From an optimization exercise on the open Yosys and OpenROAD flow, aimed at a short achievable clock period and few clock cycles; shortcuts taken in it are not production practice.
At most, simulation tests tie the RTL to the original design; equivalence was not proved.
Some runs may be left out. An edit can pass the tests and still lose a function that they never use.
For run 3, only the layout was checked, not whether the RTL still works.
No activity file was given, so power comes from the tool's default toggle rates.

$ cat design/flow/config.mk
export PLATFORM = sky130hd
export DESIGN_NAME = y86_64_top
export DESIGN_NICKNAME = y86_64_top
export VERILOG_FILES = /design/flow/design.v
export SDC_FILE = /design/flow/constraint.sdc
export NUM_CORES = 4
export LEC_CHECK = 0
export ABC_CLOCK_PERIOD_IN_PS = 4000
export CAP_MARGIN = 20
export CORE_MARGIN = 2
export CORE_UTILIZATION = 40
export PLACE_DENSITY = 0.6
export SETUP_SLACK_MARGIN = 5
export SLEW_MARGIN = 20
$ cat design/flow/constraint.sdc
create_clock -name core_clock -period 10.0 [get_ports {clk}]
set_input_delay 2.0000 -clock core_clock [delete_from_list [all_inputs] [get_ports {clk}]]
set_output_delay 2.0000 -clock core_clock [all_outputs]
set_load 0.01 [all_outputs]
$ cat design/flow/design.v
`timescale 1ns / 1ps
module alu(a, b, fn_sub, fn_and, fn_xor, valE, newCC);
    input  [63:0] a;
    input  [63:0] b;
    input         fn_sub;
    input         fn_and;
    input         fn_xor;
    output [63:0] valE;
    output [2:0]  newCC;      
    wire [63:0] sum = b + (fn_sub ? ~a : a) + {63'd0, fn_sub};
    assign valE = fn_and ? (a & b) : fn_xor ? (a ^ b) : sum;
    assign newCC[2] = (valE == 64'd0);
    assign newCC[1] = valE[63];
    assign newCC[0] = !fn_and && !fn_xor &&
                      (fn_sub ? (a[63] != b[63]) && (valE[63] != b[63])
                              : (a[63] == b[63]) && (valE[63] != b[63]));
endmodule
`timescale 1ns / 1ps
module cond(ifun, cc, Cnd);
    input  [3:0] ifun;
    input  [2:0] cc;
    output       Cnd;
    wire zf = cc[2];
    wire sf = cc[1];
    wire of = cc[0];
    assign Cnd = (ifun == 4'h0) |
                 (ifun == 4'h1) & ((sf ^ of) | zf) |
                 (ifun == 4'h2) & (sf ^ of) |
                 (ifun == 4'h3) & zf |
                 (ifun == 4'h4) & ~zf |
                 (ifun == 4'h5) & ~(sf ^ of) |
                 (ifun == 4'h6) & ~(sf ^ of) & ~zf;
endmodule
`timescale 1ns / 1ps
module registerFile(clock, reset, srcA, srcB, valA, valB, dstE, valE, dstM, valM);
    input         clock;
    input         reset;       
    input  [3:0]  srcA;
    input  [3:0]  srcB;
    output [63:0] valA;
    output [63:0] valB;
    input  [3:0]  dstE;
    input  [63:0] valE;
    input  [3:0]  dstM;
    input  [63:0] valM;
    wire [64*16-1:0] rv;
    assign rv[64*15 +: 64] = 64'd0;
    genvar g;
    generate
        for (g = 0; g < 15; g = g + 1) begin : gr
            reg [63:0] q;
            always @(posedge clock) begin
                if (!reset)
                    q <= (g == 4) ? 64'd8 : 64'd0;
                else if (dstM == g)
                    q <= valM;
                else if (dstE == g)
                    q <= valE;
            end
            assign rv[64*g +: 64] = q;
        end
    endgenerate
    assign valA = rv[64*srcA +: 64];
    assign valB = rv[64*srcB +: 64];
endmodule
`timescale 1ns / 1ps
module y86_64
(
    input  wire         clk,
    input  wire         rst,             
    output wire [63:0]  instr_addr,
    input  wire [79:0]  instr_din,
    output wire [63:0]  data_addr,
    input  wire [63:0]  data_din,
    output wire [63:0]  data_dout,
    output wire         data_we,
    output wire [3:0]   stat
);
localparam  IHALT   = 4'h0,
            INOP    = 4'h1,
            IRRMOVQ = 4'h2,
            IIRMOVQ = 4'h3,
            IRMMOVQ = 4'h4,
            IMRMOVQ = 4'h5,
            IOPQ    = 4'h6,
            IJXX    = 4'h7,
            ICALL   = 4'h8,
            IRET    = 4'h9,
            IPUSHQ  = 4'hA,
            IPOPQ   = 4'hB;
localparam  RRSP    = 4'h4,
            RNONE   = 4'hF;
localparam  SAOK    = 4'h1,
            SADR    = 4'h2,
            SINS    = 4'h3,
            SHLT    = 4'h4;
localparam  [13:0] FETCH_MAX = 14'd8182;    
localparam  [12:0] DATA_MAX  = 13'd8184;    
reg  [12:0]  F_pc;
reg          F_bad;
reg  [13:0]  ras;           
reg          D_valid;
reg  [3:0]   D_stat;
reg  [3:0]   D_icode;
reg  [3:0]   D_ifun;
reg  [3:0]   D_rA;
reg  [3:0]   D_rB;
reg  [63:0]  D_valC;
reg  [13:0]  D_valP;        
reg  [13:0]  D_target;      
reg          D_jxx;         
reg          D_taken;       
reg          D_resolved;    
reg          E_valid;
reg  [3:0]   E_stat;
reg  [3:0]   E_icode;
reg  [3:0]   E_ifun;
reg  [63:0]  E_a;
reg  [63:0]  E_b;
reg  [63:0]  E_d;
reg          E_bypA;
reg          E_bypB;
reg          E_bypDe;
reg          E_bypDm;
reg          E_sub;
reg          E_and;
reg          E_xor;
reg  [3:0]   E_dstE;
reg  [3:0]   E_dstM;
reg  [13:0]  E_valP;
reg  [13:0]  E_target;
reg  [13:0]  E_retpred;     
reg          E_jxx;
reg          E_taken;
reg          E_resolved;
reg          M_valid;
reg  [63:0]  M_valE;
reg  [12:0]  M_addr;
reg          M_we;
reg  [63:0]  M_wdata;
reg  [3:0]   M_dstE;
reg  [3:0]   M_dstM;
reg          M_ret;
reg  [13:0]  M_retpred;
reg  [2:0]   CC;            
reg  [3:0]   S_stat;
wire         done = S_stat != SAOK;
assign stat       = S_stat;
assign instr_addr = {51'd0, F_pc};
assign data_addr  = {51'd0, M_addr};
assign data_dout  = M_wdata;
assign data_we    = M_we;
wire [3:0]   f_icode = F_bad ? INOP : instr_din[7:4];
wire [3:0]   f_ifun  = instr_din[3:0];
reg          f_valid_ins;
always @(*) begin
    case (f_icode)
        IOPQ   : f_valid_ins = f_ifun <= 4'h3;
        IJXX   : f_valid_ins = f_ifun <= 4'h6;
        4'hD   : f_valid_ins = 1'b0;
        4'hE   : f_valid_ins = 1'b0;
        4'hF   : f_valid_ins = 1'b0;
        default: f_valid_ins = 1'b1;
    endcase
end
wire [3:0]   f_stat = F_bad ? SADR : !f_valid_ins ? SINS : f_icode == IHALT ? SHLT : SAOK;
wire f_need_regids = f_icode == IRRMOVQ || f_icode == IIRMOVQ || f_icode == IRMMOVQ || f_icode == IMRMOVQ ||
                     f_icode == IOPQ || f_icode == IPUSHQ || f_icode == IPOPQ;
wire f_need_valC   = f_icode == IIRMOVQ || f_icode == IRMMOVQ || f_icode == IMRMOVQ ||
                     f_icode == IJXX || f_icode == ICALL;
wire [13:0]  pc1  = {1'b0, F_pc} + 14'd1;
wire [13:0]  pc2  = {1'b0, F_pc} + 14'd2;
wire [13:0]  pc9  = {1'b0, F_pc} + 14'd9;
wire [13:0]  pc10 = {1'b0, F_pc} + 14'd10;
wire [13:0]  f_valP = f_need_valC ? (f_need_regids ? pc10 : pc9) : (f_need_regids ? pc2 : pc1);
wire         f_valP_bad = f_valP > FETCH_MAX;
wire [63:0]  f_valC = f_need_regids ? instr_din[79:16] : instr_din[71:8];
wire         f_tgt_bad = (|instr_din[71:21]) || ({1'b0, instr_din[20:8]} > FETCH_MAX);
wire [13:0]  f_target = {f_tgt_bad, instr_din[20:8]};
wire         f_jxx  = !F_bad && f_icode == IJXX && f_ifun <= 4'h6;
wire         f_call = !F_bad && f_icode == ICALL;
wire         f_ret  = !F_bad && f_icode == IRET;
wire         cc_busy = (D_valid && D_icode == IOPQ) || (E_valid && E_icode == IOPQ);
wire         f_cnd;
cond f_cond(.ifun(f_ifun), .cc(CC), .Cnd(f_cnd));
wire         f_resolved = f_ifun == 4'h0 || !cc_busy;
wire         f_backward = instr_din[20:8] <= F_pc;
wire         f_guess    = f_backward || f_ifun == 4'h4 || f_ifun == 4'h5 || f_ifun == 4'h6;
wire         f_taken    = f_resolved ? f_cnd : f_guess;
wire [13:0]  f_pred = (f_jxx && f_taken) || f_call ? f_target :
                      f_ret ? ras :
                      {f_valP_bad, f_valP[12:0]};
wire [3:0] d_srcA = (D_icode == IRRMOVQ || D_icode == IRMMOVQ || D_icode == IOPQ || D_icode == IPUSHQ) ? D_rA : RNONE;
wire [3:0] d_srcB = (D_icode == IRMMOVQ || D_icode == IMRMOVQ || D_icode == IOPQ) ? D_rB :
                    (D_icode == ICALL || D_icode == IRET || D_icode == IPUSHQ || D_icode == IPOPQ) ? RRSP :
                    RNONE;
wire [3:0] d_dstE = (D_icode == IRRMOVQ || D_icode == IIRMOVQ || D_icode == IOPQ) ? D_rB :
                    (D_icode == ICALL || D_icode == IRET || D_icode == IPUSHQ || D_icode == IPOPQ) ? RRSP :
                    RNONE;
wire [3:0] d_dstM = (D_icode == IMRMOVQ || D_icode == IPOPQ) ? D_rA : RNONE;
wire       d_a_alu = D_icode == IRRMOVQ || D_icode == IOPQ;
wire [63:0] rf_valA, rf_valB;
wire [3:0]  e_dstE;
wire        m_fwdA_M = d_srcA != RNONE && d_srcA == M_dstM;
wire        m_fwdA_E = d_srcA != RNONE && d_srcA == M_dstE;
wire        m_fwdB_M = d_srcB != RNONE && d_srcB == M_dstM;
wire        m_fwdB_E = d_srcB != RNONE && d_srcB == M_dstE;
wire [63:0] d_valA = m_fwdA_M ? data_din : m_fwdA_E ? M_valE : rf_valA;
wire [63:0] d_valB = m_fwdB_M ? data_din : m_fwdB_E ? M_valE : rf_valB;
wire        e_hitA_M = d_srcA != RNONE && d_srcA == E_dstM;
wire        e_hitA_E = d_srcA != RNONE && d_srcA == e_dstE;
wire        e_hitB_M = d_srcB != RNONE && d_srcB == E_dstM;
wire        e_hitB_E = d_srcB != RNONE && d_srcB == e_dstE;
wire        load_use = D_valid && ((d_a_alu && e_hitA_M) || e_hitB_M);
wire        d_resolvable = D_jxx && !D_resolved && !(E_valid && E_icode == IOPQ);
wire        d_cnd;
cond d_cond(.ifun(D_ifun), .cc(CC), .Cnd(d_cnd));
wire [63:0] e_a = E_bypA ? M_valE : E_a;
wire [63:0] e_b = E_bypB ? M_valE : E_b;
wire [63:0] e_valE;
wire [2:0]  e_newCC;
alu alu(
    .a(e_a),
    .b(e_b),
    .fn_sub(E_sub),
    .fn_and(E_and),
    .fn_xor(E_xor),
    .valE(e_valE),
    .newCC(e_newCC)
);
wire        e_cnd;
cond e_cond(.ifun(E_ifun), .cc(CC), .Cnd(e_cnd));
assign      e_dstE = (E_icode == IRRMOVQ && !e_cnd) ? RNONE : E_dstE;
wire        e_addr_from_b = E_icode == IRET || E_icode == IPOPQ;
wire [63:0] e_addr  = e_addr_from_b ? e_b : e_valE;
wire        e_mem   = E_icode == IRMMOVQ || E_icode == IMRMOVQ || E_icode == ICALL ||
                      E_icode == IRET || E_icode == IPUSHQ || E_icode == IPOPQ;
wire        e_store = E_icode == IRMMOVQ || E_icode == ICALL || E_icode == IPUSHQ;
wire        e_addr_ok = ~|e_addr[63:13] && e_addr[12:0] <= DATA_MAX;
wire        e_dfault = E_stat == SAOK && e_mem && !e_addr_ok;
wire [3:0]  e_stat  = e_dfault ? SADR : E_stat;
wire        e_mispredict = E_valid && E_jxx && !E_resolved && e_cnd != E_taken;
wire [13:0] e_redirect_pc = e_cnd ? E_target : E_valP;
wire [63:0] e_wdata = E_bypDm ? data_din : E_bypDe ? M_valE : E_d;
wire        m_ret_bad  = (|data_din[63:13]) || ({1'b0, data_din[12:0]} > FETCH_MAX);
wire        m_ret_hit  = !M_retpred[13] && ~|data_din[63:13] && data_din[12:0] == M_retpred[12:0];
wire        redir_M    = M_valid && M_ret && !m_ret_hit;
wire        redir_E    = !redir_M && e_mispredict;
wire        redir_D    = !redir_M && !e_mispredict && D_valid && d_resolvable && d_cnd != D_taken;
wire        stall      = load_use;
wire        e_declare = E_valid && e_stat != SAOK && !redir_M;
wire        d_declare = D_valid && D_stat != SAOK && !redir_M && !e_mispredict &&
                        !(E_valid && E_icode == IRET);
always @(posedge clk) begin
    if (!rst)
        S_stat <= SAOK;
    else if (!done) begin
        if (e_declare)
            S_stat <= e_stat;
        else if (d_declare)
            S_stat <= D_stat;
    end
end
always @(posedge clk) begin
    if (!rst) begin
        F_pc  <= 13'd0;
        F_bad <= 1'b0;
    end else if (redir_M) begin
        F_pc  <= data_din[12:0];
        F_bad <= m_ret_bad;
    end else if (redir_E) begin
        F_pc  <= e_redirect_pc[12:0];
        F_bad <= e_redirect_pc[13];
    end else if (redir_D) begin
        F_pc  <= d_cnd ? D_target[12:0] : D_valP[12:0];
        F_bad <= d_cnd ? D_target[13] : (D_valP > FETCH_MAX);
    end else if (!stall) begin
        F_pc  <= f_pred[12:0];
        F_bad <= f_pred[13];
    end
end
always @(posedge clk) begin
    if (!rst)
        ras <= 14'd0;
    else if (f_call && !stall)
        ras <= {f_valP_bad, f_valP[12:0]};
end
always @(posedge clk) begin
    if (!rst || redir_M || redir_E || redir_D) begin
        D_valid    <= 1'b0;
        D_stat     <= SAOK;
        D_icode    <= INOP;
        D_ifun     <= 4'h0;
        D_rA       <= RNONE;
        D_rB       <= RNONE;
        D_jxx      <= 1'b0;
        D_taken    <= 1'b0;
        D_resolved <= 1'b0;
    end else if (!stall) begin
        D_valid    <= 1'b1;
        D_stat     <= f_stat;
        D_icode    <= f_icode;
        D_ifun     <= f_ifun;
        D_rA       <= f_need_regids ? instr_din[15:12] : RNONE;
        D_rB       <= f_need_regids ? instr_din[11:8] : RNONE;
        D_jxx      <= f_jxx;
        D_taken    <= f_taken;
        D_resolved <= f_resolved;
    end
end
always @(posedge clk) begin
    if (!stall) begin
        D_valC   <= f_valC;
        D_valP   <= f_valP;
        D_target <= f_target;
    end
end
always @(posedge clk) begin
    if (!rst || redir_M || redir_E || stall) begin
        E_valid    <= 1'b0;
        E_stat     <= SAOK;
        E_icode    <= INOP;
        E_ifun     <= 4'h0;
        E_dstE     <= RNONE;
        E_dstM     <= RNONE;
        E_jxx      <= 1'b0;
        E_resolved <= 1'b0;
        E_bypA     <= 1'b0;
        E_bypB     <= 1'b0;
        E_bypDe    <= 1'b0;
        E_bypDm    <= 1'b0;
        E_sub      <= 1'b0;
        E_and      <= 1'b0;
        E_xor      <= 1'b0;
    end else begin
        E_valid    <= D_valid;
        E_stat     <= D_stat;
        E_icode    <= D_icode;
        E_ifun     <= D_ifun;
        E_dstE     <= d_dstE;
        E_dstM     <= d_dstM;
        E_jxx      <= D_jxx;
        E_resolved <= D_resolved || d_resolvable;
        E_bypA     <= d_a_alu && e_hitA_E;
        E_bypB     <= e_hitB_E;
        E_bypDe    <= !d_a_alu && e_hitA_E && !e_hitA_M;
        E_bypDm    <= !d_a_alu && e_hitA_M;
        E_sub      <= D_icode == IOPQ && D_ifun == 4'h1;
        E_and      <= D_icode == IOPQ && D_ifun == 4'h2;
        E_xor      <= D_icode == IOPQ && D_ifun == 4'h3;
    end
end
always @(posedge clk) begin
    E_a <= d_a_alu ? d_valA :
           (D_icode == IIRMOVQ || D_icode == IRMMOVQ || D_icode == IMRMOVQ) ? D_valC :
           (D_icode == ICALL || D_icode == IPUSHQ) ? 64'hFFFF_FFFF_FFFF_FFF8 :
           (D_icode == IRET || D_icode == IPOPQ) ? 64'd8 :
           64'd0;
    E_b <= (D_icode == IRRMOVQ || D_icode == IIRMOVQ) ? 64'd0 : d_valB;
    E_d <= D_icode == ICALL ? {50'd0, D_valP} : d_valA;
    E_valP    <= {D_valP > FETCH_MAX, D_valP[12:0]};
    E_target  <= D_target;
    E_taken   <= D_taken ^ (d_resolvable && d_cnd != D_taken);
end
reg [13:0] d_retpred;
always @(posedge clk) begin
    if (!stall)
        d_retpred <= f_pred;
end
always @(posedge clk) begin
    E_retpred <= d_retpred;
end
always @(posedge clk) begin
    if (!rst || redir_M) begin
        M_valid <= 1'b0;
        M_dstE  <= RNONE;
        M_dstM  <= RNONE;
        M_we    <= 1'b0;
        M_ret   <= 1'b0;
    end else begin
        M_valid <= E_valid;
        M_dstE  <= E_valid ? e_dstE : RNONE;
        M_dstM  <= E_valid ? E_dstM : RNONE;
        M_we    <= E_valid && e_store && E_stat == SAOK && e_addr_ok && !done;
        M_ret   <= E_valid && E_icode == IRET && E_stat == SAOK;
    end
end
always @(posedge clk) begin
    M_valE    <= e_valE;
    M_addr    <= e_addr[12:0];
    M_wdata   <= e_wdata;
    M_retpred <= E_retpred;
end
always @(posedge clk) begin
    if (!rst)
        CC <= 3'b100;
    else if (E_valid && E_icode == IOPQ && E_stat == SAOK && !redir_M)
        CC <= e_newCC;
end
registerFile rf(
    .clock(clk),
    .reset(rst),
    .srcA(d_srcA),
    .srcB(d_srcB),
    .valA(rf_valA),
    .valB(rf_valB),
    .dstE(M_dstE),
    .valE(M_valE),
    .dstM(M_dstM),
    .valM(data_din)
);
endmodule
`timescale 1ns / 1ps
module y86_64_top
(
    input  wire         clk,
    input  wire         rst_n,           
    output wire [63:0]  imem_addr,       
    input  wire [79:0]  imem_data,       
    output wire [63:0]  dmem_addr,       
    input  wire [63:0]  dmem_rdata,      
    output wire [63:0]  dmem_wdata,      
    output wire         dmem_we,         
    output wire [3:0]   stat             
);
y86_64 y86_64_pipe (
    .clk(clk),
    .rst(rst_n),
    .instr_addr(imem_addr),
    .instr_din(imem_data),
    .data_addr(dmem_addr),
    .data_din(dmem_rdata),
    .data_dout(dmem_wdata),
    .data_we(dmem_we),
    .stat(stat)
);
endmodule
$ cat design/flow/run.sh
#!/bin/bash
# synth_recipe.tcl (not shown) runs the flow's synth.tcl, then flattens the netlist and writes it again
# the make line also repeats each setting of config.mk as NAME=value (left out here)
make -C /OpenROAD-flow-scripts/flow DESIGN_CONFIG=/design/flow/config.mk WORK_HOME=/design/flow/orfs CLKGATE_MAP_FILE= SYNTH_SCRIPT=/design/flow/synth_recipe.tcl finish
==> summary.txt, run 1 <==
Placement
  • Placed cell areas: roughly 95,000 um2
  • Dpl cells: 13,300

Yosys
  • Seq/Total Area, Yosys: 0.351
  • Post-synth EDFFs: around 110
  • Largest family of logic cells by synthesized area: compound AO/OA/AOI/OAI gates
  • Syn avg cell area: a little over 8 um2
  • Simple-gate share of the synthesized area: 0.146

Power and ir drop
  • Clk pwr share: 0.362
  • Clock-net power: ~7.3 mW
  • P_int: between 10 and 15 mW
  • Leak Pwr: between 30 and 40 nW
  • P_seq: slightly below 8 mW

Setup path
  • CP Capture Point: y86_64_pipe.S_stat[1]
  • WP data required: between 10 and 15 ns
  • Kind of critical path: reg2reg
  • Register-to-Register Path Depth: 24

Drt
  • Detail Route Antenna Nets: 0
  • Top sig layer: met5
  • Post-Route WL: roughly 450 mm

STA
  • Unrepaired setup endpoints after global routing: yes
  • Minimum clock period: 5.65 ns
  • Rel. slew slack: 0.115

Global routing
  • Global route overflow: 0

Layout
  • FF+latch count: between 1,500 and 2,000
  • Filler cells: 21,500
  • Biggest register: y86_64_pipe.rf.gr.q
  • Area grow syn2layout: 14.2%
  • Final cell count without fillers: 13,800
  • Fraction of area in registers: 0.308

Outcome
  • Status: timing/DRC/antenna clean

Clock network
  • CTS root buffer: clkbuf_16
  • CTS tree: yes
  • Clk buf depth: 3
Testbench counts for the RTL of run 1, summed over its fixed seeds: cycles 121,568.
[run 1: worst max-delay path, stage by stage (launching register included)]
cell and delay, ns:
dfxtp_4 0.38, buf_12 0.13, buf_16 0.17, mux2_4 0.35, xor2_4 0.17, fa_2 0.36
a21o_1 0.23, a221oi_4 0.34, buf_4 0.17, buf_4 0.10, o22a_1 0.18, nand2_2 0.10
a31oi_1 0.23, a22oi_2 0.08, buf_6 0.18, o211ai_1 0.31, nand2b_1 0.15, a21boi_2 0.20
xor2_1 0.15, a21oi_1 0.18, or4_1 0.62, nor4_4 0.30, buf_12 0.17, nand2_2 0.05
o211a_1 0.21
[run 1: Yosys cell counts (all sizes together) (22+ instances only)]
cell / n
a311oi: 75
dfxtp: 1447
o21ai: 277
o21a: 29
o22ai: 165
and3: 79
xor2: 112
a31oi: 217
inv: 106
clkbuf: 1006
a21o: 49
nand2: 1133
nor2: 1352
o32ai: 66
edfxtp: 106
xnor2: 94
nor3: 255
a21oi: 574
o21ba: 50
nor2b: 22
nand4: 50
mux2: 182
mux2i: 1468
buf: 341
nor4: 67
ha: 137
a211oi: 1014
nand3: 53
o221ai: 251
and2: 26
nand2b: 29
[run 1: how the worst min path moves through the flow]
| stage | depth (start not counted) | start | slack [ns] | to |
|---|---|---|---|---|
| 6_report | 0 | y86_64_pipe.E_retpred[8] | 0.33 | y86_64_pipe.M_retpred[8] |
| 4_1_cts | 0 | y86_64_pipe.E_retpred[3] | 0.33 | y86_64_pipe.M_retpred[3] |
| 5_1_grt | 0 | y86_64_pipe.E_retpred[3] | 0.34 | y86_64_pipe.M_retpred[3] |
| 3_5_place_dp | 0 | y86_64_pipe.E_retpred[13] | 0.31 | y86_64_pipe.M_retpred[13] |
| 3_3_place_gp | 0 | y86_64_pipe.E_retpred[8] | 0.31 | y86_64_pipe.M_retpred[8] |
| 2_1_floorplan | 0 | y86_64_pipe.E_retpred[0] | 0.31 | y86_64_pipe.M_retpred[0] |
[run 1: layout by cell type (no fill, tap or decap), types with 164 or more instances in the layout]
cell type	n
mux2i_1	1460
dfxtp_1	1404
nor2_1	1333
nand2_1	1109
a211oi_1	997
a21oi_1	545
o221ai_1	250
buf_4	248
nor3_1	244
o21ai_0	214
a31oi_1	209
clkdlybuf4s50_1	194
clkbuf_16	186
mux2_2	168
o22ai_1	164
Figure 1. PDN straps and rails (run 1).
The bar under the picture is 100 um long. Pins as bars on the die edge. Tap cells in grey.
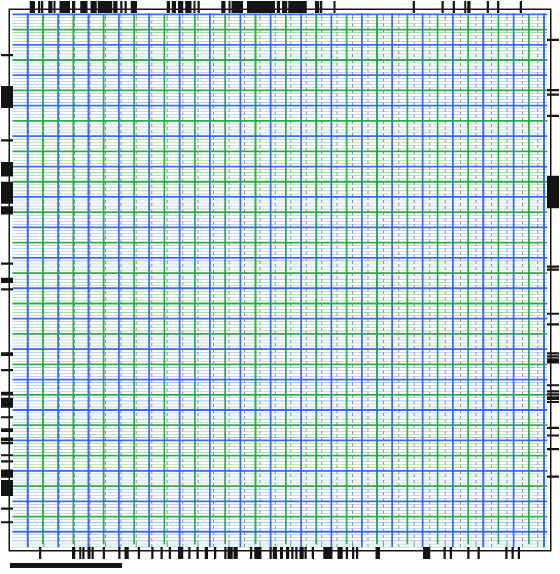
VDD -> green
VSS -> blue
signal pins = 343
rows = 175

Figure 2. Placement by cell class (run 1).
Fill, decap, tap and diode cells in grey.
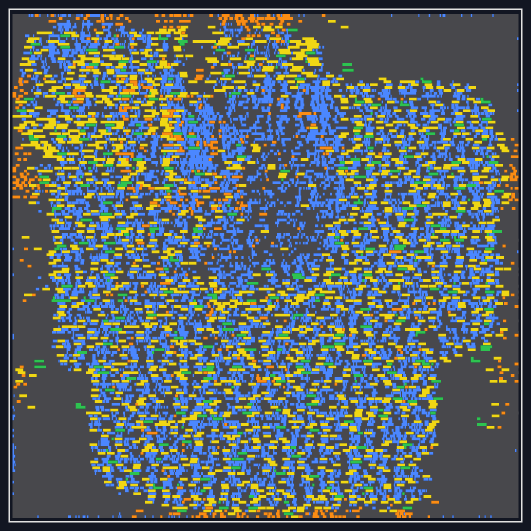
clock drivers and dummy loads -> green  # cells 338
remaining buffers and delay cells -> orange  # cells 571
remaining logic cells -> blue  # cells 8,262
registers -> yellow  # cells 1,553

Figure 3. Routed clock nets over the placement (run 1).
The bar under the picture is 100 um long.
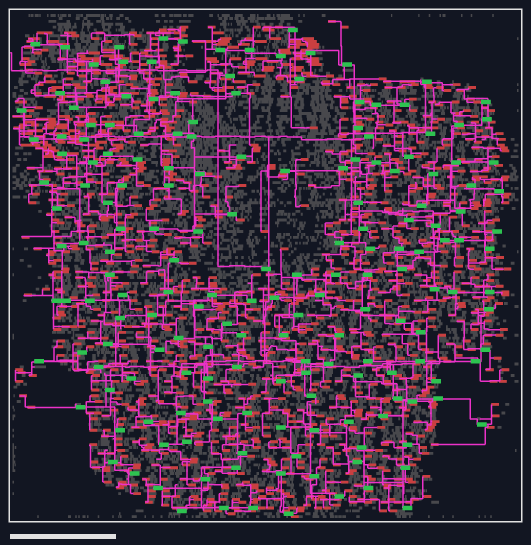
flip-flops -> red  # count 1,553
clock wires -> magenta  # length 23.1 mm
clock-net drivers -> green  # count 180
flops lie = widely spread
routed clock nets = 181

Figure 4. Metal layers overlaid (run 1).
Only two layers are drawn.
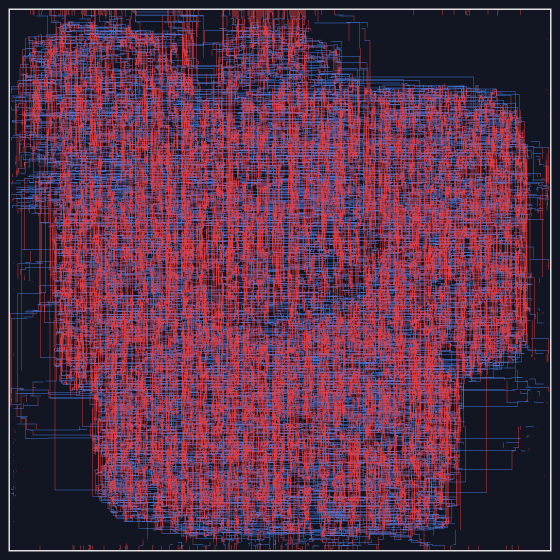
M1 -> blue  # wire length 167 mm
M2 -> red  # wire length 187 mm

Figure 5. Clock tree branches (run 1).
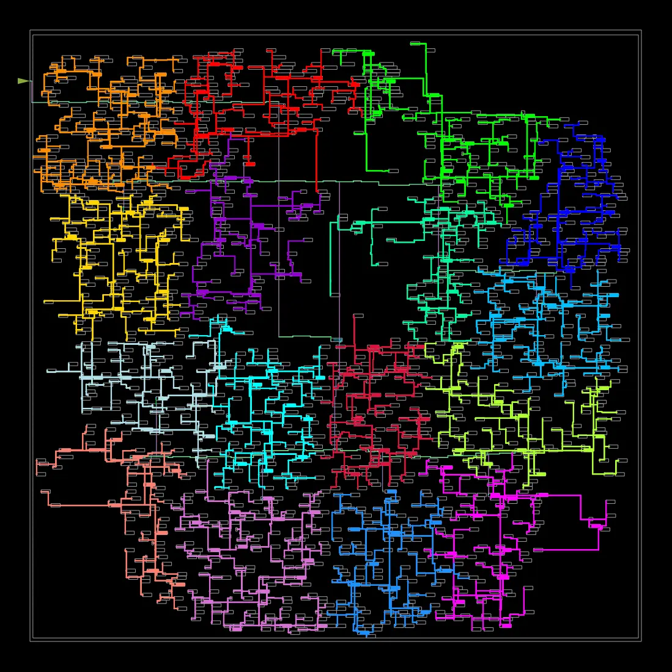

==> run 1 -> run 2 <==
==> design/flow/config.mk (replaced) <==
export PLATFORM = sky130hd
export DESIGN_NAME = y86_64_top
export DESIGN_NICKNAME = y86_64_top
export VERILOG_FILES = /design/flow/design.v
export SDC_FILE = /design/flow/constraint.sdc
export NUM_CORES = 4
export LEC_CHECK = 0
export CAP_MARGIN = 20
export CORE_MARGIN = 2
export CORE_UTILIZATION = 40
export PLACE_DENSITY = 0.6
export SLEW_MARGIN = 20
Figure 6. Clock tree branches (run 2).
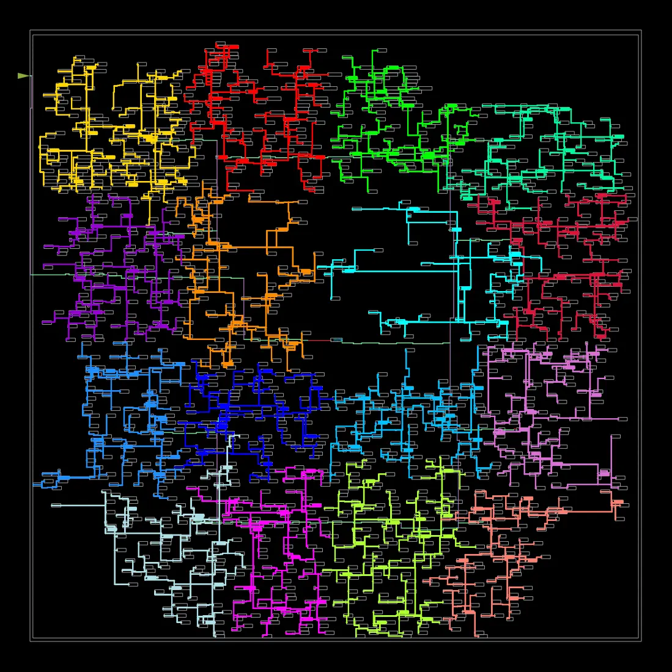
Clock Sinks: 1,553
FF+latch count: 1,553
CTS root buffer: clkbuf_16

Figure 7. PDN straps and rails (run 2).
The bar under the picture is 100 um long. Pins as bars on the die edge. Tap cells in grey.
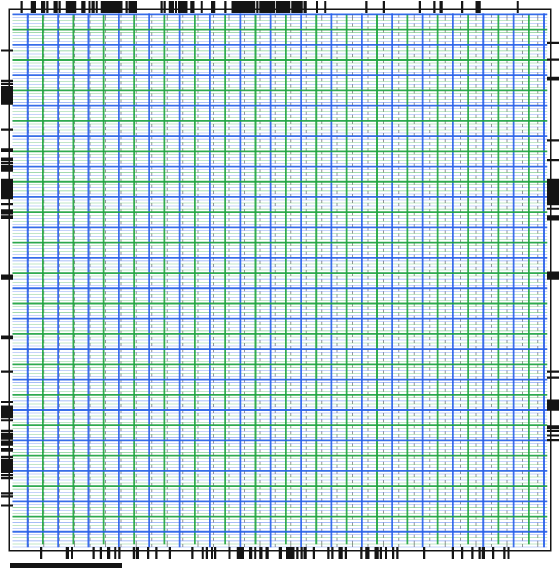
VSS -> blue
VDD -> green
tap cells = 3,009
met5 straps = 35
signal pins = 343
met1 rails = 176
met4 straps = 35

Figure 8. Metal layers overlaid (run 2).
Only two layers are drawn.
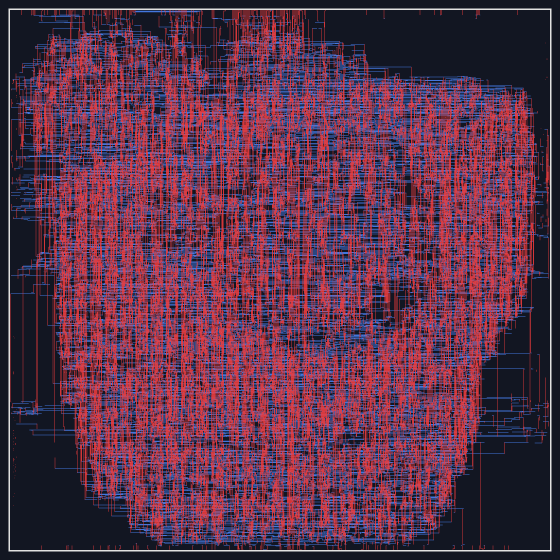
All-Layer GR Usage: 0.356
WL per Instance: 31.8 um
Post-Route WL: 434 mm

==> summary.txt, run 2 <==
Outcome
  • Status: timing/DRC/antenna clean

Clock network
  • Setup Fix Bufs, Post-CTS: 0
  • Clk slew on worst S/H paths: about 0.07 ns
  • CTS tree: yes
  • Clk buf depth: 3 (unchanged)

Hold path
  • Hold Startpoint: y86_64_pipe.E_retpred[5]
  • WHS Endpoint: y86_64_pipe.M_retpred[5]
  • Hold Path Depth: 0 (unchanged)

Layout
  • Filler cells: 21,900 (+2.0%)
  • Multi-input logic area: ~54,000 um2
  • Biggest register: y86_64_pipe.rf.gr.q
  • Most common cell after layout, fill and taps aside: mux2i_1
  • Area grow syn2layout: 10.8%
  • Most frequent cells in the layout: mux2i_1, dfxtp_1, nor2_1

Yosys
  • Ys async rst share: 0
  • Top cells by instance count after synthesis: mux2i_1, dfxtp_1, nor2_1
  • Synth Instances: ~11,000
  • Seq/Total Area, Yosys: 0.351 (unchanged)
  • Top-count cell post-synth: mux2i_1
  • Post-synth EDFFs: 106 (unchanged)
  • Syn avg cell area: 8.29 um2 (unchanged)

Power and ir drop
  • Leak Pwr: 36.8 nW (-3.5%)
  • P_int: 12.3 mW (-3.7%)
  • P_seq: 7.90 mW (-0.5%)
  • Comb power frac: 0.232
  • Clk pwr share: 0.362 (about the same)
  • Clock-net power: 7.06 mW (-3.8%)
  • P_sw: slightly above 7 mW
  • Sequential power share: 0.405

STA
  • Post-route clock period utilization: 0.725
  • Skew final: 0.0393 ns
  • # setup viols final: 0
  • Rel. slew slack: 0.136 (+0.0218)
  • Minimum clock period: 7.25 ns (+1.60 ns)
  • Unrepaired setup endpoints after global routing: no

Global routing
  • Global route overflow: 0 (unchanged)

Drt
  • Detail Route Antenna Nets: 0 (unchanged)
  • Top sig layer: met5

Setup path
  • WP data required: 10.76 ns (about the same)
  • Nature of the critical path endpoint: register
  • Register-to-Register Path Depth: 19 (-21%)
  • Kind of critical path: reg2reg

Die
  • Initial Util: 0.403
  • Core ar.: around 230,000 um2

Placement
  • Pre-CTS setup slack: between 2 and 2.5 ns
[run 2: cell count changes in the layout (fill, tap and decap cells not counted), sizes merged, moves of 2 or more]
cell,before,now
bufinv,21,13
clkbuf,262,255
bufbuf,5,0
clkdlybuf4s50,194,239
dlygate4sd2,20,0
or3,17,15
dlymetal6s2s,9,0
buf,334,223
clkinv,50,39
inv,114,120
clkinvlp,7,13
[run 2: worst max-delay path by stage]
stage | start | endpoint | slack, ns | cells past startpoint
after floorplan | y86_64_pipe.E_bypB | y86_64_pipe.S_stat[1] | 3.64 | 23
after global placement | dmem_rdata[21] | y86_64_pipe.CC[2] | 2.39 | 11
after detailed placement | dmem_rdata[21] | y86_64_pipe.M_we | 2.44 | 10
after CTS | y86_64_pipe.E_bypB | y86_64_pipe.S_stat[1] | 2.86 | 19
after global routing | y86_64_pipe.M_valE[0] | y86_64_pipe.S_stat[1] | 2.34 | 19
final | y86_64_pipe.M_valE[0] | y86_64_pipe.S_stat[1] | 2.75 | 19
[run 2: critical path, cell delays in order, from the launching register on]
cell and delay [ns]:
dfxtp_1 0.93, mux2_2 0.40, mux2_2 0.38, fa_1 0.47, a21o_1 0.19, a221oi_1 0.78, nor2_1 0.13, o311a_1 0.39
o2111ai_1 0.27, nand3_1 0.25, a31oi_1 0.55, o21ai_0 0.22, xnor2_1 0.17, a21oi_1 0.15, or4_1 0.57, or4b_1 0.49
nor4_2 0.18, buf_4 0.24, nand2_1 0.09, o211a_1 0.24
[run 2: logic make-up after synthesis]
group | share of synthesized area
buffers and inverters | 0.0645
muxes | 0.183
xor gates and xnor gates | 0.0199
DFF | 0.351
other | 0.0000409
AOI/OAI and AO/OA | 0.216
and+or+nand+nor | 0.146
adders and majority gates | 0.0193
[run 2: layout make-up]
class / count / share of cell area
well taps: 3009 / 0.0371
clock buffers: 255 / 0.0515
clock inverters: 78 / 0.0101
repair buffers: 462 / 0.0424
diodes: 34 / 0.000838
inverters: 107 / 0.00403
flip-flops and latches: 1553 / 0.317
multi-input cells: 8149 / 0.537
[run 2: metrics by stage]
step,instances,cell area (um2)
3_3_place_gp,13300,95100
4_1_cts,13600,101000
2_1_floorplan,11200,92000
6_report,13600,101000
3_5_place_dp,13300,95100
5_1_grt,13600,101000
Figure 9. Placement by cell class (run 2).
Fill, decap, tap and diode cells in grey.
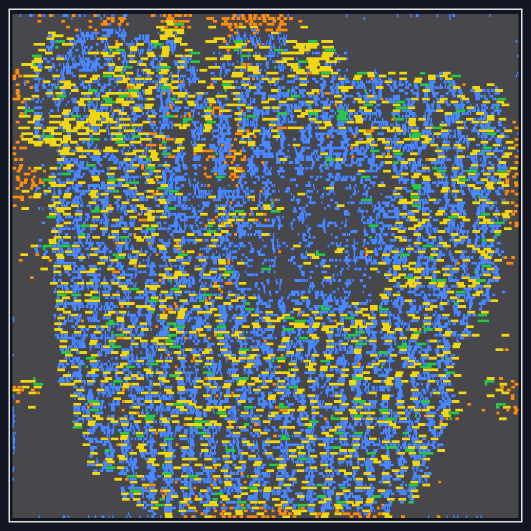

==> run 2 -> run 3 <==
--- a/design/flow/design.v
+++ b/design/flow/design.v
@@ -7,13 +7,18 @@
     input         fn_xor;
     output [63:0] valE;
     output [2:0]  newCC;      
-    wire [63:0] sum = b + (fn_sub ? ~a : a) + {63'd0, fn_sub};
+    wire [63:0] ai = fn_sub ? ~a : a;
+    wire [64:0] s65 = {b, 1'b1} + {ai, fn_sub};
+    wire [63:0] sum = s65[64:1];
     assign valE = fn_and ? (a & b) : fn_xor ? (a ^ b) : sum;
-    assign newCC[2] = (valE == 64'd0);
+    wire zf_add = ((a ^ b) ^ {(a[62:0] | b[62:0]), 1'b0}) == 64'd0;
+    wire zf_eq  = (a ^ b) == 64'd0;
+    wire zf_and = (a & b) == 64'd0;
+    assign newCC[2] = fn_and ? zf_and : (fn_sub | fn_xor) ? zf_eq : zf_add;
     assign newCC[1] = valE[63];
     assign newCC[0] = !fn_and && !fn_xor &&
-                      (fn_sub ? (a[63] != b[63]) && (valE[63] != b[63])
-                              : (a[63] == b[63]) && (valE[63] != b[63]));
+                      (fn_sub ? (a[63] != b[63]) && (sum[63] != b[63])
+                              : (a[63] == b[63]) && (sum[63] != b[63]));
 endmodule
 `timescale 1ns / 1ps
 module cond(ifun, cc, Cnd);
@@ -120,6 +125,8 @@
 reg  [63:0]  E_d;
 reg          E_bypA;
 reg          E_bypB;
+reg          E_bypAm;
+reg          E_bypBm;
 reg          E_bypDe;
 reg          E_bypDm;
 reg          E_sub;
@@ -150,6 +157,9 @@
 assign data_addr  = {51'd0, M_addr};
 assign data_dout  = M_wdata;
 assign data_we    = M_we;
+wire [2:0]   e_newCC;
+wire         e_sets_cc = E_valid && E_icode == IOPQ;
+wire [2:0]   d_cc = e_sets_cc ? {e_newCC[2], CC[1:0]} : CC;
 wire [3:0]   f_icode = F_bad ? INOP : instr_din[7:4];
 wire [3:0]   f_ifun  = instr_din[3:0];
 reg          f_valid_ins;
@@ -180,10 +190,10 @@
 wire         f_jxx  = !F_bad && f_icode == IJXX && f_ifun <= 4'h6;
 wire         f_call = !F_bad && f_icode == ICALL;
 wire         f_ret  = !F_bad && f_icode == IRET;
-wire         cc_busy = (D_valid && D_icode == IOPQ) || (E_valid && E_icode == IOPQ);
 wire         f_cnd;
-cond f_cond(.ifun(f_ifun), .cc(CC), .Cnd(f_cnd));
-wire         f_resolved = f_ifun == 4'h0 || !cc_busy;
+cond f_cond(.ifun(f_ifun), .cc(d_cc), .Cnd(f_cnd));
+wire         f_resolved = f_ifun == 4'h0 ||
+                          (!(D_valid && D_icode == IOPQ) && (!e_sets_cc || f_ifun == 4'h3 || f_ifun == 4'h4));
 wire         f_backward = instr_din[20:8] <= F_pc;
 wire         f_guess    = f_backward || f_ifun == 4'h4 || f_ifun == 4'h5 || f_ifun == 4'h6;
 wire         f_taken    = f_resolved ? f_cnd : f_guess;
@@ -211,14 +221,13 @@
 wire        e_hitA_E = d_srcA != RNONE && d_srcA == e_dstE;
 wire        e_hitB_M = d_srcB != RNONE && d_srcB == E_dstM;
 wire        e_hitB_E = d_srcB != RNONE && d_srcB == e_dstE;
-wire        load_use = D_valid && ((d_a_alu && e_hitA_M) || e_hitB_M);
-wire        d_resolvable = D_jxx && !D_resolved && !(E_valid && E_icode == IOPQ);
+wire        d_zf_only = D_ifun == 4'h3 || D_ifun == 4'h4;
+wire        d_resolvable = D_jxx && !D_resolved && (!e_sets_cc || d_zf_only);
 wire        d_cnd;
-cond d_cond(.ifun(D_ifun), .cc(CC), .Cnd(d_cnd));
-wire [63:0] e_a = E_bypA ? M_valE : E_a;
-wire [63:0] e_b = E_bypB ? M_valE : E_b;
+cond d_cond(.ifun(D_ifun), .cc(d_cc), .Cnd(d_cnd));
+wire [63:0] e_a = E_bypAm ? data_din : E_bypA ? M_valE : E_a;
+wire [63:0] e_b = E_bypBm ? data_din : E_bypB ? M_valE : E_b;
 wire [63:0] e_valE;
-wire [2:0]  e_newCC;
 alu alu(
     .a(e_a),
     .b(e_b),
@@ -232,11 +241,19 @@
 cond e_cond(.ifun(E_ifun), .cc(CC), .Cnd(e_cnd));
 assign      e_dstE = (E_icode == IRRMOVQ && !e_cnd) ? RNONE : E_dstE;
 wire        e_addr_from_b = E_icode == IRET || E_icode == IPOPQ;
-wire [63:0] e_addr  = e_addr_from_b ? e_b : e_valE;
+wire        e_addr_down   = E_icode == ICALL || E_icode == IPUSHQ;
+wire [12:0] e_addr  = e_addr_from_b ? e_b[12:0] : e_valE[12:0];
 wire        e_mem   = E_icode == IRMMOVQ || E_icode == IMRMOVQ || E_icode == ICALL ||
                       E_icode == IRET || E_icode == IPUSHQ || E_icode == IPOPQ;
 wire        e_store = E_icode == IRMMOVQ || E_icode == ICALL || E_icode == IPUSHQ;
-wire        e_addr_ok = ~|e_addr[63:13] && e_addr[12:0] <= DATA_MAX;
+wire [13:0] e_lo    = {1'b0, e_b[12:0]} + {1'b0, E_a[12:0]};
+wire [50:0] e_hx    = e_b[63:13] ^ E_a[63:13];
+wire [50:0] e_ho    = e_b[63:13] | E_a[63:13];
+wire        e_hi_zero = (e_hx ^ {e_ho[49:0], e_lo[13]}) == 51'd0;
+wire        e_ok_disp = e_hi_zero && e_lo[12:0] <= DATA_MAX;
+wire        e_ok_down = ~|e_b[63:14] && (e_b[13] ? e_b[12:0] == 13'd0 : e_b[12:3] != 10'd0);
+wire        e_ok_b    = ~|e_b[63:13] && e_b[12:0] <= DATA_MAX;
+wire        e_addr_ok = e_addr_from_b ? e_ok_b : e_addr_down ? e_ok_down : e_ok_disp;
 wire        e_dfault = E_stat == SAOK && e_mem && !e_addr_ok;
 wire [3:0]  e_stat  = e_dfault ? SADR : E_stat;
 wire        e_mispredict = E_valid && E_jxx && !E_resolved && e_cnd != E_taken;
@@ -247,7 +264,7 @@
 wire        redir_M    = M_valid && M_ret && !m_ret_hit;
 wire        redir_E    = !redir_M && e_mispredict;
 wire        redir_D    = !redir_M && !e_mispredict && D_valid && d_resolvable && d_cnd != D_taken;
-wire        stall      = load_use;
+wire        stall      = 1'b0;
 wire        e_declare = E_valid && e_stat != SAOK && !redir_M;
 wire        d_declare = D_valid && D_stat != SAOK && !redir_M && !e_mispredict &&
                         !(E_valid && E_icode == IRET);
@@ -327,6 +344,8 @@
         E_resolved <= 1'b0;
         E_bypA     <= 1'b0;
         E_bypB     <= 1'b0;
+        E_bypAm    <= 1'b0;
+        E_bypBm    <= 1'b0;
         E_bypDe    <= 1'b0;
         E_bypDm    <= 1'b0;
         E_sub      <= 1'b0;
@@ -341,8 +360,10 @@
         E_dstM     <= d_dstM;
         E_jxx      <= D_jxx;
         E_resolved <= D_resolved || d_resolvable;
-        E_bypA     <= d_a_alu && e_hitA_E;
-        E_bypB     <= e_hitB_E;
+        E_bypA     <= d_a_alu && e_hitA_E && !e_hitA_M;
+        E_bypB     <= e_hitB_E && !e_hitB_M;
+        E_bypAm    <= d_a_alu && e_hitA_M;
+        E_bypBm    <= e_hitB_M;
         E_bypDe    <= !d_a_alu && e_hitA_E && !e_hitA_M;
         E_bypDm    <= !d_a_alu && e_hitA_M;
         E_sub      <= D_icode == IOPQ && D_ifun == 4'h1;
@@ -387,7 +408,7 @@
 end
 always @(posedge clk) begin
     M_valE    <= e_valE;
-    M_addr    <= e_addr[12:0];
+    M_addr    <= e_addr;
     M_wdata   <= e_wdata;
     M_retpred <= E_retpred;
 end
==> design/flow/flow/run.sh (new file) <==
#!/bin/bash
set -euo pipefail
MARGIN=${MARGIN:-6.5}
bash standard.sh SETUP_SLACK_MARGIN=$MARGIN finish > standard_make.log 2>&1
==> design/flow/standard.sh (new file) <==
#!/bin/bash
# synth_recipe.tcl (not shown) runs the flow's synth.tcl, then flattens the netlist and writes it again
# the make line also repeats each setting of config.mk as NAME=value (left out here)
make -C /OpenROAD-flow-scripts/flow DESIGN_CONFIG=/design/flow/config.mk WORK_HOME=/design/flow/orfs CLKGATE_MAP_FILE= SYNTH_SCRIPT=/design/flow/synth_recipe.tcl "${@:-finish}"
--- a/design/flow/config.mk
+++ b/design/flow/config.mk
@@ -5,6 +5,7 @@
 export SDC_FILE = /design/flow/constraint.sdc
 export NUM_CORES = 4
 export LEC_CHECK = 0
+export ABC_CLOCK_PERIOD_IN_PS = 3500
 export CAP_MARGIN = 20
 export CORE_MARGIN = 2
 export CORE_UTILIZATION = 40
removed: design/flow/run.sh
Figure 10. Placement by cell class (run 3).
Fill, decap, tap and diode cells in grey.
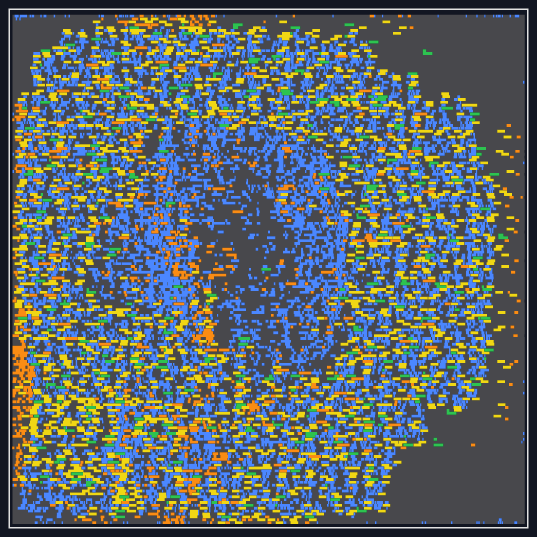
clock drivers and dummy loads -> green  # cells 333
remaining logic cells -> blue  # cells 8,781
remaining buffers and delay cells -> orange  # cells 889
registers -> yellow  # cells 1,555

Figure 11. Metal layers overlaid (run 3).
Only two layers are drawn.
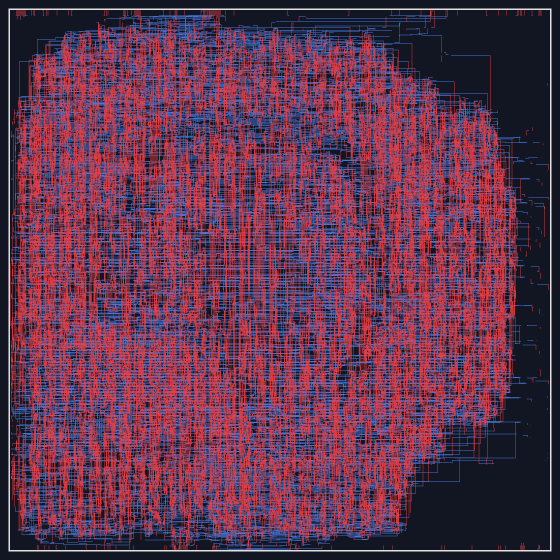
M2 -> red  # wire length 206 mm
M1 -> blue  # wire length 193 mm

==> summary.txt, run 3 <==
Global routing
  • Global route overflow: 0 (unchanged)
  • Initial antenna violation count: between 60 and 70
  • All-Layer GR Usage: 0.406 (+0.0501)
  • Global-route met1 utilization: 0.506

Power and ir drop
  • P_seq: 7.53 mW (-4.7%)
  • Clk pwr share: 0.335 (-0.027)
  • P_int: 13.3 mW (+7.9%)
  • Sequential power share: 0.354 (-0.051)
  • Leak Pwr: 41.7 nW (+13%)
  • P_sw: 8.00 mW (+11%)
  • Clock-net power: 7.12 mW (+0.8%)
  • Comb power frac: 0.312 (+0.080)

STA
  • Unrepaired setup endpoints after global routing: yes
  • Minimum clock period: 5.19 ns (-2.06 ns)
  • Rel. slew slack: 0.0214 (-0.115)
  • # setup viols final: 0 (unchanged)
  • Skew final: 0.0817 ns (+0.0424 ns)
  • Post-route clock period utilization: 0.519 (-0.206)

Die
  • Initial Util: 0.403 (about the same)
  • Core ar.: 233,000 um2 (+2.4%)

Yosys
  • Post-synth top area cell: dfxtp_1
  • Top-count cell post-synth: dfxtp_1
  • Seq/Total Area, Yosys: 0.331 (-0.0194)
  • Synth Instances: 11,600 (+4.8%)
  • Syn avg cell area: 8.10 um2 (-2.2%)
  • Post-synth EDFFs: 0 (-100%)
  • Top cells by instance count after synthesis: dfxtp_1, mux2i_1, nor2_1
  • Ys async rst share: 0 (unchanged)

Layout
  • Biggest register: y86_64_pipe.rf.gr.q
  • Most common cell after layout, fill and taps aside: dfxtp_1
  • Filler cells: 21,900 (+0.0046%)
  • Most frequent cells in the layout: dfxtp_1, mux2i_1, nor2_1
  • Area grow syn2layout: 22.9%

Setup path
  • Register-to-Register Path Depth: 17 (-2)
  • CP Capture Point: y86_64_pipe.F_pc[7]
  • Nature of the critical path endpoint: register
  • Kind of critical path: in2reg
  • Startpoint types: primary input
  • CP Launch Point: dmem_rdata[54]
  • WP data required: 10.82 ns (+0.06 ns)

Hold path
  • Hold Startpoint: y86_64_pipe.E_retpred[11]
  • WHS Endpoint: y86_64_pipe.M_retpred[11]
  • Hold Path Depth: 0 (unchanged)

Clock network
  • CTS root buffer: clkbuf_16
  • Clk buf depth: 3 (unchanged)
  • CTS tree: yes
  • Clk slew on worst S/H paths: 0.06 ns (about the same)

Drt
  • WL per Instance: 34.8 um (+9.3%)
  • Drc violations: 0
  • Post-Route WL: 512 mm (+18%)
  • Detail Route Antenna Nets: 0 (unchanged)

Flow run
  • Number of max-cap violations: 0

Outcome
  • Status: timing/DRC/antenna clean
Figure 12. Clock tree branches (run 3).
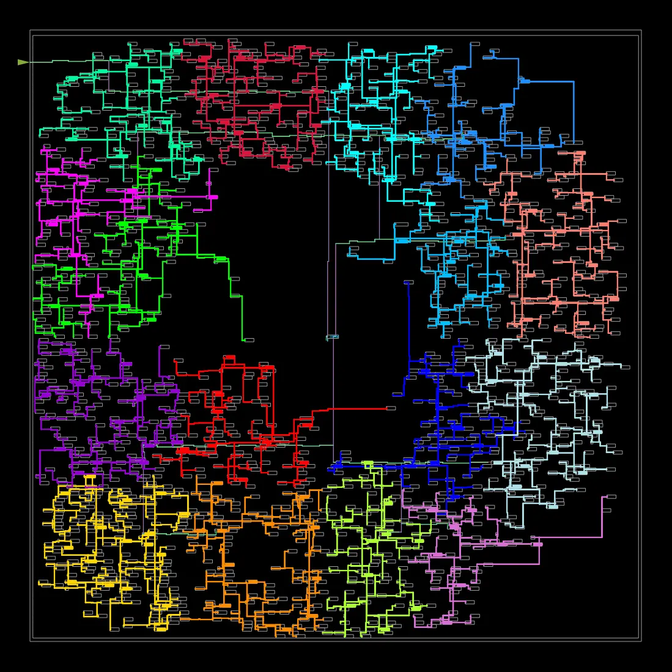
Clock Sinks: 1,555
FF+latch count: 1,555

run 3: cell types whose count changed after synthesis, sizes merged, moves of 72 or more:
cell / change
o21ai: +157
mux2: -139
inv: +136
nand2: +135
nor3: -134
ha: +131
xnor2: +118
dfxtp: +108
edfxtp: -106
a211oi: +96
clkbuf: +85
a21oi: -72
run 3: cells by family (layout without fill, tap and decap cells):
group / after synthesis / count (layout) / synth area share
AO/OA/AOI/OAI: 3153 / 3156 / 0.229
XOR/XNOR: 272 / 272 / 0.0254
adder cells (fa/ha/maj): 269 / 269 / 0.0359
buffers and inverters: 1611 / 1466 / 0.0691
flip-flops: 1555 / 1555 / 0.331
multiplexers: 1550 / 1550 / 0.166
other: 1 / 148 / 0.0000399
AND/OR/NAND/NOR: 3179 / 3187 / 0.143
run 3: metal layers:
layer	wire (um)	part of all wire	vias to the layer above
met5	436	0.00085	-
met4	42300	0.082	50
met3	70700	0.14	2131
met2	206000	0.40	7561
met1	193000	0.38	47300
li1	-	-	41400
run 3: worst max-delay path, stage by stage:
cell and delay (ns):
buf_12 0.12, buf_12 0.13, a21oi_4 0.19, ha_4 0.27, a22oi_2 0.14, nand4_1 0.11, or4_4 0.56, or4_4 0.57
o211ai_4 0.22, buf_12 0.16, buf_6 0.09, and4_4 0.23, o21ai_4 0.08, and2_4 0.21, o21ai_4 0.14, buf_12 0.17
mux2_2 0.35, o211a_1 0.22
run 3: layout make-up:
type                    count  area, um2  share of cell area
diodes                     45        113            0.000976
clock buffers             273       5430              0.0470
clock inverters            60        905             0.00784
inverters                 243        950             0.00823
multi-input cells        8537      62000               0.537
flip-flops and latches   1555      31300               0.271
well taps                3132       3920              0.0340
repair buffers            889      10800              0.0937
repair inverters            1       11.3           0.0000976
run 3: through the flow:
stage                     cells  total power [mW]  instance area [um2]  setup WS, ns
after global placement    13900              12.7                98500          1.94
after CTS                 14600              20.8               114000          4.94
after floorplan           11700              10.7                95700          4.70
after global routing      14700              21.8               115000          4.77
final                     14700              21.3               115000          4.81
after detailed placement  13900              12.7                98500          2.09
run 3: what timing repair did:
item                       4_1_cts  5_1_grt
gates cloned                    68        9
gates resized for setup       1626      202
pin swaps                      248       86
setup buffers                  298       70
setup endpoints to repair     1165      777
Figure 13. PDN straps and rails (run 3).
The bar under the picture is 100 um long. Pins as bars on the die edge. Tap cells in grey.
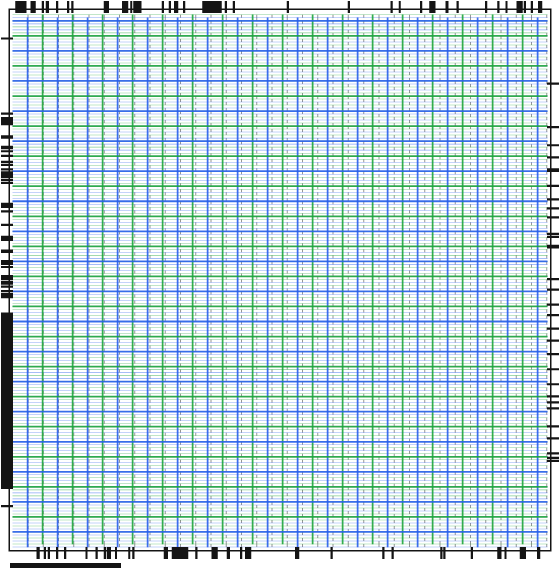

==> run 4: a larger rewrite; changed files in full <==
==> design/flow/design.v <==
`timescale 1ns / 1ps
module alu(a, b, fn_sub, fn_and, fn_xor, valE, newCC);
    input  [63:0] a;
    input  [63:0] b;
    input         fn_sub;
    input         fn_and;
    input         fn_xor;
    output [63:0] valE;
    output [2:0]  newCC;      
    wire [63:0] ai = a ^ {64{fn_sub}};
    wire [63:0] sum;
    add64 add(.a(ai), .b(b), .cin(fn_sub), .s(sum));
    assign valE = fn_and ? (a & b) : fn_xor ? (a ^ b) : sum;
    wire zf_add = ((a ^ b) ^ {(a[62:0] | b[62:0]), 1'b0}) == 64'd0;
    wire zf_eq  = (a ^ b) == 64'd0;
    wire zf_and = (a & b) == 64'd0;
    assign newCC[2] = fn_and ? zf_and : (fn_sub | fn_xor) ? zf_eq : zf_add;
    assign newCC[1] = valE[63];
    assign newCC[0] = !fn_and && !fn_xor &&
                      (fn_sub ? (a[63] != b[63]) && (sum[63] != b[63])
                              : (a[63] == b[63]) && (sum[63] != b[63]));
endmodule
module add64(a, b, cin, s);
    input  [63:0] a;
    input  [63:0] b;
    input         cin;
    output [63:0] s;
    wire [63:0] p = a ^ b;
    wire [63:0] g = (a & b) | {63'd0, p[0] & cin};
    wire [64*7-1:0] G;
    wire [64*7-1:0] P;
    assign G[63:0] = g;
    assign P[63:0] = p;
    genvar l, i;
    generate
        for (l = 0; l < 6; l = l + 1) begin : lv
            for (i = 0; i < 64; i = i + 1) begin : bt
                if (i >= (1 << l)) begin : comb
                    assign G[64*(l+1) + i] = G[64*l + i] | (P[64*l + i] & G[64*l + i - (1 << l)]);
                    assign P[64*(l+1) + i] = P[64*l + i] & P[64*l + i - (1 << l)];
                end else begin : pass
                    assign G[64*(l+1) + i] = G[64*l + i];
                    assign P[64*(l+1) + i] = P[64*l + i];
                end
            end
        end
    endgenerate
    assign s = p ^ {G[64*6 +: 63], cin};
endmodule
`timescale 1ns / 1ps
module cond(ifun, cc, Cnd);
    input  [3:0] ifun;
    input  [2:0] cc;
    output       Cnd;
    wire zf = cc[2];
    wire sf = cc[1];
    wire of = cc[0];
    assign Cnd = (ifun == 4'h0) |
                 (ifun == 4'h1) & ((sf ^ of) | zf) |
                 (ifun == 4'h2) & (sf ^ of) |
                 (ifun == 4'h3) & zf |
                 (ifun == 4'h4) & ~zf |
                 (ifun == 4'h5) & ~(sf ^ of) |
                 (ifun == 4'h6) & ~(sf ^ of) & ~zf;
endmodule
`timescale 1ns / 1ps
module registerFile(clock, reset, selA, selB, valA, valB, dstE, valE, dstM, valM);
    input         clock;
    input         reset;       
    input  [14:0] selA;
    input  [14:0] selB;
    output [63:0] valA;
    output [63:0] valB;
    input  [3:0]  dstE;
    input  [63:0] valE;
    input  [3:0]  dstM;
    input  [63:0] valM;
    wire [64*16-1:0] accA;
    wire [64*16-1:0] accB;
    assign accA[63:0] = 64'd0;
    assign accB[63:0] = 64'd0;
    genvar g;
    generate
        for (g = 0; g < 15; g = g + 1) begin : gr
            reg [63:0] q;
            always @(posedge clock) begin
                if (!reset)
                    q <= (g == 4) ? 64'd8 : 64'd0;
                else if (dstM == g)
                    q <= valM;
                else if (dstE == g)
                    q <= valE;
            end
            assign accA[64*(g+1) +: 64] = accA[64*g +: 64] | ({64{selA[g]}} & q);
            assign accB[64*(g+1) +: 64] = accB[64*g +: 64] | ({64{selB[g]}} & q);
        end
    endgenerate
    assign valA = accA[64*15 +: 64];
    assign valB = accB[64*15 +: 64];
endmodule
`timescale 1ns / 1ps
module y86_64
(
    input  wire         clk,
    input  wire         rst,             
    output wire [63:0]  instr_addr,
    input  wire [79:0]  instr_din,
    output wire [63:0]  data_addr,
    input  wire [63:0]  data_din,
    output wire [63:0]  data_dout,
    output wire         data_we,
    output wire [3:0]   stat
);
localparam  IHALT   = 4'h0,
            INOP    = 4'h1,
            IRRMOVQ = 4'h2,
            IIRMOVQ = 4'h3,
            IRMMOVQ = 4'h4,
            IMRMOVQ = 4'h5,
            IOPQ    = 4'h6,
            IJXX    = 4'h7,
            ICALL   = 4'h8,
            IRET    = 4'h9,
            IPUSHQ  = 4'hA,
            IPOPQ   = 4'hB;
localparam  RRSP    = 4'h4,
            RNONE   = 4'hF;
localparam  SAOK    = 4'h1,
            SADR    = 4'h2,
            SINS    = 4'h3,
            SHLT    = 4'h4;
localparam  [13:0] FETCH_MAX = 14'd8182;    
localparam  [12:0] DATA_MAX  = 13'd8184;    
reg  [12:0]  F_pc;
reg          F_bad;
reg  [13:0]  ras;           
reg          D_valid;
reg  [3:0]   D_stat;
reg  [3:0]   D_icode;
reg  [3:0]   D_ifun;
reg  [3:0]   D_dstE;
reg  [3:0]   D_dstM;
reg  [14:0]  D_selA;        
reg  [14:0]  D_selB;
reg          D_mA_M;        
reg          D_mA_E;        
reg          D_mB_M;
reg          D_mB_E;
reg          D_eA_M;        
reg          D_eA_E;        
reg          D_eB_M;
reg          D_eB_E;
reg          D_a_alu;       
reg          D_k_valC;      
reg          D_k_down;      
reg          D_k_up;        
reg          D_call;
reg  [63:0]  D_valC;
reg  [13:0]  D_valP;        
reg  [13:0]  D_target;      
reg          D_jxx;         
reg          D_taken;       
reg          D_resolved;    
reg  [13:0]  D_retpred;     
reg          E_valid;
reg  [3:0]   E_stat;
reg  [3:0]   E_icode;
reg  [3:0]   E_ifun;
reg  [63:0]  E_a;
reg  [63:0]  E_b;
reg  [63:0]  E_d;
reg          E_bypA;
reg          E_bypB;
reg          E_bypDe;
reg          E_bypDm;
reg          E_sub;
reg          E_and;
reg          E_xor;
reg  [3:0]   E_dstE;
reg  [3:0]   E_dstM;
reg  [13:0]  E_valP;
reg  [13:0]  E_target;
reg  [13:0]  E_retpred;
reg          E_jxx;
reg          E_taken;
reg          E_resolved;
reg          M_valid;
reg  [63:0]  M_valE;
reg  [12:0]  M_addr;
reg          M_we;
reg  [63:0]  M_wdata;
reg  [3:0]   M_dstE;
reg  [3:0]   M_dstM;
reg          M_ret;
reg  [13:0]  M_retpred;
reg          R_mis;
reg  [13:0]  R_tgt;         
reg  [2:0]   CC_old;        
reg          CC_upd;        
reg          P_pend;        
reg  [3:0]   P_stat;
reg  [2:0]   CC;            
reg  [3:0]   S_stat;
wire         done = S_stat != SAOK;
assign stat       = S_stat;
assign instr_addr = {51'd0, F_pc};
assign data_addr  = {51'd0, M_addr};
assign data_dout  = M_wdata;
assign data_we    = M_we && !R_mis;
wire        e_cnd;
cond e_cond(.ifun(E_ifun), .cc(CC), .Cnd(e_cnd));
wire        e_cmov_off = E_icode == IRRMOVQ && !e_cnd;
wire [3:0]  e_dstE = (!E_valid || e_cmov_off) ? RNONE : E_dstE;
wire [3:0]  e_dstM = E_valid ? E_dstM : RNONE;
wire [3:0]  d_dstE = D_valid ? D_dstE : RNONE;
wire [3:0]  d_dstM = D_valid ? D_dstM : RNONE;
wire [2:0]  e_newCC;
wire        e_sets_cc = E_valid && E_icode == IOPQ;
wire        e_zf_early = 1'b1;
wire [2:0]  d_cc = e_sets_cc ? {e_newCC[2], CC[1:0]} : CC;
wire [3:0]   f_icode = F_bad ? INOP : instr_din[7:4];
wire [3:0]   f_ifun  = instr_din[3:0];
wire [3:0]   f_rA    = instr_din[15:12];
wire [3:0]   f_rB    = instr_din[11:8];
reg          f_valid_ins;
always @(*) begin
    case (f_icode)
        IOPQ   : f_valid_ins = f_ifun <= 4'h3;
        IJXX   : f_valid_ins = f_ifun <= 4'h6;
        4'hD   : f_valid_ins = 1'b0;
        4'hE   : f_valid_ins = 1'b0;
        4'hF   : f_valid_ins = 1'b0;
        default: f_valid_ins = 1'b1;
    endcase
end
wire [3:0]   f_stat = F_bad ? SADR : !f_valid_ins ? SINS : f_icode == IHALT ? SHLT : SAOK;
wire f_need_regids = f_icode == IRRMOVQ || f_icode == IIRMOVQ || f_icode == IRMMOVQ || f_icode == IMRMOVQ ||
                     f_icode == IOPQ || f_icode == IPUSHQ || f_icode == IPOPQ;
wire f_need_valC   = f_icode == IIRMOVQ || f_icode == IRMMOVQ || f_icode == IMRMOVQ ||
                     f_icode == IJXX || f_icode == ICALL;
wire [13:0]  pc1  = {1'b0, F_pc} + 14'd1;
wire [13:0]  pc2  = {1'b0, F_pc} + 14'd2;
wire [13:0]  pc9  = {1'b0, F_pc} + 14'd9;
wire [13:0]  pc10 = {1'b0, F_pc} + 14'd10;
wire [13:0]  f_valP = f_need_valC ? (f_need_regids ? pc10 : pc9) : (f_need_regids ? pc2 : pc1);
wire         f_valP_bad = f_valP > FETCH_MAX;
wire [63:0]  f_valC = f_need_regids ? instr_din[79:16] : instr_din[71:8];
wire         f_tgt_bad = (|instr_din[71:21]) || ({1'b0, instr_din[20:8]} > FETCH_MAX);
wire [13:0]  f_target = {f_tgt_bad, instr_din[20:8]};
wire         f_jxx  = !F_bad && f_icode == IJXX && f_ifun <= 4'h6;
wire         f_call = !F_bad && f_icode == ICALL;
wire         f_ret  = !F_bad && f_icode == IRET;
wire         f_cnd;
cond f_cond(.ifun(f_ifun), .cc(d_cc), .Cnd(f_cnd));
wire         f_resolved = f_ifun == 4'h0 ||
                          (!(D_valid && D_icode == IOPQ) &&
                           (!e_sets_cc || (e_zf_early && (f_ifun == 4'h3 || f_ifun == 4'h4))));
wire         f_backward = instr_din[20:8] <= F_pc;
wire         f_guess    = f_backward || f_ifun == 4'h4 || f_ifun == 4'h5 || f_ifun == 4'h6;
wire         f_taken    = f_resolved ? f_cnd : f_guess;
wire [13:0]  f_pred = (f_jxx && f_taken) || f_call ? f_target :
                      f_ret ? ras :
                      {f_valP_bad, f_valP[12:0]};
wire [3:0] f_srcA = (f_icode == IRRMOVQ || f_icode == IRMMOVQ || f_icode == IOPQ || f_icode == IPUSHQ) ? f_rA : RNONE;
wire [3:0] f_srcB = (f_icode == IRMMOVQ || f_icode == IMRMOVQ || f_icode == IOPQ) ? f_rB :
                    (f_icode == ICALL || f_icode == IRET || f_icode == IPUSHQ || f_icode == IPOPQ) ? RRSP :
                    RNONE;
wire [3:0] f_dstE = (f_icode == IRRMOVQ || f_icode == IIRMOVQ || f_icode == IOPQ) ? f_rB :
                    (f_icode == ICALL || f_icode == IRET || f_icode == IPUSHQ || f_icode == IPOPQ) ? RRSP :
                    RNONE;
wire [3:0] f_dstM = (f_icode == IMRMOVQ || f_icode == IPOPQ) ? f_rA : RNONE;
wire       f_hasA = f_srcA != RNONE;
wire       f_hasB = f_srcB != RNONE;
wire [63:0] rf_valA, rf_valB;
wire [63:0] d_valA = D_mA_M ? data_din : D_mA_E ? M_valE : rf_valA;
wire [63:0] d_valB = D_mB_M ? data_din : D_mB_E ? M_valE : rf_valB;
wire        d_zf_only = D_ifun == 4'h3 || D_ifun == 4'h4;
wire        d_resolvable = D_jxx && !D_resolved && (!e_sets_cc || (e_zf_early && d_zf_only));
wire        d_cnd;
cond d_cond(.ifun(D_ifun), .cc(d_cc), .Cnd(d_cnd));
wire [63:0] e_a = E_bypA ? M_valE : E_a;
wire [63:0] e_b = E_bypB ? M_valE : E_b;
wire [63:0] e_valE;
alu alu(
    .a(e_a),
    .b(e_b),
    .fn_sub(E_sub),
    .fn_and(E_and),
    .fn_xor(E_xor),
    .valE(e_valE),
    .newCC(e_newCC)
);
wire        e_addr_from_b = E_icode == IRET || E_icode == IPOPQ;
wire        e_addr_down   = E_icode == ICALL || E_icode == IPUSHQ;
wire [12:0] e_addr  = e_addr_from_b ? e_b[12:0] : e_valE[12:0];
wire        e_mem   = E_icode == IRMMOVQ || E_icode == IMRMOVQ || E_icode == ICALL ||
                      E_icode == IRET || E_icode == IPUSHQ || E_icode == IPOPQ;
wire        e_store = E_icode == IRMMOVQ || E_icode == ICALL || E_icode == IPUSHQ;
wire [13:0] e_lo    = {1'b0, e_b[12:0]} + {1'b0, E_a[12:0]};
wire [50:0] e_hx    = e_b[63:13] ^ E_a[63:13];
wire [50:0] e_ho    = e_b[63:13] | E_a[63:13];
wire        e_hi_zero = (e_hx ^ {e_ho[49:0], e_lo[13]}) == 51'd0;
wire        e_ok_disp = e_hi_zero && e_lo[12:0] <= DATA_MAX;
wire        e_ok_down = ~|e_b[63:14] && (e_b[13] ? e_b[12:0] == 13'd0 : e_b[12:3] != 10'd0);
wire        e_ok_b    = ~|e_b[63:13] && e_b[12:0] <= DATA_MAX;
wire        e_addr_ok = e_addr_from_b ? e_ok_b : e_addr_down ? e_ok_down : e_ok_disp;
wire        e_dfault = E_stat == SAOK && e_mem && !e_addr_ok;
wire [3:0]  e_stat  = e_dfault ? SADR : E_stat;
wire        e_mispredict = E_valid && E_jxx && !E_resolved && e_cnd != E_taken;
wire [13:0] e_redirect_pc = e_cnd ? E_target : E_valP;
wire [63:0] e_wdata = E_bypDm ? data_din : E_bypDe ? M_valE : E_d;
wire        m_ret_bad  = (|data_din[63:13]) || ({1'b0, data_din[12:0]} > FETCH_MAX);
wire        m_ret_hit  = !M_retpred[13] && ~|data_din[63:13] && data_din[12:0] == M_retpred[12:0];
wire        m_ret_mis  = M_valid && M_ret && !m_ret_hit && !R_mis;
wire        m_ret_wait = M_valid && M_ret && !R_mis;     
wire        redir_M    = R_mis;
wire        redir_E    = !redir_M && e_mispredict;
wire        redir_D    = !redir_M && !e_mispredict && D_valid && d_resolvable && d_cnd != D_taken;
wire        stall      = D_valid && ((D_a_alu && D_eA_M) || D_eB_M);
wire        e_fault   = E_valid && e_stat != SAOK && !redir_M;
wire        e_declare = e_fault && !m_ret_wait;
wire        p_declare = P_pend && !redir_M;
wire        d_declare = D_valid && D_stat != SAOK && !redir_M && !e_mispredict &&
                        !(E_valid && E_icode == IRET) && !m_ret_wait;
always @(posedge clk) begin
    if (!rst)
        S_stat <= SAOK;
    else if (!done) begin
        if (p_declare)
            S_stat <= P_stat;
        else if (e_declare)
            S_stat <= e_stat;
        else if (d_declare)
            S_stat <= D_stat;
    end
end
always @(posedge clk) begin
    if (!rst) begin
        P_pend <= 1'b0;
        R_mis  <= 1'b0;
    end else begin
        P_pend <= e_fault && m_ret_wait;
        R_mis  <= m_ret_mis;
    end
    P_stat <= e_stat;
    R_tgt  <= {m_ret_bad, data_din[12:0]};
end
always @(posedge clk) begin
    if (!rst) begin
        F_pc  <= 13'd0;
        F_bad <= 1'b0;
    end else if (redir_M) begin
        F_pc  <= R_tgt[12:0];
        F_bad <= R_tgt[13];
    end else if (redir_E) begin
        F_pc  <= e_redirect_pc[12:0];
        F_bad <= e_redirect_pc[13];
    end else if (redir_D) begin
        F_pc  <= d_cnd ? D_target[12:0] : D_valP[12:0];
        F_bad <= d_cnd ? D_target[13] : (D_valP > FETCH_MAX);
    end else if (!stall) begin
        F_pc  <= f_pred[12:0];
        F_bad <= f_pred[13];
    end
end
always @(posedge clk) begin
    if (!rst)
        ras <= 14'd0;
    else if (f_call && !stall)
        ras <= {f_valP_bad, f_valP[12:0]};
end
integer k;
always @(posedge clk) begin
    if (!rst || redir_M || redir_E || redir_D) begin
        D_valid    <= 1'b0;
    end else if (!stall) begin
        D_valid    <= 1'b1;
    end
end
always @(posedge clk) begin
    if (!stall) begin
        D_stat     <= f_stat;
        D_icode    <= f_icode;
        D_ifun     <= f_ifun;
        D_dstE     <= f_dstE;
        D_dstM     <= f_dstM;
        D_jxx      <= f_jxx;
        D_taken    <= f_taken;
        D_resolved <= f_resolved;
    end
end
always @(posedge clk) begin
    if (stall) begin
        D_mA_M   <= D_eA_M;
        D_mA_E   <= D_eA_E;
        D_mB_M   <= D_eB_M;
        D_mB_E   <= D_eB_E;
        D_eA_M   <= 1'b0;
        D_eA_E   <= 1'b0;
        D_eB_M   <= 1'b0;
        D_eB_E   <= 1'b0;
    end else begin
        D_mA_M   <= f_hasA && f_srcA == e_dstM;
        D_mA_E   <= f_hasA && f_srcA == e_dstE;
        D_mB_M   <= f_hasB && f_srcB == e_dstM;
        D_mB_E   <= f_hasB && f_srcB == e_dstE;
        D_eA_M   <= f_hasA && f_srcA == d_dstM;
        D_eA_E   <= f_hasA && f_srcA == d_dstE;
        D_eB_M   <= f_hasB && f_srcB == d_dstM;
        D_eB_E   <= f_hasB && f_srcB == d_dstE;
    end
end
always @(posedge clk) if (!stall) begin
    for (k = 0; k < 15; k = k + 1) begin
        D_selA[k] <= f_srcA == k;
        D_selB[k] <= f_srcB == k;
    end
    D_a_alu  <= f_icode == IRRMOVQ || f_icode == IOPQ;
    D_k_valC <= f_icode == IIRMOVQ || f_icode == IRMMOVQ || f_icode == IMRMOVQ;
    D_k_down <= f_icode == ICALL || f_icode == IPUSHQ;
    D_k_up   <= f_icode == IRET || f_icode == IPOPQ;
    D_call   <= f_icode == ICALL;
    D_valC   <= f_valC;
    D_valP   <= f_valP;
    D_target <= f_target;
    D_retpred <= f_pred;
end
always @(posedge clk) begin
    if (!rst || redir_M || redir_E || stall)
        E_valid    <= 1'b0;
    else
        E_valid    <= D_valid;
end
always @(posedge clk) begin
    begin
        E_stat     <= D_stat;
        E_icode    <= D_icode;
        E_ifun     <= D_ifun;
        E_dstE     <= D_dstE;
        E_dstM     <= D_dstM;
        E_jxx      <= D_jxx;
        E_resolved <= D_resolved || d_resolvable;
        E_bypA     <= D_a_alu && D_eA_E && !e_cmov_off;
        E_bypB     <= D_eB_E && !e_cmov_off;
        E_bypDe    <= !D_a_alu && D_eA_E && !D_eA_M && !e_cmov_off;
        E_bypDm    <= !D_a_alu && D_eA_M;
        E_sub      <= D_icode == IOPQ && D_ifun == 4'h1;
        E_and      <= D_icode == IOPQ && D_ifun == 4'h2;
        E_xor      <= D_icode == IOPQ && D_ifun == 4'h3;
    end
end
always @(posedge clk) begin
    E_a <= ({64{D_a_alu}} & d_valA) |
           ({64{D_k_valC}} & D_valC) |
           ({64{D_k_down}} & 64'hFFFF_FFFF_FFFF_FFF8) |
           ({64{D_k_up}} & 64'd8);
    E_b <= d_valB;
    E_d <= D_call ? {50'd0, D_valP} : d_valA;
    E_valP    <= {D_valP > FETCH_MAX, D_valP[12:0]};
    E_target  <= D_target;
    E_taken   <= D_taken;
    E_retpred <= D_retpred;
end
always @(posedge clk) begin
    if (!rst || redir_M) begin
        M_valid <= 1'b0;
        M_dstE  <= RNONE;
        M_dstM  <= RNONE;
        M_we    <= 1'b0;
        M_ret   <= 1'b0;
    end else begin
        M_valid <= E_valid;
        M_dstE  <= e_dstE;
        M_dstM  <= e_dstM;
        M_we    <= E_valid && e_store && E_stat == SAOK && e_addr_ok && !done && !P_pend;
        M_ret   <= E_valid && E_icode == IRET && E_stat == SAOK;
    end
end
always @(posedge clk) begin
    M_valE    <= e_valE;
    M_addr    <= e_addr;
    M_wdata   <= e_wdata;
    M_retpred <= E_retpred;
end
wire        cc_en = E_valid && E_icode == IOPQ && E_stat == SAOK && !redir_M;
always @(posedge clk) begin
    if (!rst)
        CC <= 3'b100;
    else if (redir_M) begin
        if (CC_upd)
            CC <= CC_old;
    end else if (cc_en)
        CC <= e_newCC;
end
always @(posedge clk) begin
    CC_old <= CC;
    CC_upd <= cc_en;
end
registerFile rf(
    .clock(clk),
    .reset(rst),
    .selA(D_selA),
    .selB(D_selB),
    .valA(rf_valA),
    .valB(rf_valB),
    .dstE(R_mis ? RNONE : M_dstE),
    .valE(M_valE),
    .dstM(R_mis ? RNONE : M_dstM),
    .valM(data_din)
);
endmodule
`timescale 1ns / 1ps
module y86_64_top
(
    input  wire         clk,
    input  wire         rst_n,           
    output wire [63:0]  imem_addr,       
    input  wire [79:0]  imem_data,       
    output wire [63:0]  dmem_addr,       
    input  wire [63:0]  dmem_rdata,      
    output wire [63:0]  dmem_wdata,      
    output wire         dmem_we,         
    output wire [3:0]   stat             
);
y86_64 y86_64_pipe (
    .clk(clk),
    .rst(rst_n),
    .instr_addr(imem_addr),
    .instr_din(imem_data),
    .data_addr(dmem_addr),
    .data_din(dmem_rdata),
    .data_dout(dmem_wdata),
    .data_we(dmem_we),
    .stat(stat)
);
endmodule
==> design/flow/flow/run.sh <==
#!/bin/bash
# The standard layout, with these changes to how it is made:
set -euo pipefail
MARGIN=${MARGIN:-6.5}
bash standard.sh SETUP_SLACK_MARGIN=$MARGIN \
    'BUFFER_PORTS_ARGS=-buffer_cell sky130_fd_sc_hd__buf_4' \
    MATCH_CELL_FOOTPRINT=0 \
    finish > standard_make.log 2>&1
Figure 14. PDN straps and rails (run 4).
The bar under the picture is 100 um long. Pins as bars on the die edge. Tap cells in grey.
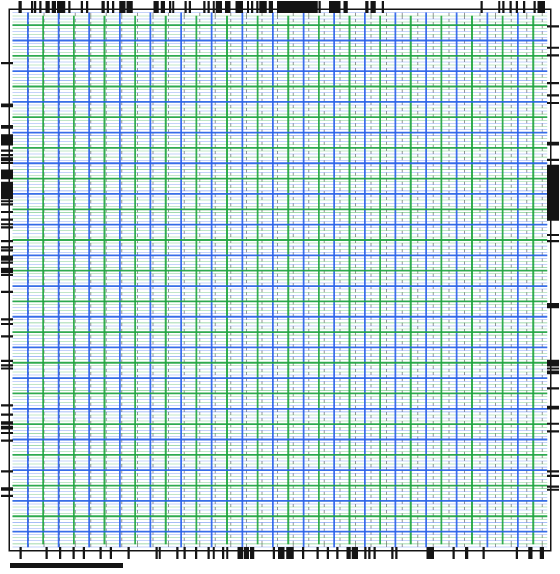
VDD -> green
VSS -> blue
met1 rails = 175
met4 straps = 34

Figure 15. Metal layers overlaid (run 4).
Only two layers are drawn.
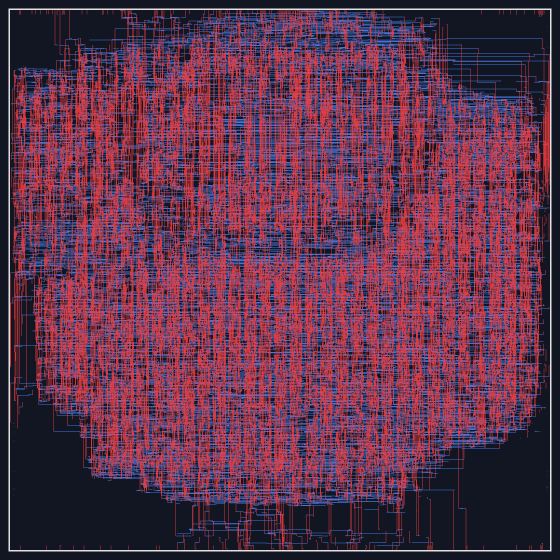
total number of vias: 89,600
WL per Instance: 36.2 um
Post-Route WL: 472 mm
All-Layer GR Usage: 0.392

Figure 16. Routed clock nets over the placement (run 4).
The bar under the picture is 100 um long.
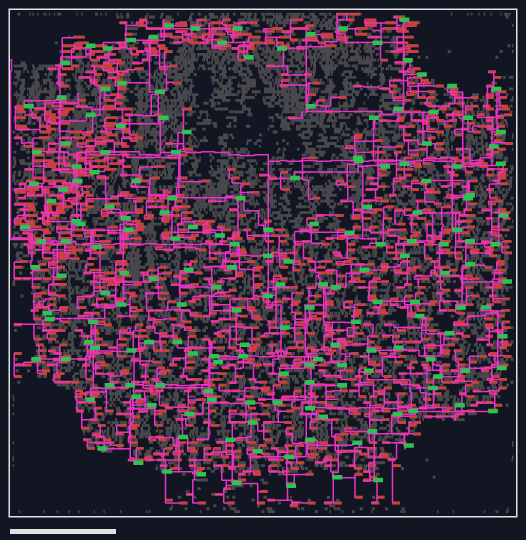
clock-net power: 7.35 mW
skew final: 0.0512 ns
Worst-Skew Late Latency: 0.89 ns
Clk pwr share: 0.309

==> summary.txt, run 4 <==
STA
  • # setup viols final: 0 (unchanged)
  • Rel. slew slack: 0.132 (+0.110)
  • Post-route clock period utilization: 0.483 (-0.0356)
  • Unrepaired setup endpoints after global routing: yes

Yosys
  • Seq/Total Area, Yosys: 0.378 (+0.0465)
  • Post-synth EDFFs: 163 (+163)
  • Top-count cell post-synth: dfxtp_1
  • Syn avg cell area: 8.88 um2 (+9.6%)
  • Simple-gate share of the synthesized area: 0.113 (-0.0300)
  • Post-synth top area cell: dfxtp_1
  • Ys async rst share: 0 (unchanged)
  • Xor-xnor portion of the synthesized cell area: 0.0260 (+0.000680)
  • Top cells by instance count after synthesis: dfxtp_1, mux2i_1, nor2_1
  • Complex-gate fraction of the synthesized area: 0.231 (+0.00127)
  • Largest family of logic cells by synthesized area: compound AO/OA/AOI/OAI gates

Flow run
  • Number of max-cap violations: 0 (unchanged)

Layout
  • Sequential cell area: 34,200 um2 (+9.3%)
  • Final cell count without fillers: 13,100 (-11%)
  • Area grow syn2layout: 18.6%
  • Filler cells: 20,700 (-5.5%)
  • Most frequent cells in the layout: dfxtp_1, nor2_1, mux2i_1

Clock network
  • Clk buf depth: 3 (unchanged)
  • Clk slew on worst S/H paths: 0.07 ns (about the same)
  • Clock Sinks: 1,619 (+4.1%)
  • CTS tree: yes

Setup path
  • CP Cell Sequence: buf_4, buf_12, clkbuf_16, mux2_4, ha_4, nor4_4, and4_1, nand4_1, or4_4, o221ai_4, and2_4, a31oi_1, a31oi_1, o21a_4, buf_12, mux2i_4, a221o_1, a21oi_1
  • CP bufs+invs: 4 (-1)
  • Register-to-Register Path Depth: 18 (+1)
  • Nature of the critical path endpoint: register
  • Startpoint types: register
  • Slowest-stage cell, CP: or4_4
  • WP data required: 10.80 ns (-0.02 ns)
  • Kind of critical path: reg2reg

Hold path
  • Hold Path Depth: 0 (unchanged)
  • WHS Endpoint: y86_64_pipe.M_retpred[6]
  • Hold Startpoint: y86_64_pipe.E_retpred[6]

Power and ir drop
  • Leak Pwr: 43.4 nW (+4.1%)
  • Power, Total: 23.8 mW (+12%)

Outcome
  • Status: timing/DRC/antenna clean

Die
  • Initial Util: 0.402 (-0.00144)
  • Core ar.: 224,000 um2 (-3.8%)

Global routing
  • Global route overflow: 0 (unchanged)

Drt
  • Drc violations: 0 (unchanged)
  • Detail Route Antenna Nets: 0 (unchanged)

Placement
  • Dpl cells: 12,500 (-10%)
Testbench counts for the RTL of run 4, summed over its fixed seeds: cycles 120,098.
[run 4: cell count changes after synthesis, sizes merged, moves of 115 or more]
cell    previous run  this run
nand4             62       276
a211oi          1110       986
a21oi            502       294
a22oi              5       843
mux2i           1506      1167
nand2           1268       412
o221ai           260        12
o21ai            434       319
a31oi            278        19
nor2            1281      1131
edfxtp             0       163
clkbuf          1091       939
[run 4: worst max path at each step]
stage | end | startpoint | cells past startpoint | slack, ns
2_1_floorplan | y86_64_pipe.F_bad | imem_data[5] | 13 | 5.49
3_3_place_gp | y86_64_pipe.F_pc[0] | y86_64_pipe.E_bypB | 15 | 3.45
3_5_place_dp | y86_64_pipe.F_pc[4] | y86_64_pipe.E_bypB | 15 | 3.39
4_1_cts | y86_64_pipe.F_pc[0] | y86_64_pipe.E_bypB | 16 | 5.39
5_1_grt | y86_64_pipe.F_pc[12] | y86_64_pipe.E_bypB | 18 | 5.18
6_report | y86_64_pipe.F_pc[1] | y86_64_pipe.E_bypB | 18 | 5.17
[run 4: final cells by class]
cell class | count | share of cell area
multi-input cells | 7165 | 0.517
flip-flops and latches | 1619 | 0.320
repair buffers | 669 | 0.0578
clock buffers | 259 | 0.0505
well taps | 2992 | 0.0350
clock inverters | 77 | 0.00985
inverters | 263 | 0.00956
diodes | 11 | 0.000258
[run 4: repair_timing]
action	4_1_cts	5_1_grt
setup endpoints to repair	824	534
gates resized for setup	559	220
pin swaps	138	122
hold endpoints to repair	0	0
gates cloned	14	4
buffers inserted	148	75
[run 4: power by group]
part | internal (mW) | total (mW) | switching, mW
Combinational | 2.99 | 8.14 | 5.15
Sequential | 7.16 | 8.27 | 1.10
Clock | 4.26 | 7.35 | 3.08
Total | 14.4 | 23.8 | 9.33
[run 4: logic make-up (layout without fill, tap and decap cells)]
family                   count (synthesis)  count (layout)
AO/OA/AOI/OAI                         2940            2941
flip-flops                            1619            1619
multiplexers                          1323            1323
AND/OR/NAND/NOR                       2256            2262
XOR/XNOR                               267             267
other                                    1             114
buffers and inverters                 1463            1268
adder cells (fa/ha/maj)                269             269
[run 4: metal layers]
layer / GRT usage / vias to the layer above / share of wire
met5: 0.00228 / - / 0.00065
met4: 0.297 / 32 / 0.094
met3: 0.122 / 2269 / 0.13
met2: 0.564 / 7324 / 0.41
met1: 0.486 / 43000 / 0.37
li1: - / 37000 / -
Figure 17. Clock tree branches (run 4).
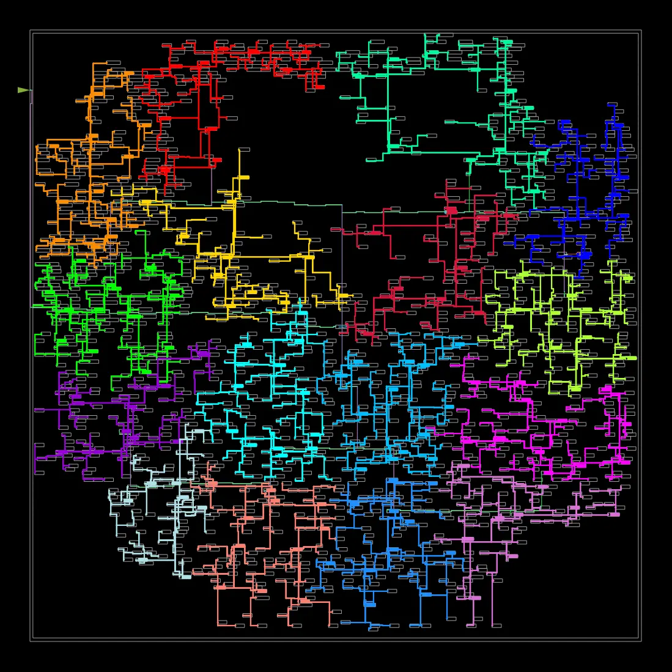

==> run 4 -> run 5 <==
--- a/design/flow/design.v
+++ b/design/flow/design.v
@@ -169,9 +169,6 @@
 reg  [63:0]  E_a;
 reg  [63:0]  E_b;
 reg  [63:0]  E_d;
-reg          E_bypA;
-reg          E_bypB;
-reg          E_bypDe;
 reg          E_bypDm;
 reg          E_sub;
 reg          E_and;
@@ -278,8 +275,8 @@
 wire        d_resolvable = D_jxx && !D_resolved && (!e_sets_cc || (e_zf_early && d_zf_only));
 wire        d_cnd;
 cond d_cond(.ifun(D_ifun), .cc(d_cc), .Cnd(d_cnd));
-wire [63:0] e_a = E_bypA ? M_valE : E_a;
-wire [63:0] e_b = E_bypB ? M_valE : E_b;
+wire [63:0] e_a = E_a;
+wire [63:0] e_b = E_b;
 wire [63:0] e_valE;
 alu alu(
     .a(e_a),
@@ -308,7 +305,7 @@
 wire [3:0]  e_stat  = e_dfault ? SADR : E_stat;
 wire        e_mispredict = E_valid && E_jxx && !E_resolved && e_cnd != E_taken;
 wire [13:0] e_redirect_pc = e_cnd ? E_target : E_valP;
-wire [63:0] e_wdata = E_bypDm ? data_din : E_bypDe ? M_valE : E_d;
+wire [63:0] e_wdata = E_bypDm ? data_din : E_d;
 wire        m_ret_bad  = (|data_din[63:13]) || ({1'b0, data_din[12:0]} > FETCH_MAX);
 wire        m_ret_hit  = !M_retpred[13] && ~|data_din[63:13] && data_din[12:0] == M_retpred[12:0];
 wire        m_ret_mis  = M_valid && M_ret && !m_ret_hit && !R_mis;
@@ -440,22 +437,22 @@
         E_dstM     <= D_dstM;
         E_jxx      <= D_jxx;
         E_resolved <= D_resolved || d_resolvable;
-        E_bypA     <= D_a_alu && D_eA_E && !e_cmov_off;
-        E_bypB     <= D_eB_E && !e_cmov_off;
-        E_bypDe    <= !D_a_alu && D_eA_E && !D_eA_M && !e_cmov_off;
         E_bypDm    <= !D_a_alu && D_eA_M;
         E_sub      <= D_icode == IOPQ && D_ifun == 4'h1;
         E_and      <= D_icode == IOPQ && D_ifun == 4'h2;
         E_xor      <= D_icode == IOPQ && D_ifun == 4'h3;
     end
 end
+wire        d_fwdA_e = D_eA_E && !D_eA_M && !e_cmov_off;
+wire        d_fwdB_e = D_eB_E && !e_cmov_off;
 always @(posedge clk) begin
-    E_a <= ({64{D_a_alu}} & d_valA) |
+    E_a <= (D_a_alu && d_fwdA_e) ? e_valE :
+           ({64{D_a_alu}} & d_valA) |
            ({64{D_k_valC}} & D_valC) |
            ({64{D_k_down}} & 64'hFFFF_FFFF_FFFF_FFF8) |
            ({64{D_k_up}} & 64'd8);
-    E_b <= d_valB;
-    E_d <= D_call ? {50'd0, D_valP} : d_valA;
+    E_b <= d_fwdB_e ? e_valE : d_valB;
+    E_d <= D_call ? {50'd0, D_valP} : d_fwdA_e ? e_valE : d_valA;
     E_valP    <= {D_valP > FETCH_MAX, D_valP[12:0]};
     E_target  <= D_target;
     E_taken   <= D_taken;
Figure 18. Clock tree branches (run 5).
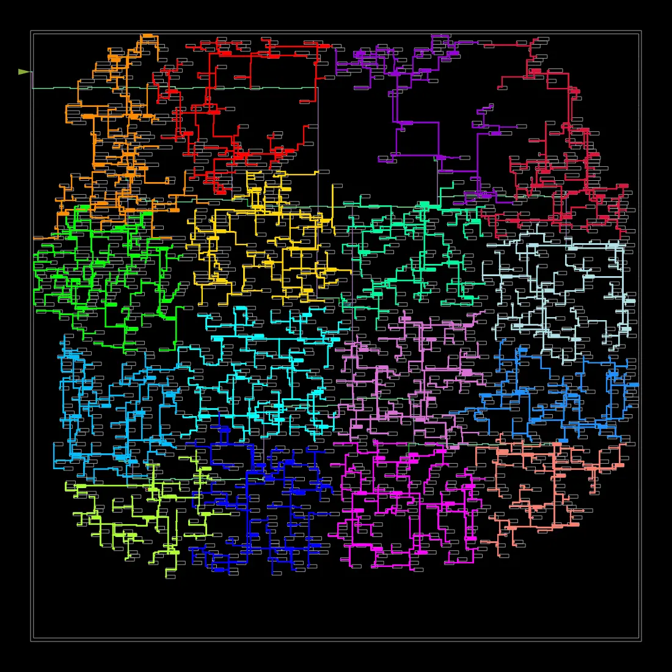
FF+latch count: 1,616
Clock Sinks: 1,616
H-tree depth: 4
CTS Buf Count: 178

Figure 19. PDN straps and rails (run 5).
The bar under the picture is 100 um long. Pins as bars on the die edge. Tap cells in grey.
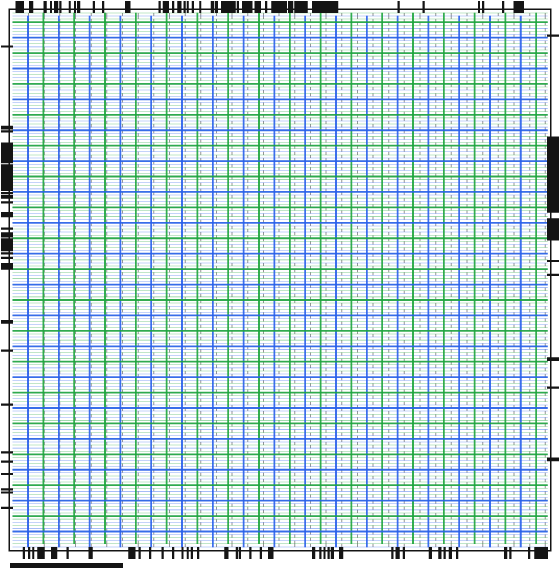
VDD -> green
VSS -> blue
tap cells = 2,975
met4 straps = 34
rows = 173
met1 rails = 174

Figure 20. Placement by cell class (run 5).
Fill, decap, tap and diode cells in grey.
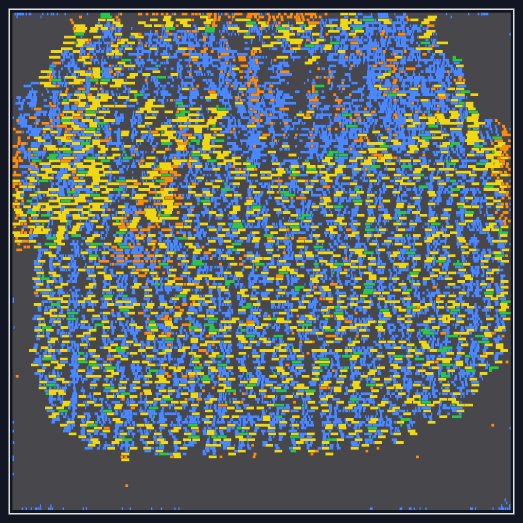
fraction of area in registers: 0.322
Core ar.: 222,000 um2
num rows: 173
Util after Layout: 0.479
post-route cell area: 106,000 um2

==> summary.txt, run 5 <==
Global routing
  • Global route overflow: 0 (unchanged)
  • All-Layer GR Usage: 0.403 (+0.0111)

Power and ir drop
  • Clk pwr share: 0.259 (-0.050)
  • Power, Total: 27.2 mW (+15%)
  • Comb power frac: 0.417 (+0.074)
  • Sequential power share: 0.324 (-0.024)
  • P_sw: 11.7 mW (+25%)
  • P_int: 15.5 mW (+7.7%)

Yosys
  • Ys async rst share: 0 (unchanged)
  • Top cells by instance count after synthesis: dfxtp_1, nor2_1, clkbuf_1
  • Syn avg cell area: 8.40 um2 (-5.4%)
  • Seq/Total Area, Yosys: 0.382 (+0.00361)
  • Post-synth top area cell: dfxtp_1
  • Post-synth EDFFs: 163 (unchanged)
  • Top-count cell post-synth: dfxtp_1

Layout
  • Area grow syn2layout: 19.4%
  • Filler cells: 20,900 (+0.57%)
  • # nets final: between 10,000 and 15,000
  • Most frequent cells in the layout: dfxtp_1, nor2_1, nand2_1

Outcome
  • Status: timing/DRC/antenna clean

Setup path
  • WP data required: 10.76 ns (-0.04 ns)
  • CP Cell Sequence: inv_4, ha_4, buf_6, nor4_4, nand4_1, or4_4, o21ai_4, or3_4, a221oi_4, or4_4, buf_8, o221a_4, o221a_4, o31a_1
  • Kind of critical path: reg2reg
  • Startpoint types: register
  • Crit path max fanout: 6
  • Nature of the critical path endpoint: register
  • CP max stage delay: 0.65 ns

Drt
  • Detail Route Antenna Nets: 0 (unchanged)
  • Total number of vias: 94,600 (+5.6%)
  • WL per Instance: 35.9 um (-0.73%)
  • Post-Route WL: 482 mm (+2.0%)

Clock network
  • CTS tree: yes
  • Clk buf depth: 3 (unchanged)
  • Clk slew on worst S/H paths: 0.07 ns (about the same)

STA
  • Post-route clock period utilization: 0.400 (-0.0827)
  • Worst Hold Margin: between 0.3 and 0.4 ns
  • Slew at the pin with the worst max-slew slack: 1.26 ns
  • Rel. slew slack: 0.157 (+0.0249)
  • Skew final: 0.0382 ns (-0.0130 ns)
  • Setup TNS: 0 ns

Hold path
  • Hold Startpoint: y86_64_pipe.E_retpred[4]

Die
  • Ports: ~340
  • Die width: between 400 and 500 um
  • Initial Util: 0.401 (about the same)

Flow run
  • Number of max-cap violations: 0 (unchanged)
Testbench counts for the RTL of run 5, summed over its fixed seeds: cycles 120,098.
run 5: through the flow:
stage | setup slack [ns] | util | instances
after floorplan | 5.75 | - | 10700
after global placement | 4.18 | 0.415 | 12800
after detailed placement | 4.56 | 0.415 | 12800
after CTS | 6.10 | 0.464 | 13300
after global routing | 5.92 | 0.479 | 13400
final | 6.00 | 0.479 | 13400
run 5: cell type report:
cell class,count,area [um2],area share
diodes,28,70.1,0.000659
clock buffers,248,5150,0.0485
clock inverters,81,972,0.00915
inverters,255,1010,0.00951
multi-input cells,7517,54300,0.511
flip-flops and latches,1616,34200,0.322
well taps,2975,3720,0.0350
repair buffers,700,6860,0.0646
run 5: critical path, delay by kind of cell (launching register included):
family,cells,cell delay [ns]
AOI/OAI and AO/OA,5,0.88
buffers and inverters,3,0.36
and+or+nand+nor,5,2.06
adders and majority gates,1,0.25
DFF,1,0.37
run 5: path summary, 6_finish.rpt:
path	end	slack (ns)	cells past startpoint
setup / recovery	y86_64_pipe.F_pc[11]	6.00	14
hold / removal	y86_64_pipe.M_retpred[4]	0.32	0
hold reg to reg	y86_64_pipe.M_retpred[4]	0.32	0
setup reg to reg	y86_64_pipe.F_pc[11]	6.00	14
run 5: cell families after synthesis:
group / count (synthesis) / share of synthesized area
AOI/OAI and AO/OA: 3117 / 0.254
adders and majority gates: 207 / 0.0292
muxes: 765 / 0.0872
DFF: 1616 / 0.382
xor gates and xnor gates: 220 / 0.0218
and+or+nand+nor: 3098 / 0.155
other: 1 / 0.0000421
buffers and inverters: 1576 / 0.0717
run 5: power by group through the flow:
| stage | combinational (mW) | clock (mW) | sequential, mW |
|---|---|---|---|
| finish | 11.4 | 7.05 | 8.82 |
| detailed placement | 8.22 | 0 | 8.77 |
| global route | 11.6 | 7.28 | 8.84 |
| CTS | 9.84 | 7.02 | 8.68 |
| global placement | 8.21 | 0 | 8.76 |
| floorplan | 5.38 | 0 | 7.79 |
run 5: what timing repair did:
item,4_1_cts,5_1_grt
gates cloned,11,9
setup buffers,141,99
setup endpoints to repair,1008,974
gates resized for setup,733,458
pin swaps,181,223
run 5: layer usage:
metal / track usage / vias to the layer above / wire (um)
li1: - / 38500 / -
met1: 0.511 / 45100 / 174000
met2: 0.561 / 8522 / 191000
met3: 0.130 / 2438 / 70200
met4: 0.311 / 22 / 46700
met5: 0.00576 / - / 237
Figure 21. Metal layers overlaid (run 5).
Only two layers are drawn.
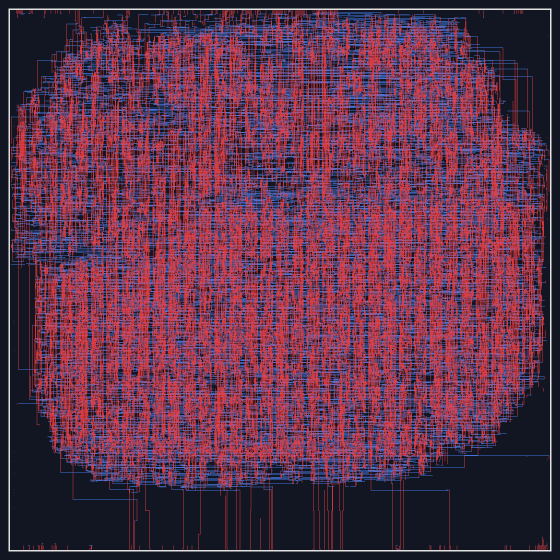

==> run 5 -> run 6 <==
--- a/design/flow/design.v
+++ b/design/flow/design.v
@@ -1,24 +1,23 @@
 `timescale 1ns / 1ps
-module alu(a, b, fn_sub, fn_and, fn_xor, valE, newCC);
-    input  [63:0] a;
+module alu(ai, b, fn_sub, fn_and, fn_xor, valE, newCC);
+    input  [63:0] ai;
     input  [63:0] b;
     input         fn_sub;
     input         fn_and;
     input         fn_xor;
     output [63:0] valE;
     output [2:0]  newCC;      
-    wire [63:0] ai = a ^ {64{fn_sub}};
     wire [63:0] sum;
     add64 add(.a(ai), .b(b), .cin(fn_sub), .s(sum));
-    assign valE = fn_and ? (a & b) : fn_xor ? (a ^ b) : sum;
-    wire zf_add = ((a ^ b) ^ {(a[62:0] | b[62:0]), 1'b0}) == 64'd0;
-    wire zf_eq  = (a ^ b) == 64'd0;
-    wire zf_and = (a & b) == 64'd0;
-    assign newCC[2] = fn_and ? zf_and : (fn_sub | fn_xor) ? zf_eq : zf_add;
+    wire [63:0] x = ai ^ b;
+    assign valE = fn_and ? (ai & b) : fn_xor ? x : sum;
+    wire zf_add = (x ^ {(ai[62:0] | b[62:0]), 1'b0}) == 64'd0;
+    wire zf_sub = &x;
+    wire zf_xor = x == 64'd0;
+    wire zf_and = (ai & b) == 64'd0;
+    assign newCC[2] = fn_and ? zf_and : fn_sub ? zf_sub : fn_xor ? zf_xor : zf_add;
     assign newCC[1] = valE[63];
-    assign newCC[0] = !fn_and && !fn_xor &&
-                      (fn_sub ? (a[63] != b[63]) && (sum[63] != b[63])
-                              : (a[63] == b[63]) && (sum[63] != b[63]));
+    assign newCC[0] = !fn_and && !fn_xor && (ai[63] == b[63]) && (sum[63] != b[63]);
 endmodule
 module add64(a, b, cin, s);
     input  [63:0] a;
@@ -252,8 +251,7 @@
 wire         f_resolved = f_ifun == 4'h0 ||
                           (!(D_valid && D_icode == IOPQ) &&
                            (!e_sets_cc || (e_zf_early && (f_ifun == 4'h3 || f_ifun == 4'h4))));
-wire         f_backward = instr_din[20:8] <= F_pc;
-wire         f_guess    = f_backward || f_ifun == 4'h4 || f_ifun == 4'h5 || f_ifun == 4'h6;
+wire         f_guess    = f_ifun == 4'h4 || f_ifun == 4'h5 || f_ifun == 4'h6;
 wire         f_taken    = f_resolved ? f_cnd : f_guess;
 wire [13:0]  f_pred = (f_jxx && f_taken) || f_call ? f_target :
                       f_ret ? ras :
@@ -279,7 +277,7 @@
 wire [63:0] e_b = E_b;
 wire [63:0] e_valE;
 alu alu(
-    .a(e_a),
+    .ai(e_a),
     .b(e_b),
     .fn_sub(E_sub),
     .fn_and(E_and),
@@ -438,19 +436,21 @@
         E_jxx      <= D_jxx;
         E_resolved <= D_resolved || d_resolvable;
         E_bypDm    <= !D_a_alu && D_eA_M;
-        E_sub      <= D_icode == IOPQ && D_ifun == 4'h1;
+        E_sub      <= d_sub;
         E_and      <= D_icode == IOPQ && D_ifun == 4'h2;
         E_xor      <= D_icode == IOPQ && D_ifun == 4'h3;
     end
 end
 wire        d_fwdA_e = D_eA_E && !D_eA_M && !e_cmov_off;
 wire        d_fwdB_e = D_eB_E && !e_cmov_off;
+wire        d_sub = D_icode == IOPQ && D_ifun == 4'h1;
+wire [63:0] d_inv = {64{d_sub}};
 always @(posedge clk) begin
-    E_a <= (D_a_alu && d_fwdA_e) ? e_valE :
-           ({64{D_a_alu}} & d_valA) |
-           ({64{D_k_valC}} & D_valC) |
-           ({64{D_k_down}} & 64'hFFFF_FFFF_FFFF_FFF8) |
-           ({64{D_k_up}} & 64'd8);
+    E_a <= (D_a_alu && d_fwdA_e) ? (e_valE ^ d_inv) :
+           (({64{D_a_alu}} & d_valA) |
+            ({64{D_k_valC}} & D_valC) |
+            ({64{D_k_down}} & 64'hFFFF_FFFF_FFFF_FFF8) |
+            ({64{D_k_up}} & 64'd8)) ^ d_inv;
     E_b <= d_fwdB_e ? e_valE : d_valB;
     E_d <= D_call ? {50'd0, D_valP} : d_fwdA_e ? e_valE : d_valA;
     E_valP    <= {D_valP > FETCH_MAX, D_valP[12:0]};
Figure 22. Metal layers overlaid (run 6).
Only two layers are drawn.
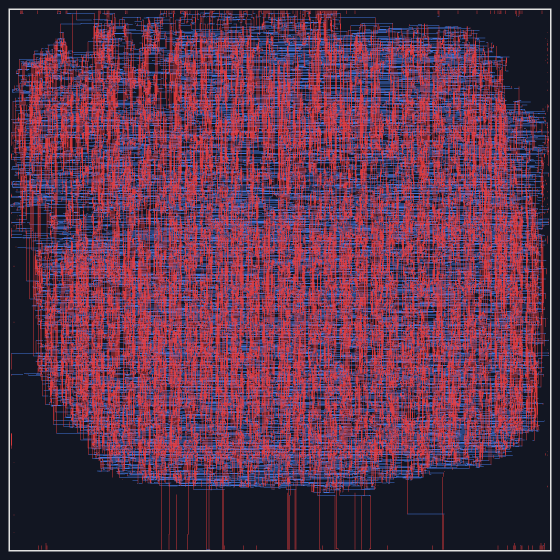
M1 -> blue  # wire length 173 mm
M2 -> red  # wire length 188 mm

Figure 23. PDN straps and rails (run 6).
The bar under the picture is 100 um long. Pins as bars on the die edge. Tap cells in grey.
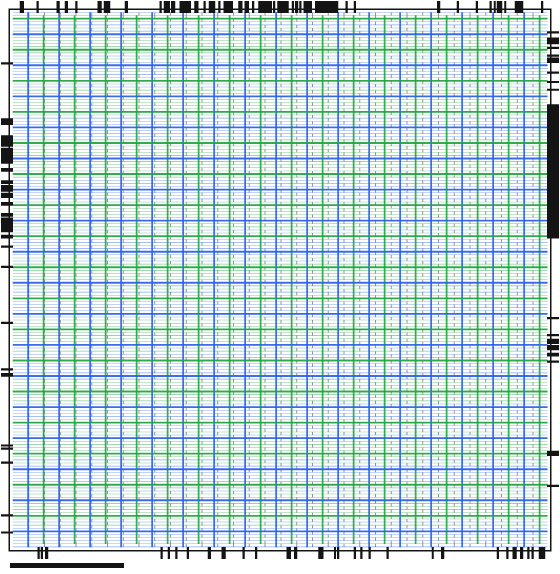
VSS -> blue
VDD -> green
met5 straps = 34
met4 straps = 34
rows = 172

Figure 24. Clock tree branches (run 6).
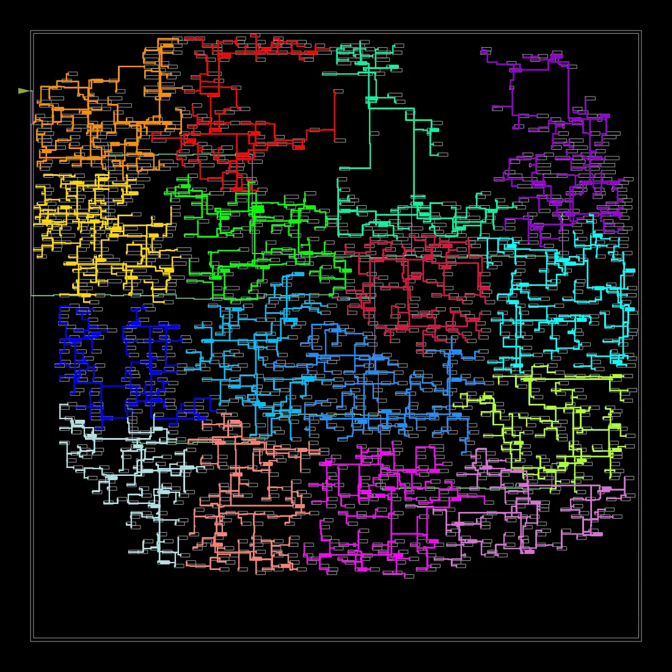
CTS Buf Count: 179

==> summary.txt, run 6 <==
Drt
  • Post-Route WL: 474 mm (-1.8%)
  • WL per Instance: 36.3 um (+0.92%)
  • Total number of vias: 93,000 (-1.7%)
  • Detail Route Antenna Nets: 0 (unchanged)

Die
  • Die width: 473 um (-0.66%)
  • Ports: 343 (unchanged)
  • Initial Util: 0.401 (about the same)
  • Num rows: 172 (-0.58%)

Setup path
  • Slowest-stage cell, CP: or3_4
  • CP bufs+invs: 4 (+1)
  • CP max stage delay: 0.37 ns (-0.28 ns)
  • WP data required: 10.80 ns (+0.04 ns)
  • CP Cell Sequence: buf_12, o31a_1, a311oi_4, buf_6, nor2_2, o31a_1, buf_6, buf_4, or3_4, a21oi_2, a41oi_2, a21oi_2, mux2_4, o311ai_4, a21oi_1
  • Kind of critical path: in2reg
  • Worst path top cell family by delay: compound AO/OA/AOI/OAI gates
  • Nature of the critical path endpoint: register
  • Startpoint types: primary input

Global routing
  • Global-route met1 utilization: 0.503 (-0.00860)
  • GRT Max-Usage Layer: met2
  • GRT met2 Usage: 0.555 (-0.00629)
  • Routing usage on met3: 0.137 (+0.00769)
  • Global route overflow: 0 (unchanged)
  • All-Layer GR Usage: 0.400 (-0.00269)

Power and ir drop
  • Largest Pwr Group: combinational cells
  • Comb power frac: 0.422 (+0.005)
  • Clock-net power: 6.86 mW (-3%)
  • Sequential power share: 0.324 (about the same)
  • Clk pwr share: 0.254 (-0.005)
  • P_int: 15.5 mW (about the same)
  • P_sw: 11.5 mW (-1.9%)

Yosys
  • Top-count cell post-synth: dfxtp_1
  • Main synth FF type: dfxtp_1
  • Syn avg cell area: 8.53 um2 (+1.5%)
  • Seq/Total Area, Yosys: 0.387 (+0.00513)
  • Ys async rst share: 0 (unchanged)
  • Post-synth EDFFs: 163 (unchanged)
  • Post-synth top area cell: dfxtp_1
  • Top cells by instance count after synthesis: dfxtp_1, nor2_1, clkbuf_1

Layout
  • Most frequent cells in the layout: dfxtp_1, nor2_1, a22oi_1
  • # nets final: 10,300 (-3.2%)
  • Area grow syn2layout: 18.3%
  • Post-route cell area: 104,000 um2 (-2.2%)

STA
  • Slew at the pin with the worst max-slew slack: 1.30 ns (+0.0330 ns)
  • Post-route clock period utilization: 0.396 (-0.00419)
  • Setup TNS: 0 ns (unchanged)
  • Rel. slew slack: 0.135 (-0.0214)

Outcome
  • Status: timing/DRC/antenna clean

Clock network
  • CTS tree: yes
  • Clock Sinks: 1,616 (unchanged)
  • Clk buf depth: 3 (unchanged)
  • Clk slew on worst S/H paths: 0.06 ns (about the same)

Flow run
  • Number of max-cap violations: 0 (unchanged)
Testbench counts for the RTL of run 6, summed over its fixed seeds: cycles 120,098.
run 6: cell count changes after synthesis, sizes merged, moves of 66 or more:
cell / delta
a311oi: -66
ha: -75
mux2: +66
xnor2: +94
nand3: -78
xor2: -103
clkbuf: -66
nand2: -276
buf: +72
mux2i: +82
run 6: metal layers:
layer  part of all wire  vias up  wire length, um
li1                   -    37500                -
met1               0.37    44700           173000
met2               0.40     8356           188000
met3               0.14     2382            66800
met4              0.096       26            45300
met5            0.00094        -              445
run 6: layout make-up:
cell class / count / area (um2)
multi-input combinational: 7222 / 52400
tap: 2871 / 3590
timing repair inverter: 1 / 5.00
clock inverter: 59 / 717
antenna: 46 / 115
sequential: 1616 / 34200
inverter: 251 / 996
timing repair buffer: 730 / 6730
clock buffer: 266 / 5260
fill: 20600 / 115000
run 6: what timing repair did:
action / CTS / global route
resized for setup: 667 / 366
gates cloned: 12 / 4
pin swaps: 184 / 181
buffers inserted: 205 / 94
setup endpoints to repair: 1212 / 625
run 6: kinds of logic after synthesis:
group	count (synthesis)	synth area share
adder cells (fa/ha/maj)	133	0.0192
flip-flops	1616	0.387
other	1	0.0000427
buffers and inverters	1577	0.0729
AND/OR/NAND/NOR	2789	0.143
XOR/XNOR	211	0.0211
multiplexers	913	0.106
AO/OA/AOI/OAI	3063	0.251
run 6: path summary, 6_finish.rpt:
check	startpoint	end	slack (ns)	depth (start not counted)
worst max-delay path	imem_data[4]	y86_64_pipe.F_bad	6.04	15
worst min-delay path	y86_64_pipe.E_retpred[8]	y86_64_pipe.M_retpred[8]	0.32	0
worst max register to register	y86_64_pipe.E_b[61]	y86_64_pipe.F_pc[1]	6.08	16
worst min register to register	y86_64_pipe.E_retpred[8]	y86_64_pipe.M_retpred[8]	0.32	0
run 6: through the flow:
| stage | utilization | instances | power (mW) | hold WS [ns] | setup slack, ns |
|---|---|---|---|---|---|
| finish | 0.475 | 13100 | 27.0 | 0.325 | 6.04 |
| global route | 0.474 | 13000 | 27.5 | 0.332 | 5.98 |
| CTS | 0.463 | 12900 | 25.4 | 0.325 | 6.12 |
| detailed placement | 0.413 | 12400 | 16.7 | 0.312 | 4.83 |
| global placement | 0.413 | 12400 | 16.7 | 0.311 | 4.54 |
| floorplan | - | 10400 | 13.0 | 0.310 | 5.39 |
Figure 25. Placement by cell class (run 6).
Fill, decap, tap and diode cells in grey.
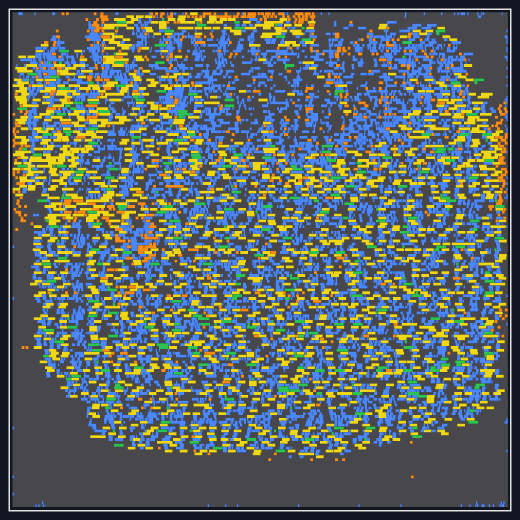

==> run 6 -> run 7 <==
--- a/design/flow/config.mk
+++ b/design/flow/config.mk
@@ -8,6 +8,6 @@
 export ABC_CLOCK_PERIOD_IN_PS = 3500
 export CAP_MARGIN = 20
 export CORE_MARGIN = 2
-export CORE_UTILIZATION = 40
-export PLACE_DENSITY = 0.6
+export CORE_UTILIZATION = 55
+export PLACE_DENSITY = 0.7
 export SLEW_MARGIN = 20
Figure 26. Placement by cell class (run 7).
Fill, decap, tap and diode cells in grey.
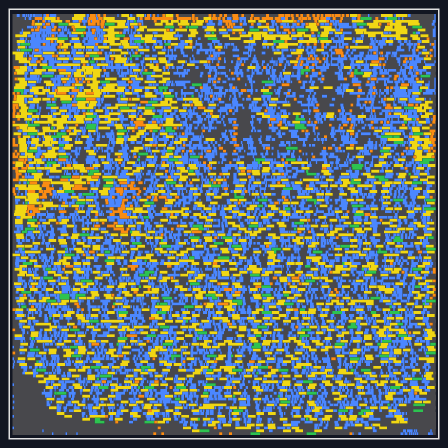
fraction of area in registers: 0.337
Core ar.: 159,000 um2
post-route cell area: 101,000 um2

Figure 27. Clock tree branches (run 7).
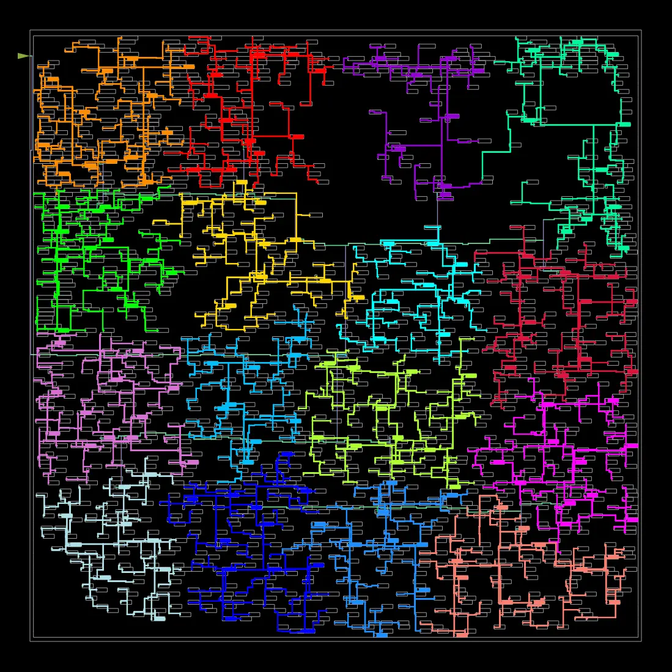
CTS Buf Count: 172

Figure 28. PDN straps and rails (run 7).
The bar under the picture is 100 um long. Pins as bars on the die edge. Tap cells in grey.
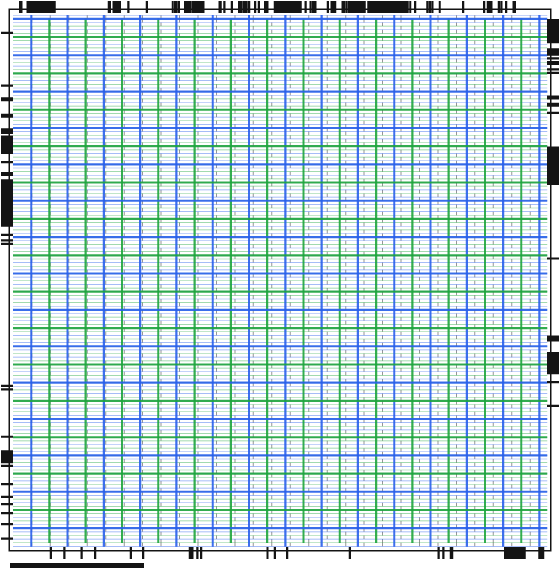
Chip Height: 404 um
maximum VDD drop: 0.000210 V
die width: 404 um

==> summary.txt, run 7 <==
Drt
  • Met1 wire length: 157 mm (-9.0%)
  • Met3 WL: 77.6 mm (+16%)
  • WL per Instance: 38.0 um (+4.9%)
  • Detailed-route vias per instance: around 7.8
  • First-pass DRT Iterations: 17
  • Met2 wire length: 174 mm (-7.7%)
  • Top sig layer: met5
  • Total number of vias: 95,100 (+2.3%)

Global routing
  • All-Layer GR Usage: 0.539 (+0.139)
  • Routing usage on met3: 0.252 (+0.115)
  • GRT met2 Usage: 0.709 (+0.154)
  • Largest net degree at the start of global routing: between 100 and 150
  • Global route overflow: 0 (unchanged)
  • GRT Max-Usage Layer: met2
  • Global-route met1 utilization: 0.655 (+0.153)

Setup path
  • Register-to-Register Path Depth: 16 (unchanged)
  • CP max stage delay: 0.60 ns (+0.23 ns)
  • Worst r2r dst: y86_64_pipe.E_a[52]
  • WP data required: 10.70 ns (-0.10 ns)
  • Kind of critical path: reg2reg
  • Slowest-stage cell, CP: o311ai_1
  • Worst r2r src: y86_64_pipe.E_b[28]
  • Critical path's most frequent cell: buf_6
  • Nature of the critical path endpoint: register
  • CP Cell Sequence: inv_1, ha_4, nand3_1, o311ai_1, a32o_1, a31oi_4, buf_12, buf_6, o21bai_4, buf_6, a21oi_4, buf_6, or3_4, a31oi_4, o21ai_1, xnor2_1
  • Startpoint types: register

Outcome
  • Status: timing/DRC/antenna clean

Yosys
  • Syn avg cell area: 8.53 um2 (unchanged)
  • Synth Instances: 10,300
  • Seq/Total Area, Yosys: 0.387 (unchanged)
  • Ys async rst share: 0 (unchanged)
  • Main synth FF type: dfxtp_1
  • Top cells by instance count after synthesis: dfxtp_1, nor2_1, clkbuf_1
  • Top-count cell post-synth: dfxtp_1

STA
  • Slew at the pin with the worst max-slew slack: 1.32 ns (+0.0248 ns)
  • Fin. max-slew vios: 0
  • Rel. slew slack: 0.119 (-0.0165)
  • Post-route clock period utilization: 0.393 (-0.00337)
  • Setup TNS: 0 ns (unchanged)

Flow run
  • Number of max-cap violations: 0 (unchanged)

Clock network
  • CTS tree: yes
  • Clock Sinks: 1,616 (unchanged)
  • Clk buf depth: 3 (unchanged)
  • Clk slew on worst S/H paths: 0.06 ns (about the same)
  • Setup Fix Bufs, Post-CTS: 189 (-7.8%)
  • Post-cts sizing count: 593 (-11%)

Layout
  • Most frequent cells in the layout: dfxtp_1, nor2_1, a22oi_1
  • # nets final: 10,200 (-0.75%)

Hold path
  • WHS Endpoint: y86_64_pipe.M_retpred[8]
  • Hold Path Depth: 0 (unchanged)
  • Hold Startpoint: y86_64_pipe.E_retpred[8]

Die
  • Ports: 343 (unchanged)
  • Num rows: 146 (-15%)

Placement
  • Placer congestion estimate: 1.05
==> run 7: worst max-delay path: cells and delay by family, from the launching register on <==
family | cells | cell delay, ns
adders and majority gates | 1 | 0.39
and+or+nand+nor | 2 | 0.54
AOI/OAI and AO/OA | 7 | 1.61
xor gates and xnor gates | 1 | 0.14
DFF | 1 | 0.39
buffers and inverters | 5 | 0.70
==> run 7: power by group <==
| group | internal (mW) | switching, mW | leakage (nW) | total (mW) |
|---|---|---|---|---|
| registers | 7.32 | 1.34 | 13.6 | 8.67 |
| logic | 3.93 | 6.82 | 21.8 | 10.7 |
| clock network | 3.96 | 2.93 | 2.91 | 6.88 |
| total | 15.2 | 11.1 | 38.3 | 26.3 |
==> run 7: logic make-up after synthesis <==
group / after synthesis / synth area share
xor gates and xnor gates: 211 / 0.0211
muxes: 913 / 0.106
DFF: 1616 / 0.387
adders and majority gates: 133 / 0.0192
AOI/OAI and AO/OA: 3063 / 0.251
buffers and inverters: 1577 / 0.0729
and+or+nand+nor: 2789 / 0.143
other: 1 / 0.0000427
==> run 7: through the flow <==
stage | cells | power [mW] | setup slack (ns) | hold WS (ns)
4_1_cts | 12100 | 24.9 | 6.18 | 0.326
3_3_place_gp | 11600 | 16.5 | 4.86 | 0.312
6_report | 12200 | 26.3 | 6.07 | 0.327
5_1_grt | 12100 | 26.6 | 5.98 | 0.335
2_1_floorplan | 10400 | 13.0 | 5.39 | 0.310
3_5_place_dp | 11600 | 16.6 | 4.92 | 0.312
==> run 7: layout make-up <==
class	instances	area, um2
Clock buffer	257	5190
Fill cell	13300	57400
Timing Repair Buffer	661	6070
Antenna cell	26	65.1
Tap cell	2072	2590
Multi-Input combinational cell	7221	51400
Timing Repair inverter	1	5.00
Clock inverter	57	779
Inverter	251	980
Sequential cell	1616	34100
==> run 7: worst max-delay path by stage <==
stage                     slack [ns]  cells past startpoint                 from              endpoint
final                           6.07                     16  y86_64_pipe.E_b[28]   y86_64_pipe.E_a[52]
after global routing            5.98                     20   y86_64_pipe.E_a[0]   y86_64_pipe.E_d[60]
after CTS                       6.18                     13         imem_data[5]     y86_64_pipe.F_bad
after detailed placement        4.92                     12         imem_data[7]     y86_64_pipe.F_bad
after global placement          4.86                     13  y86_64_pipe.E_b[43]  y86_64_pipe.F_pc[11]
after floorplan                 5.39                     13         imem_data[4]     y86_64_pipe.F_bad
Figure 29. Metal layers overlaid (run 7).
Only two layers are drawn.
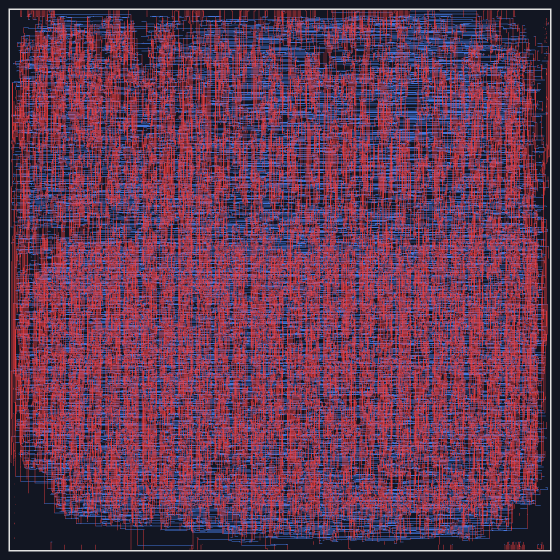

==> run 7 -> run 8 <==
--- a/design/flow/design.v
+++ b/design/flow/design.v
@@ -239,7 +239,8 @@
 wire [13:0]  pc9  = {1'b0, F_pc} + 14'd9;
 wire [13:0]  pc10 = {1'b0, F_pc} + 14'd10;
 wire [13:0]  f_valP = f_need_valC ? (f_need_regids ? pc10 : pc9) : (f_need_regids ? pc2 : pc1);
-wire         f_valP_bad = f_valP > FETCH_MAX;
+wire         f_valP_bad = f_need_valC ? (f_need_regids ? F_pc > 13'd8172 : F_pc > 13'd8173)
+                                      : (f_need_regids ? F_pc > 13'd8180 : F_pc > 13'd8181);
 wire [63:0]  f_valC = f_need_regids ? instr_din[79:16] : instr_din[71:8];
 wire         f_tgt_bad = (|instr_din[71:21]) || ({1'b0, instr_din[20:8]} > FETCH_MAX);
 wire [13:0]  f_target = {f_tgt_bad, instr_din[20:8]};
--- a/design/flow/config.mk
+++ b/design/flow/config.mk
@@ -8,6 +8,6 @@
 export ABC_CLOCK_PERIOD_IN_PS = 3500
 export CAP_MARGIN = 20
 export CORE_MARGIN = 2
-export CORE_UTILIZATION = 55
-export PLACE_DENSITY = 0.7
+export CORE_UTILIZATION = 40
+export PLACE_DENSITY = 0.6
 export SLEW_MARGIN = 20
Figure 30. Metal layers overlaid (run 8).
Only two layers are drawn.
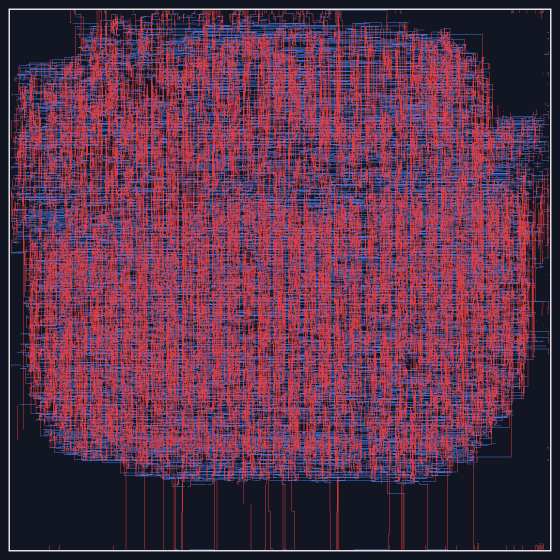
WL per Instance: 36.7 um
Post-Route WL: 485 mm
All-Layer GR Usage: 0.395

Figure 31. PDN straps and rails (run 8).
The bar under the picture is 100 um long. Pins as bars on the die edge. Tap cells in grey.
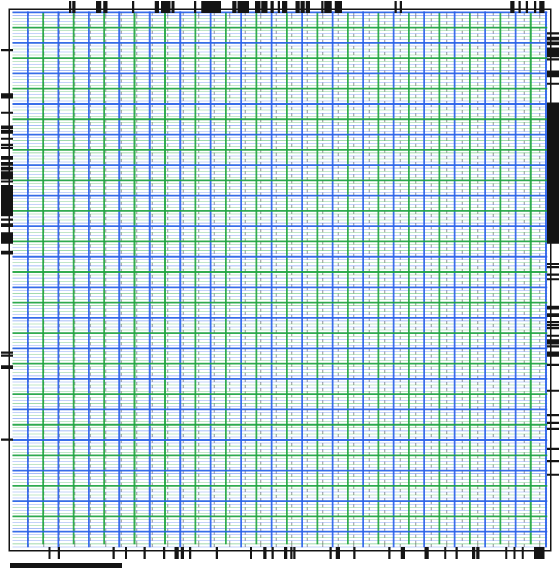
Chip Height: 481 um
maximum VDD drop: 0.000189 V

==> summary.txt, run 8 <==
Clock network
  • Clk buf depth: 3 (unchanged)
  • Clock Sinks: 1,616 (unchanged)
  • Clk slew on worst S/H paths: 0.06 ns (about the same)
  • CTS Buf Count: 178 (+3.5%)
  • CTS tree: yes

Die
  • Ports: 343 (unchanged)
  • Die width: 481 um (+19%)
  • Num rows: 175 (+20%)
  • Core ar.: 227,000 um2 (+43%)

Layout
  • # nets final: 10,300 (+1.2%)
  • Multi-input logic area: 55,100 um2 (+7.2%)
  • Sequential cell area: 34,200 um2 (+0.18%)
  • Filler cells: 21,300 (+60%)
  • Final cell count without fillers: 13,200 (+8.7%)

STA
  • Rel. slew slack: 0.0626 (-0.0562)
  • Worst Hold Margin: 0.325 ns (-0.00244 ns)
  • Post-route clock period utilization: 0.381 (-0.0114)
  • Fin. max-slew vios: 0 (unchanged)
  • Slew at the pin with the worst max-slew slack: 1.41 ns (+0.0844 ns)
  • Setup TNS: 0 ns (unchanged)

Yosys
  • Top cells by instance count after synthesis: dfxtp_1, nand2_1, o211a_1
  • Complex-gate fraction of the synthesized area: 0.273 (+0.0216)
  • Ys async rst share: 0 (unchanged)
  • Top-count cell post-synth: dfxtp_1
  • Largest family of logic cells by synthesized area: compound AO/OA/AOI/OAI gates
  • Simple-gate share of the synthesized area: 0.136 (-0.00673)
  • Adder-cell area share of the yosys netlist: 0.0192 (about the same)
  • Syn avg cell area: 8.78 um2 (+2.9%)
  • Synth Instances: 10,400 (+0.57%)
  • Seq/Total Area, Yosys: 0.374 (-0.0130)
  • Xor-xnor portion of the synthesized cell area: 0.0217 (+0.000625)

Outcome
  • Status: timing/DRC/antenna clean

Setup path
  • Kind of critical path: reg2reg
  • Worst r2r src: y86_64_pipe.E_b[15]
  • CP Launch Point: y86_64_pipe.E_b[15]
  • Nature of the critical path endpoint: register
  • WP data required: 10.76 ns (+0.06 ns)
  • Startpoint types: register

Power and ir drop
  • Sw frac: 0.415 (-0.00695)
  • Sequential power share: 0.330 (about the same)
  • Comb power frac: 0.393 (-0.016)

Drt
  • First-pass DRT Iterations: 10 (-7)
  • Detailed-route vias per instance: 7.12 (-9.0%)

Global routing
  • Global route overflow: 0 (unchanged)
  • Largest net degree at the start of global routing: 129 (-2.3%)

Placement
  • Pre-CTS setup slack: 4.79 ns (-0.133 ns)

Flow run
  • Number of max-cap violations: 0 (unchanged)
Testbench counts for the RTL of run 8, summed over its fixed seeds: cycles 120,098.
Figure 32. Routed clock nets over the placement (run 8).
The bar under the picture is 100 um long.
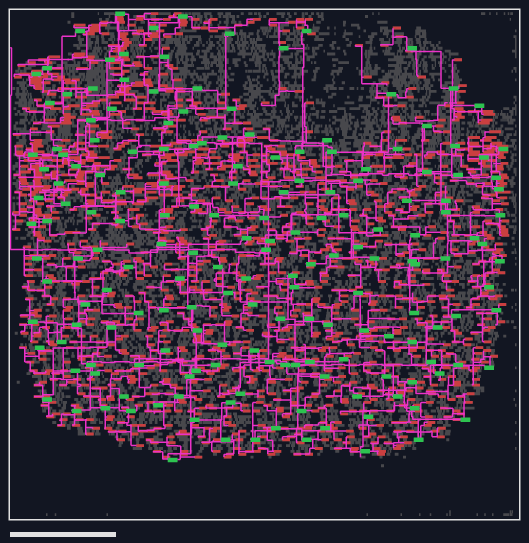
clock-net power: 7.07 mW
Clk pwr share: 0.277

## run 8: cell count changes in the layout (fill, tap and decap cells not counted), sizes merged, moves of 18 or more
cell    previous run  this run
a211oi           778        90
mux2i            759       891
a311oi           256         6
o211a             18       980
buf              652       682
nand2            563      1442
o21ai            186       229
a21oi            429       404
a21o              37        55
nor3              80        60
nor2            1225       276
mux2             154        71
xor2              42        66
## run 8: layout make-up
class | instances | share of cell area
clock buffers | 259 | 0.0488
flip-flops and latches | 1616 | 0.320
repair buffers | 696 | 0.0610
clock inverters | 71 | 0.00870
inverters | 244 | 0.00873
diodes | 19 | 0.000446
well taps | 3009 | 0.0353
multi-input cells | 7303 | 0.517
## run 8: final timing paths
path | end | slack (ns) | cells after the start
worst min-delay path | y86_64_pipe.M_retpred[9] | 0.32 | 0
worst min register to register | y86_64_pipe.M_retpred[9] | 0.32 | 0
worst max register to register | y86_64_pipe.F_pc[9] | 6.19 | 15
worst max-delay path | y86_64_pipe.F_pc[9] | 6.19 | 15
## run 8: power by group through the flow
stage | clock [mW] | sequential, mW | combinational, mW
finish | 7.07 | 8.44 | 10.1
CTS | 7.06 | 8.35 | 9.03
detailed placement | 0 | 8.45 | 7.44
global placement | 0 | 8.44 | 7.42
floorplan | 0 | 7.60 | 4.85
global route | 7.31 | 8.48 | 10.3
## run 8: repair_timing
action / CTS / global route
resized for setup: 664 / 273
buffers inserted: 195 / 73
cloned: 12 / 7
endpoints found under the setup margin: 1099 / 602
pin swaps: 168 / 145
## run 8: worst max-delay path, cell delays in order (launching register included)
cell and delay, ns:
dfxtp_2 0.32, buf_4 0.15, ha_4 0.22, nor4_2 0.25
and4_4 0.34, nand3_2 0.10, or4_4 0.64, and3_4 0.25
a211oi_4 0.28, buf_4 0.16, buf_6 0.09, o21ai_4 0.06
a211oi_4 0.30, buf_6 0.19, a211oi_1 0.07, o31ai_2 0.25
## run 8: routing by layer
layer | global-route usage | share of wire | vias to the layer above | wire length [um]
met5 | 0 | 0.00047 | - | 229
met3 | 0.137 | 0.14 | 2516 | 69400
met4 | 0.310 | 0.098 | 34 | 47300
met2 | 0.552 | 0.40 | 8560 | 193000
li1 | - | - | 37500 | -
met1 | 0.492 | 0.36 | 45400 | 175000

==> separate check: timing with driven ports <==
No port has a modelled driver above. Below, the same layouts with a new extraction and two added sets of constraints.
Step 1, drivers: a clkbuf_16 drives clk and a buf_2 each remaining input, both assumed.
Step 2, shift: input delay + t, output delay - t, t = (earliest + latest rising clock arrival at the registers) / 2. This alone moves slack from input paths to output paths.
a / b / c = ideal / step 1 / step 2; a / b = the first two.
run	shift t [ns]	setup slack, ns	worst hold slack (ns)	worst register clock-pin slew, ns
run 1	0.970	4.350 / 4.350 / 3.646	0.328 / 0.328 / 0.328	0.07 / 0.07
run 2	0.974	2.748 / 2.748 / 2.205	0.325 / 0.325 / 0.325	0.07 / 0.07
run 3	0.989	4.812 / 4.697 / 3.708	0.332 / 0.332 / 0.332	0.07 / 0.07
run 4	0.959	5.169 / 5.169 / 4.976	0.328 / 0.328 / 0.328	0.07 / 0.07
run 5	0.952	5.996 / 5.996 / 5.309	0.322 / 0.322 / 0.322	0.07 / 0.07
run 6	0.970	6.038 / 6.060 / 5.090	0.325 / 0.325 / 0.325	0.07 / 0.07
run 7	0.940	6.071 / 6.071 / 5.221	0.327 / 0.327 / 0.327	0.07 / 0.07
run 8	0.964	6.186 / 6.186 / 5.443	0.325 / 0.325 / 0.325	0.07 / 0.07
After both steps setup and hold are still met in every run listed. The setup slack of run 3, which loses most, moves by -0.115 ns with the drivers and by -1.104 ns with both steps.
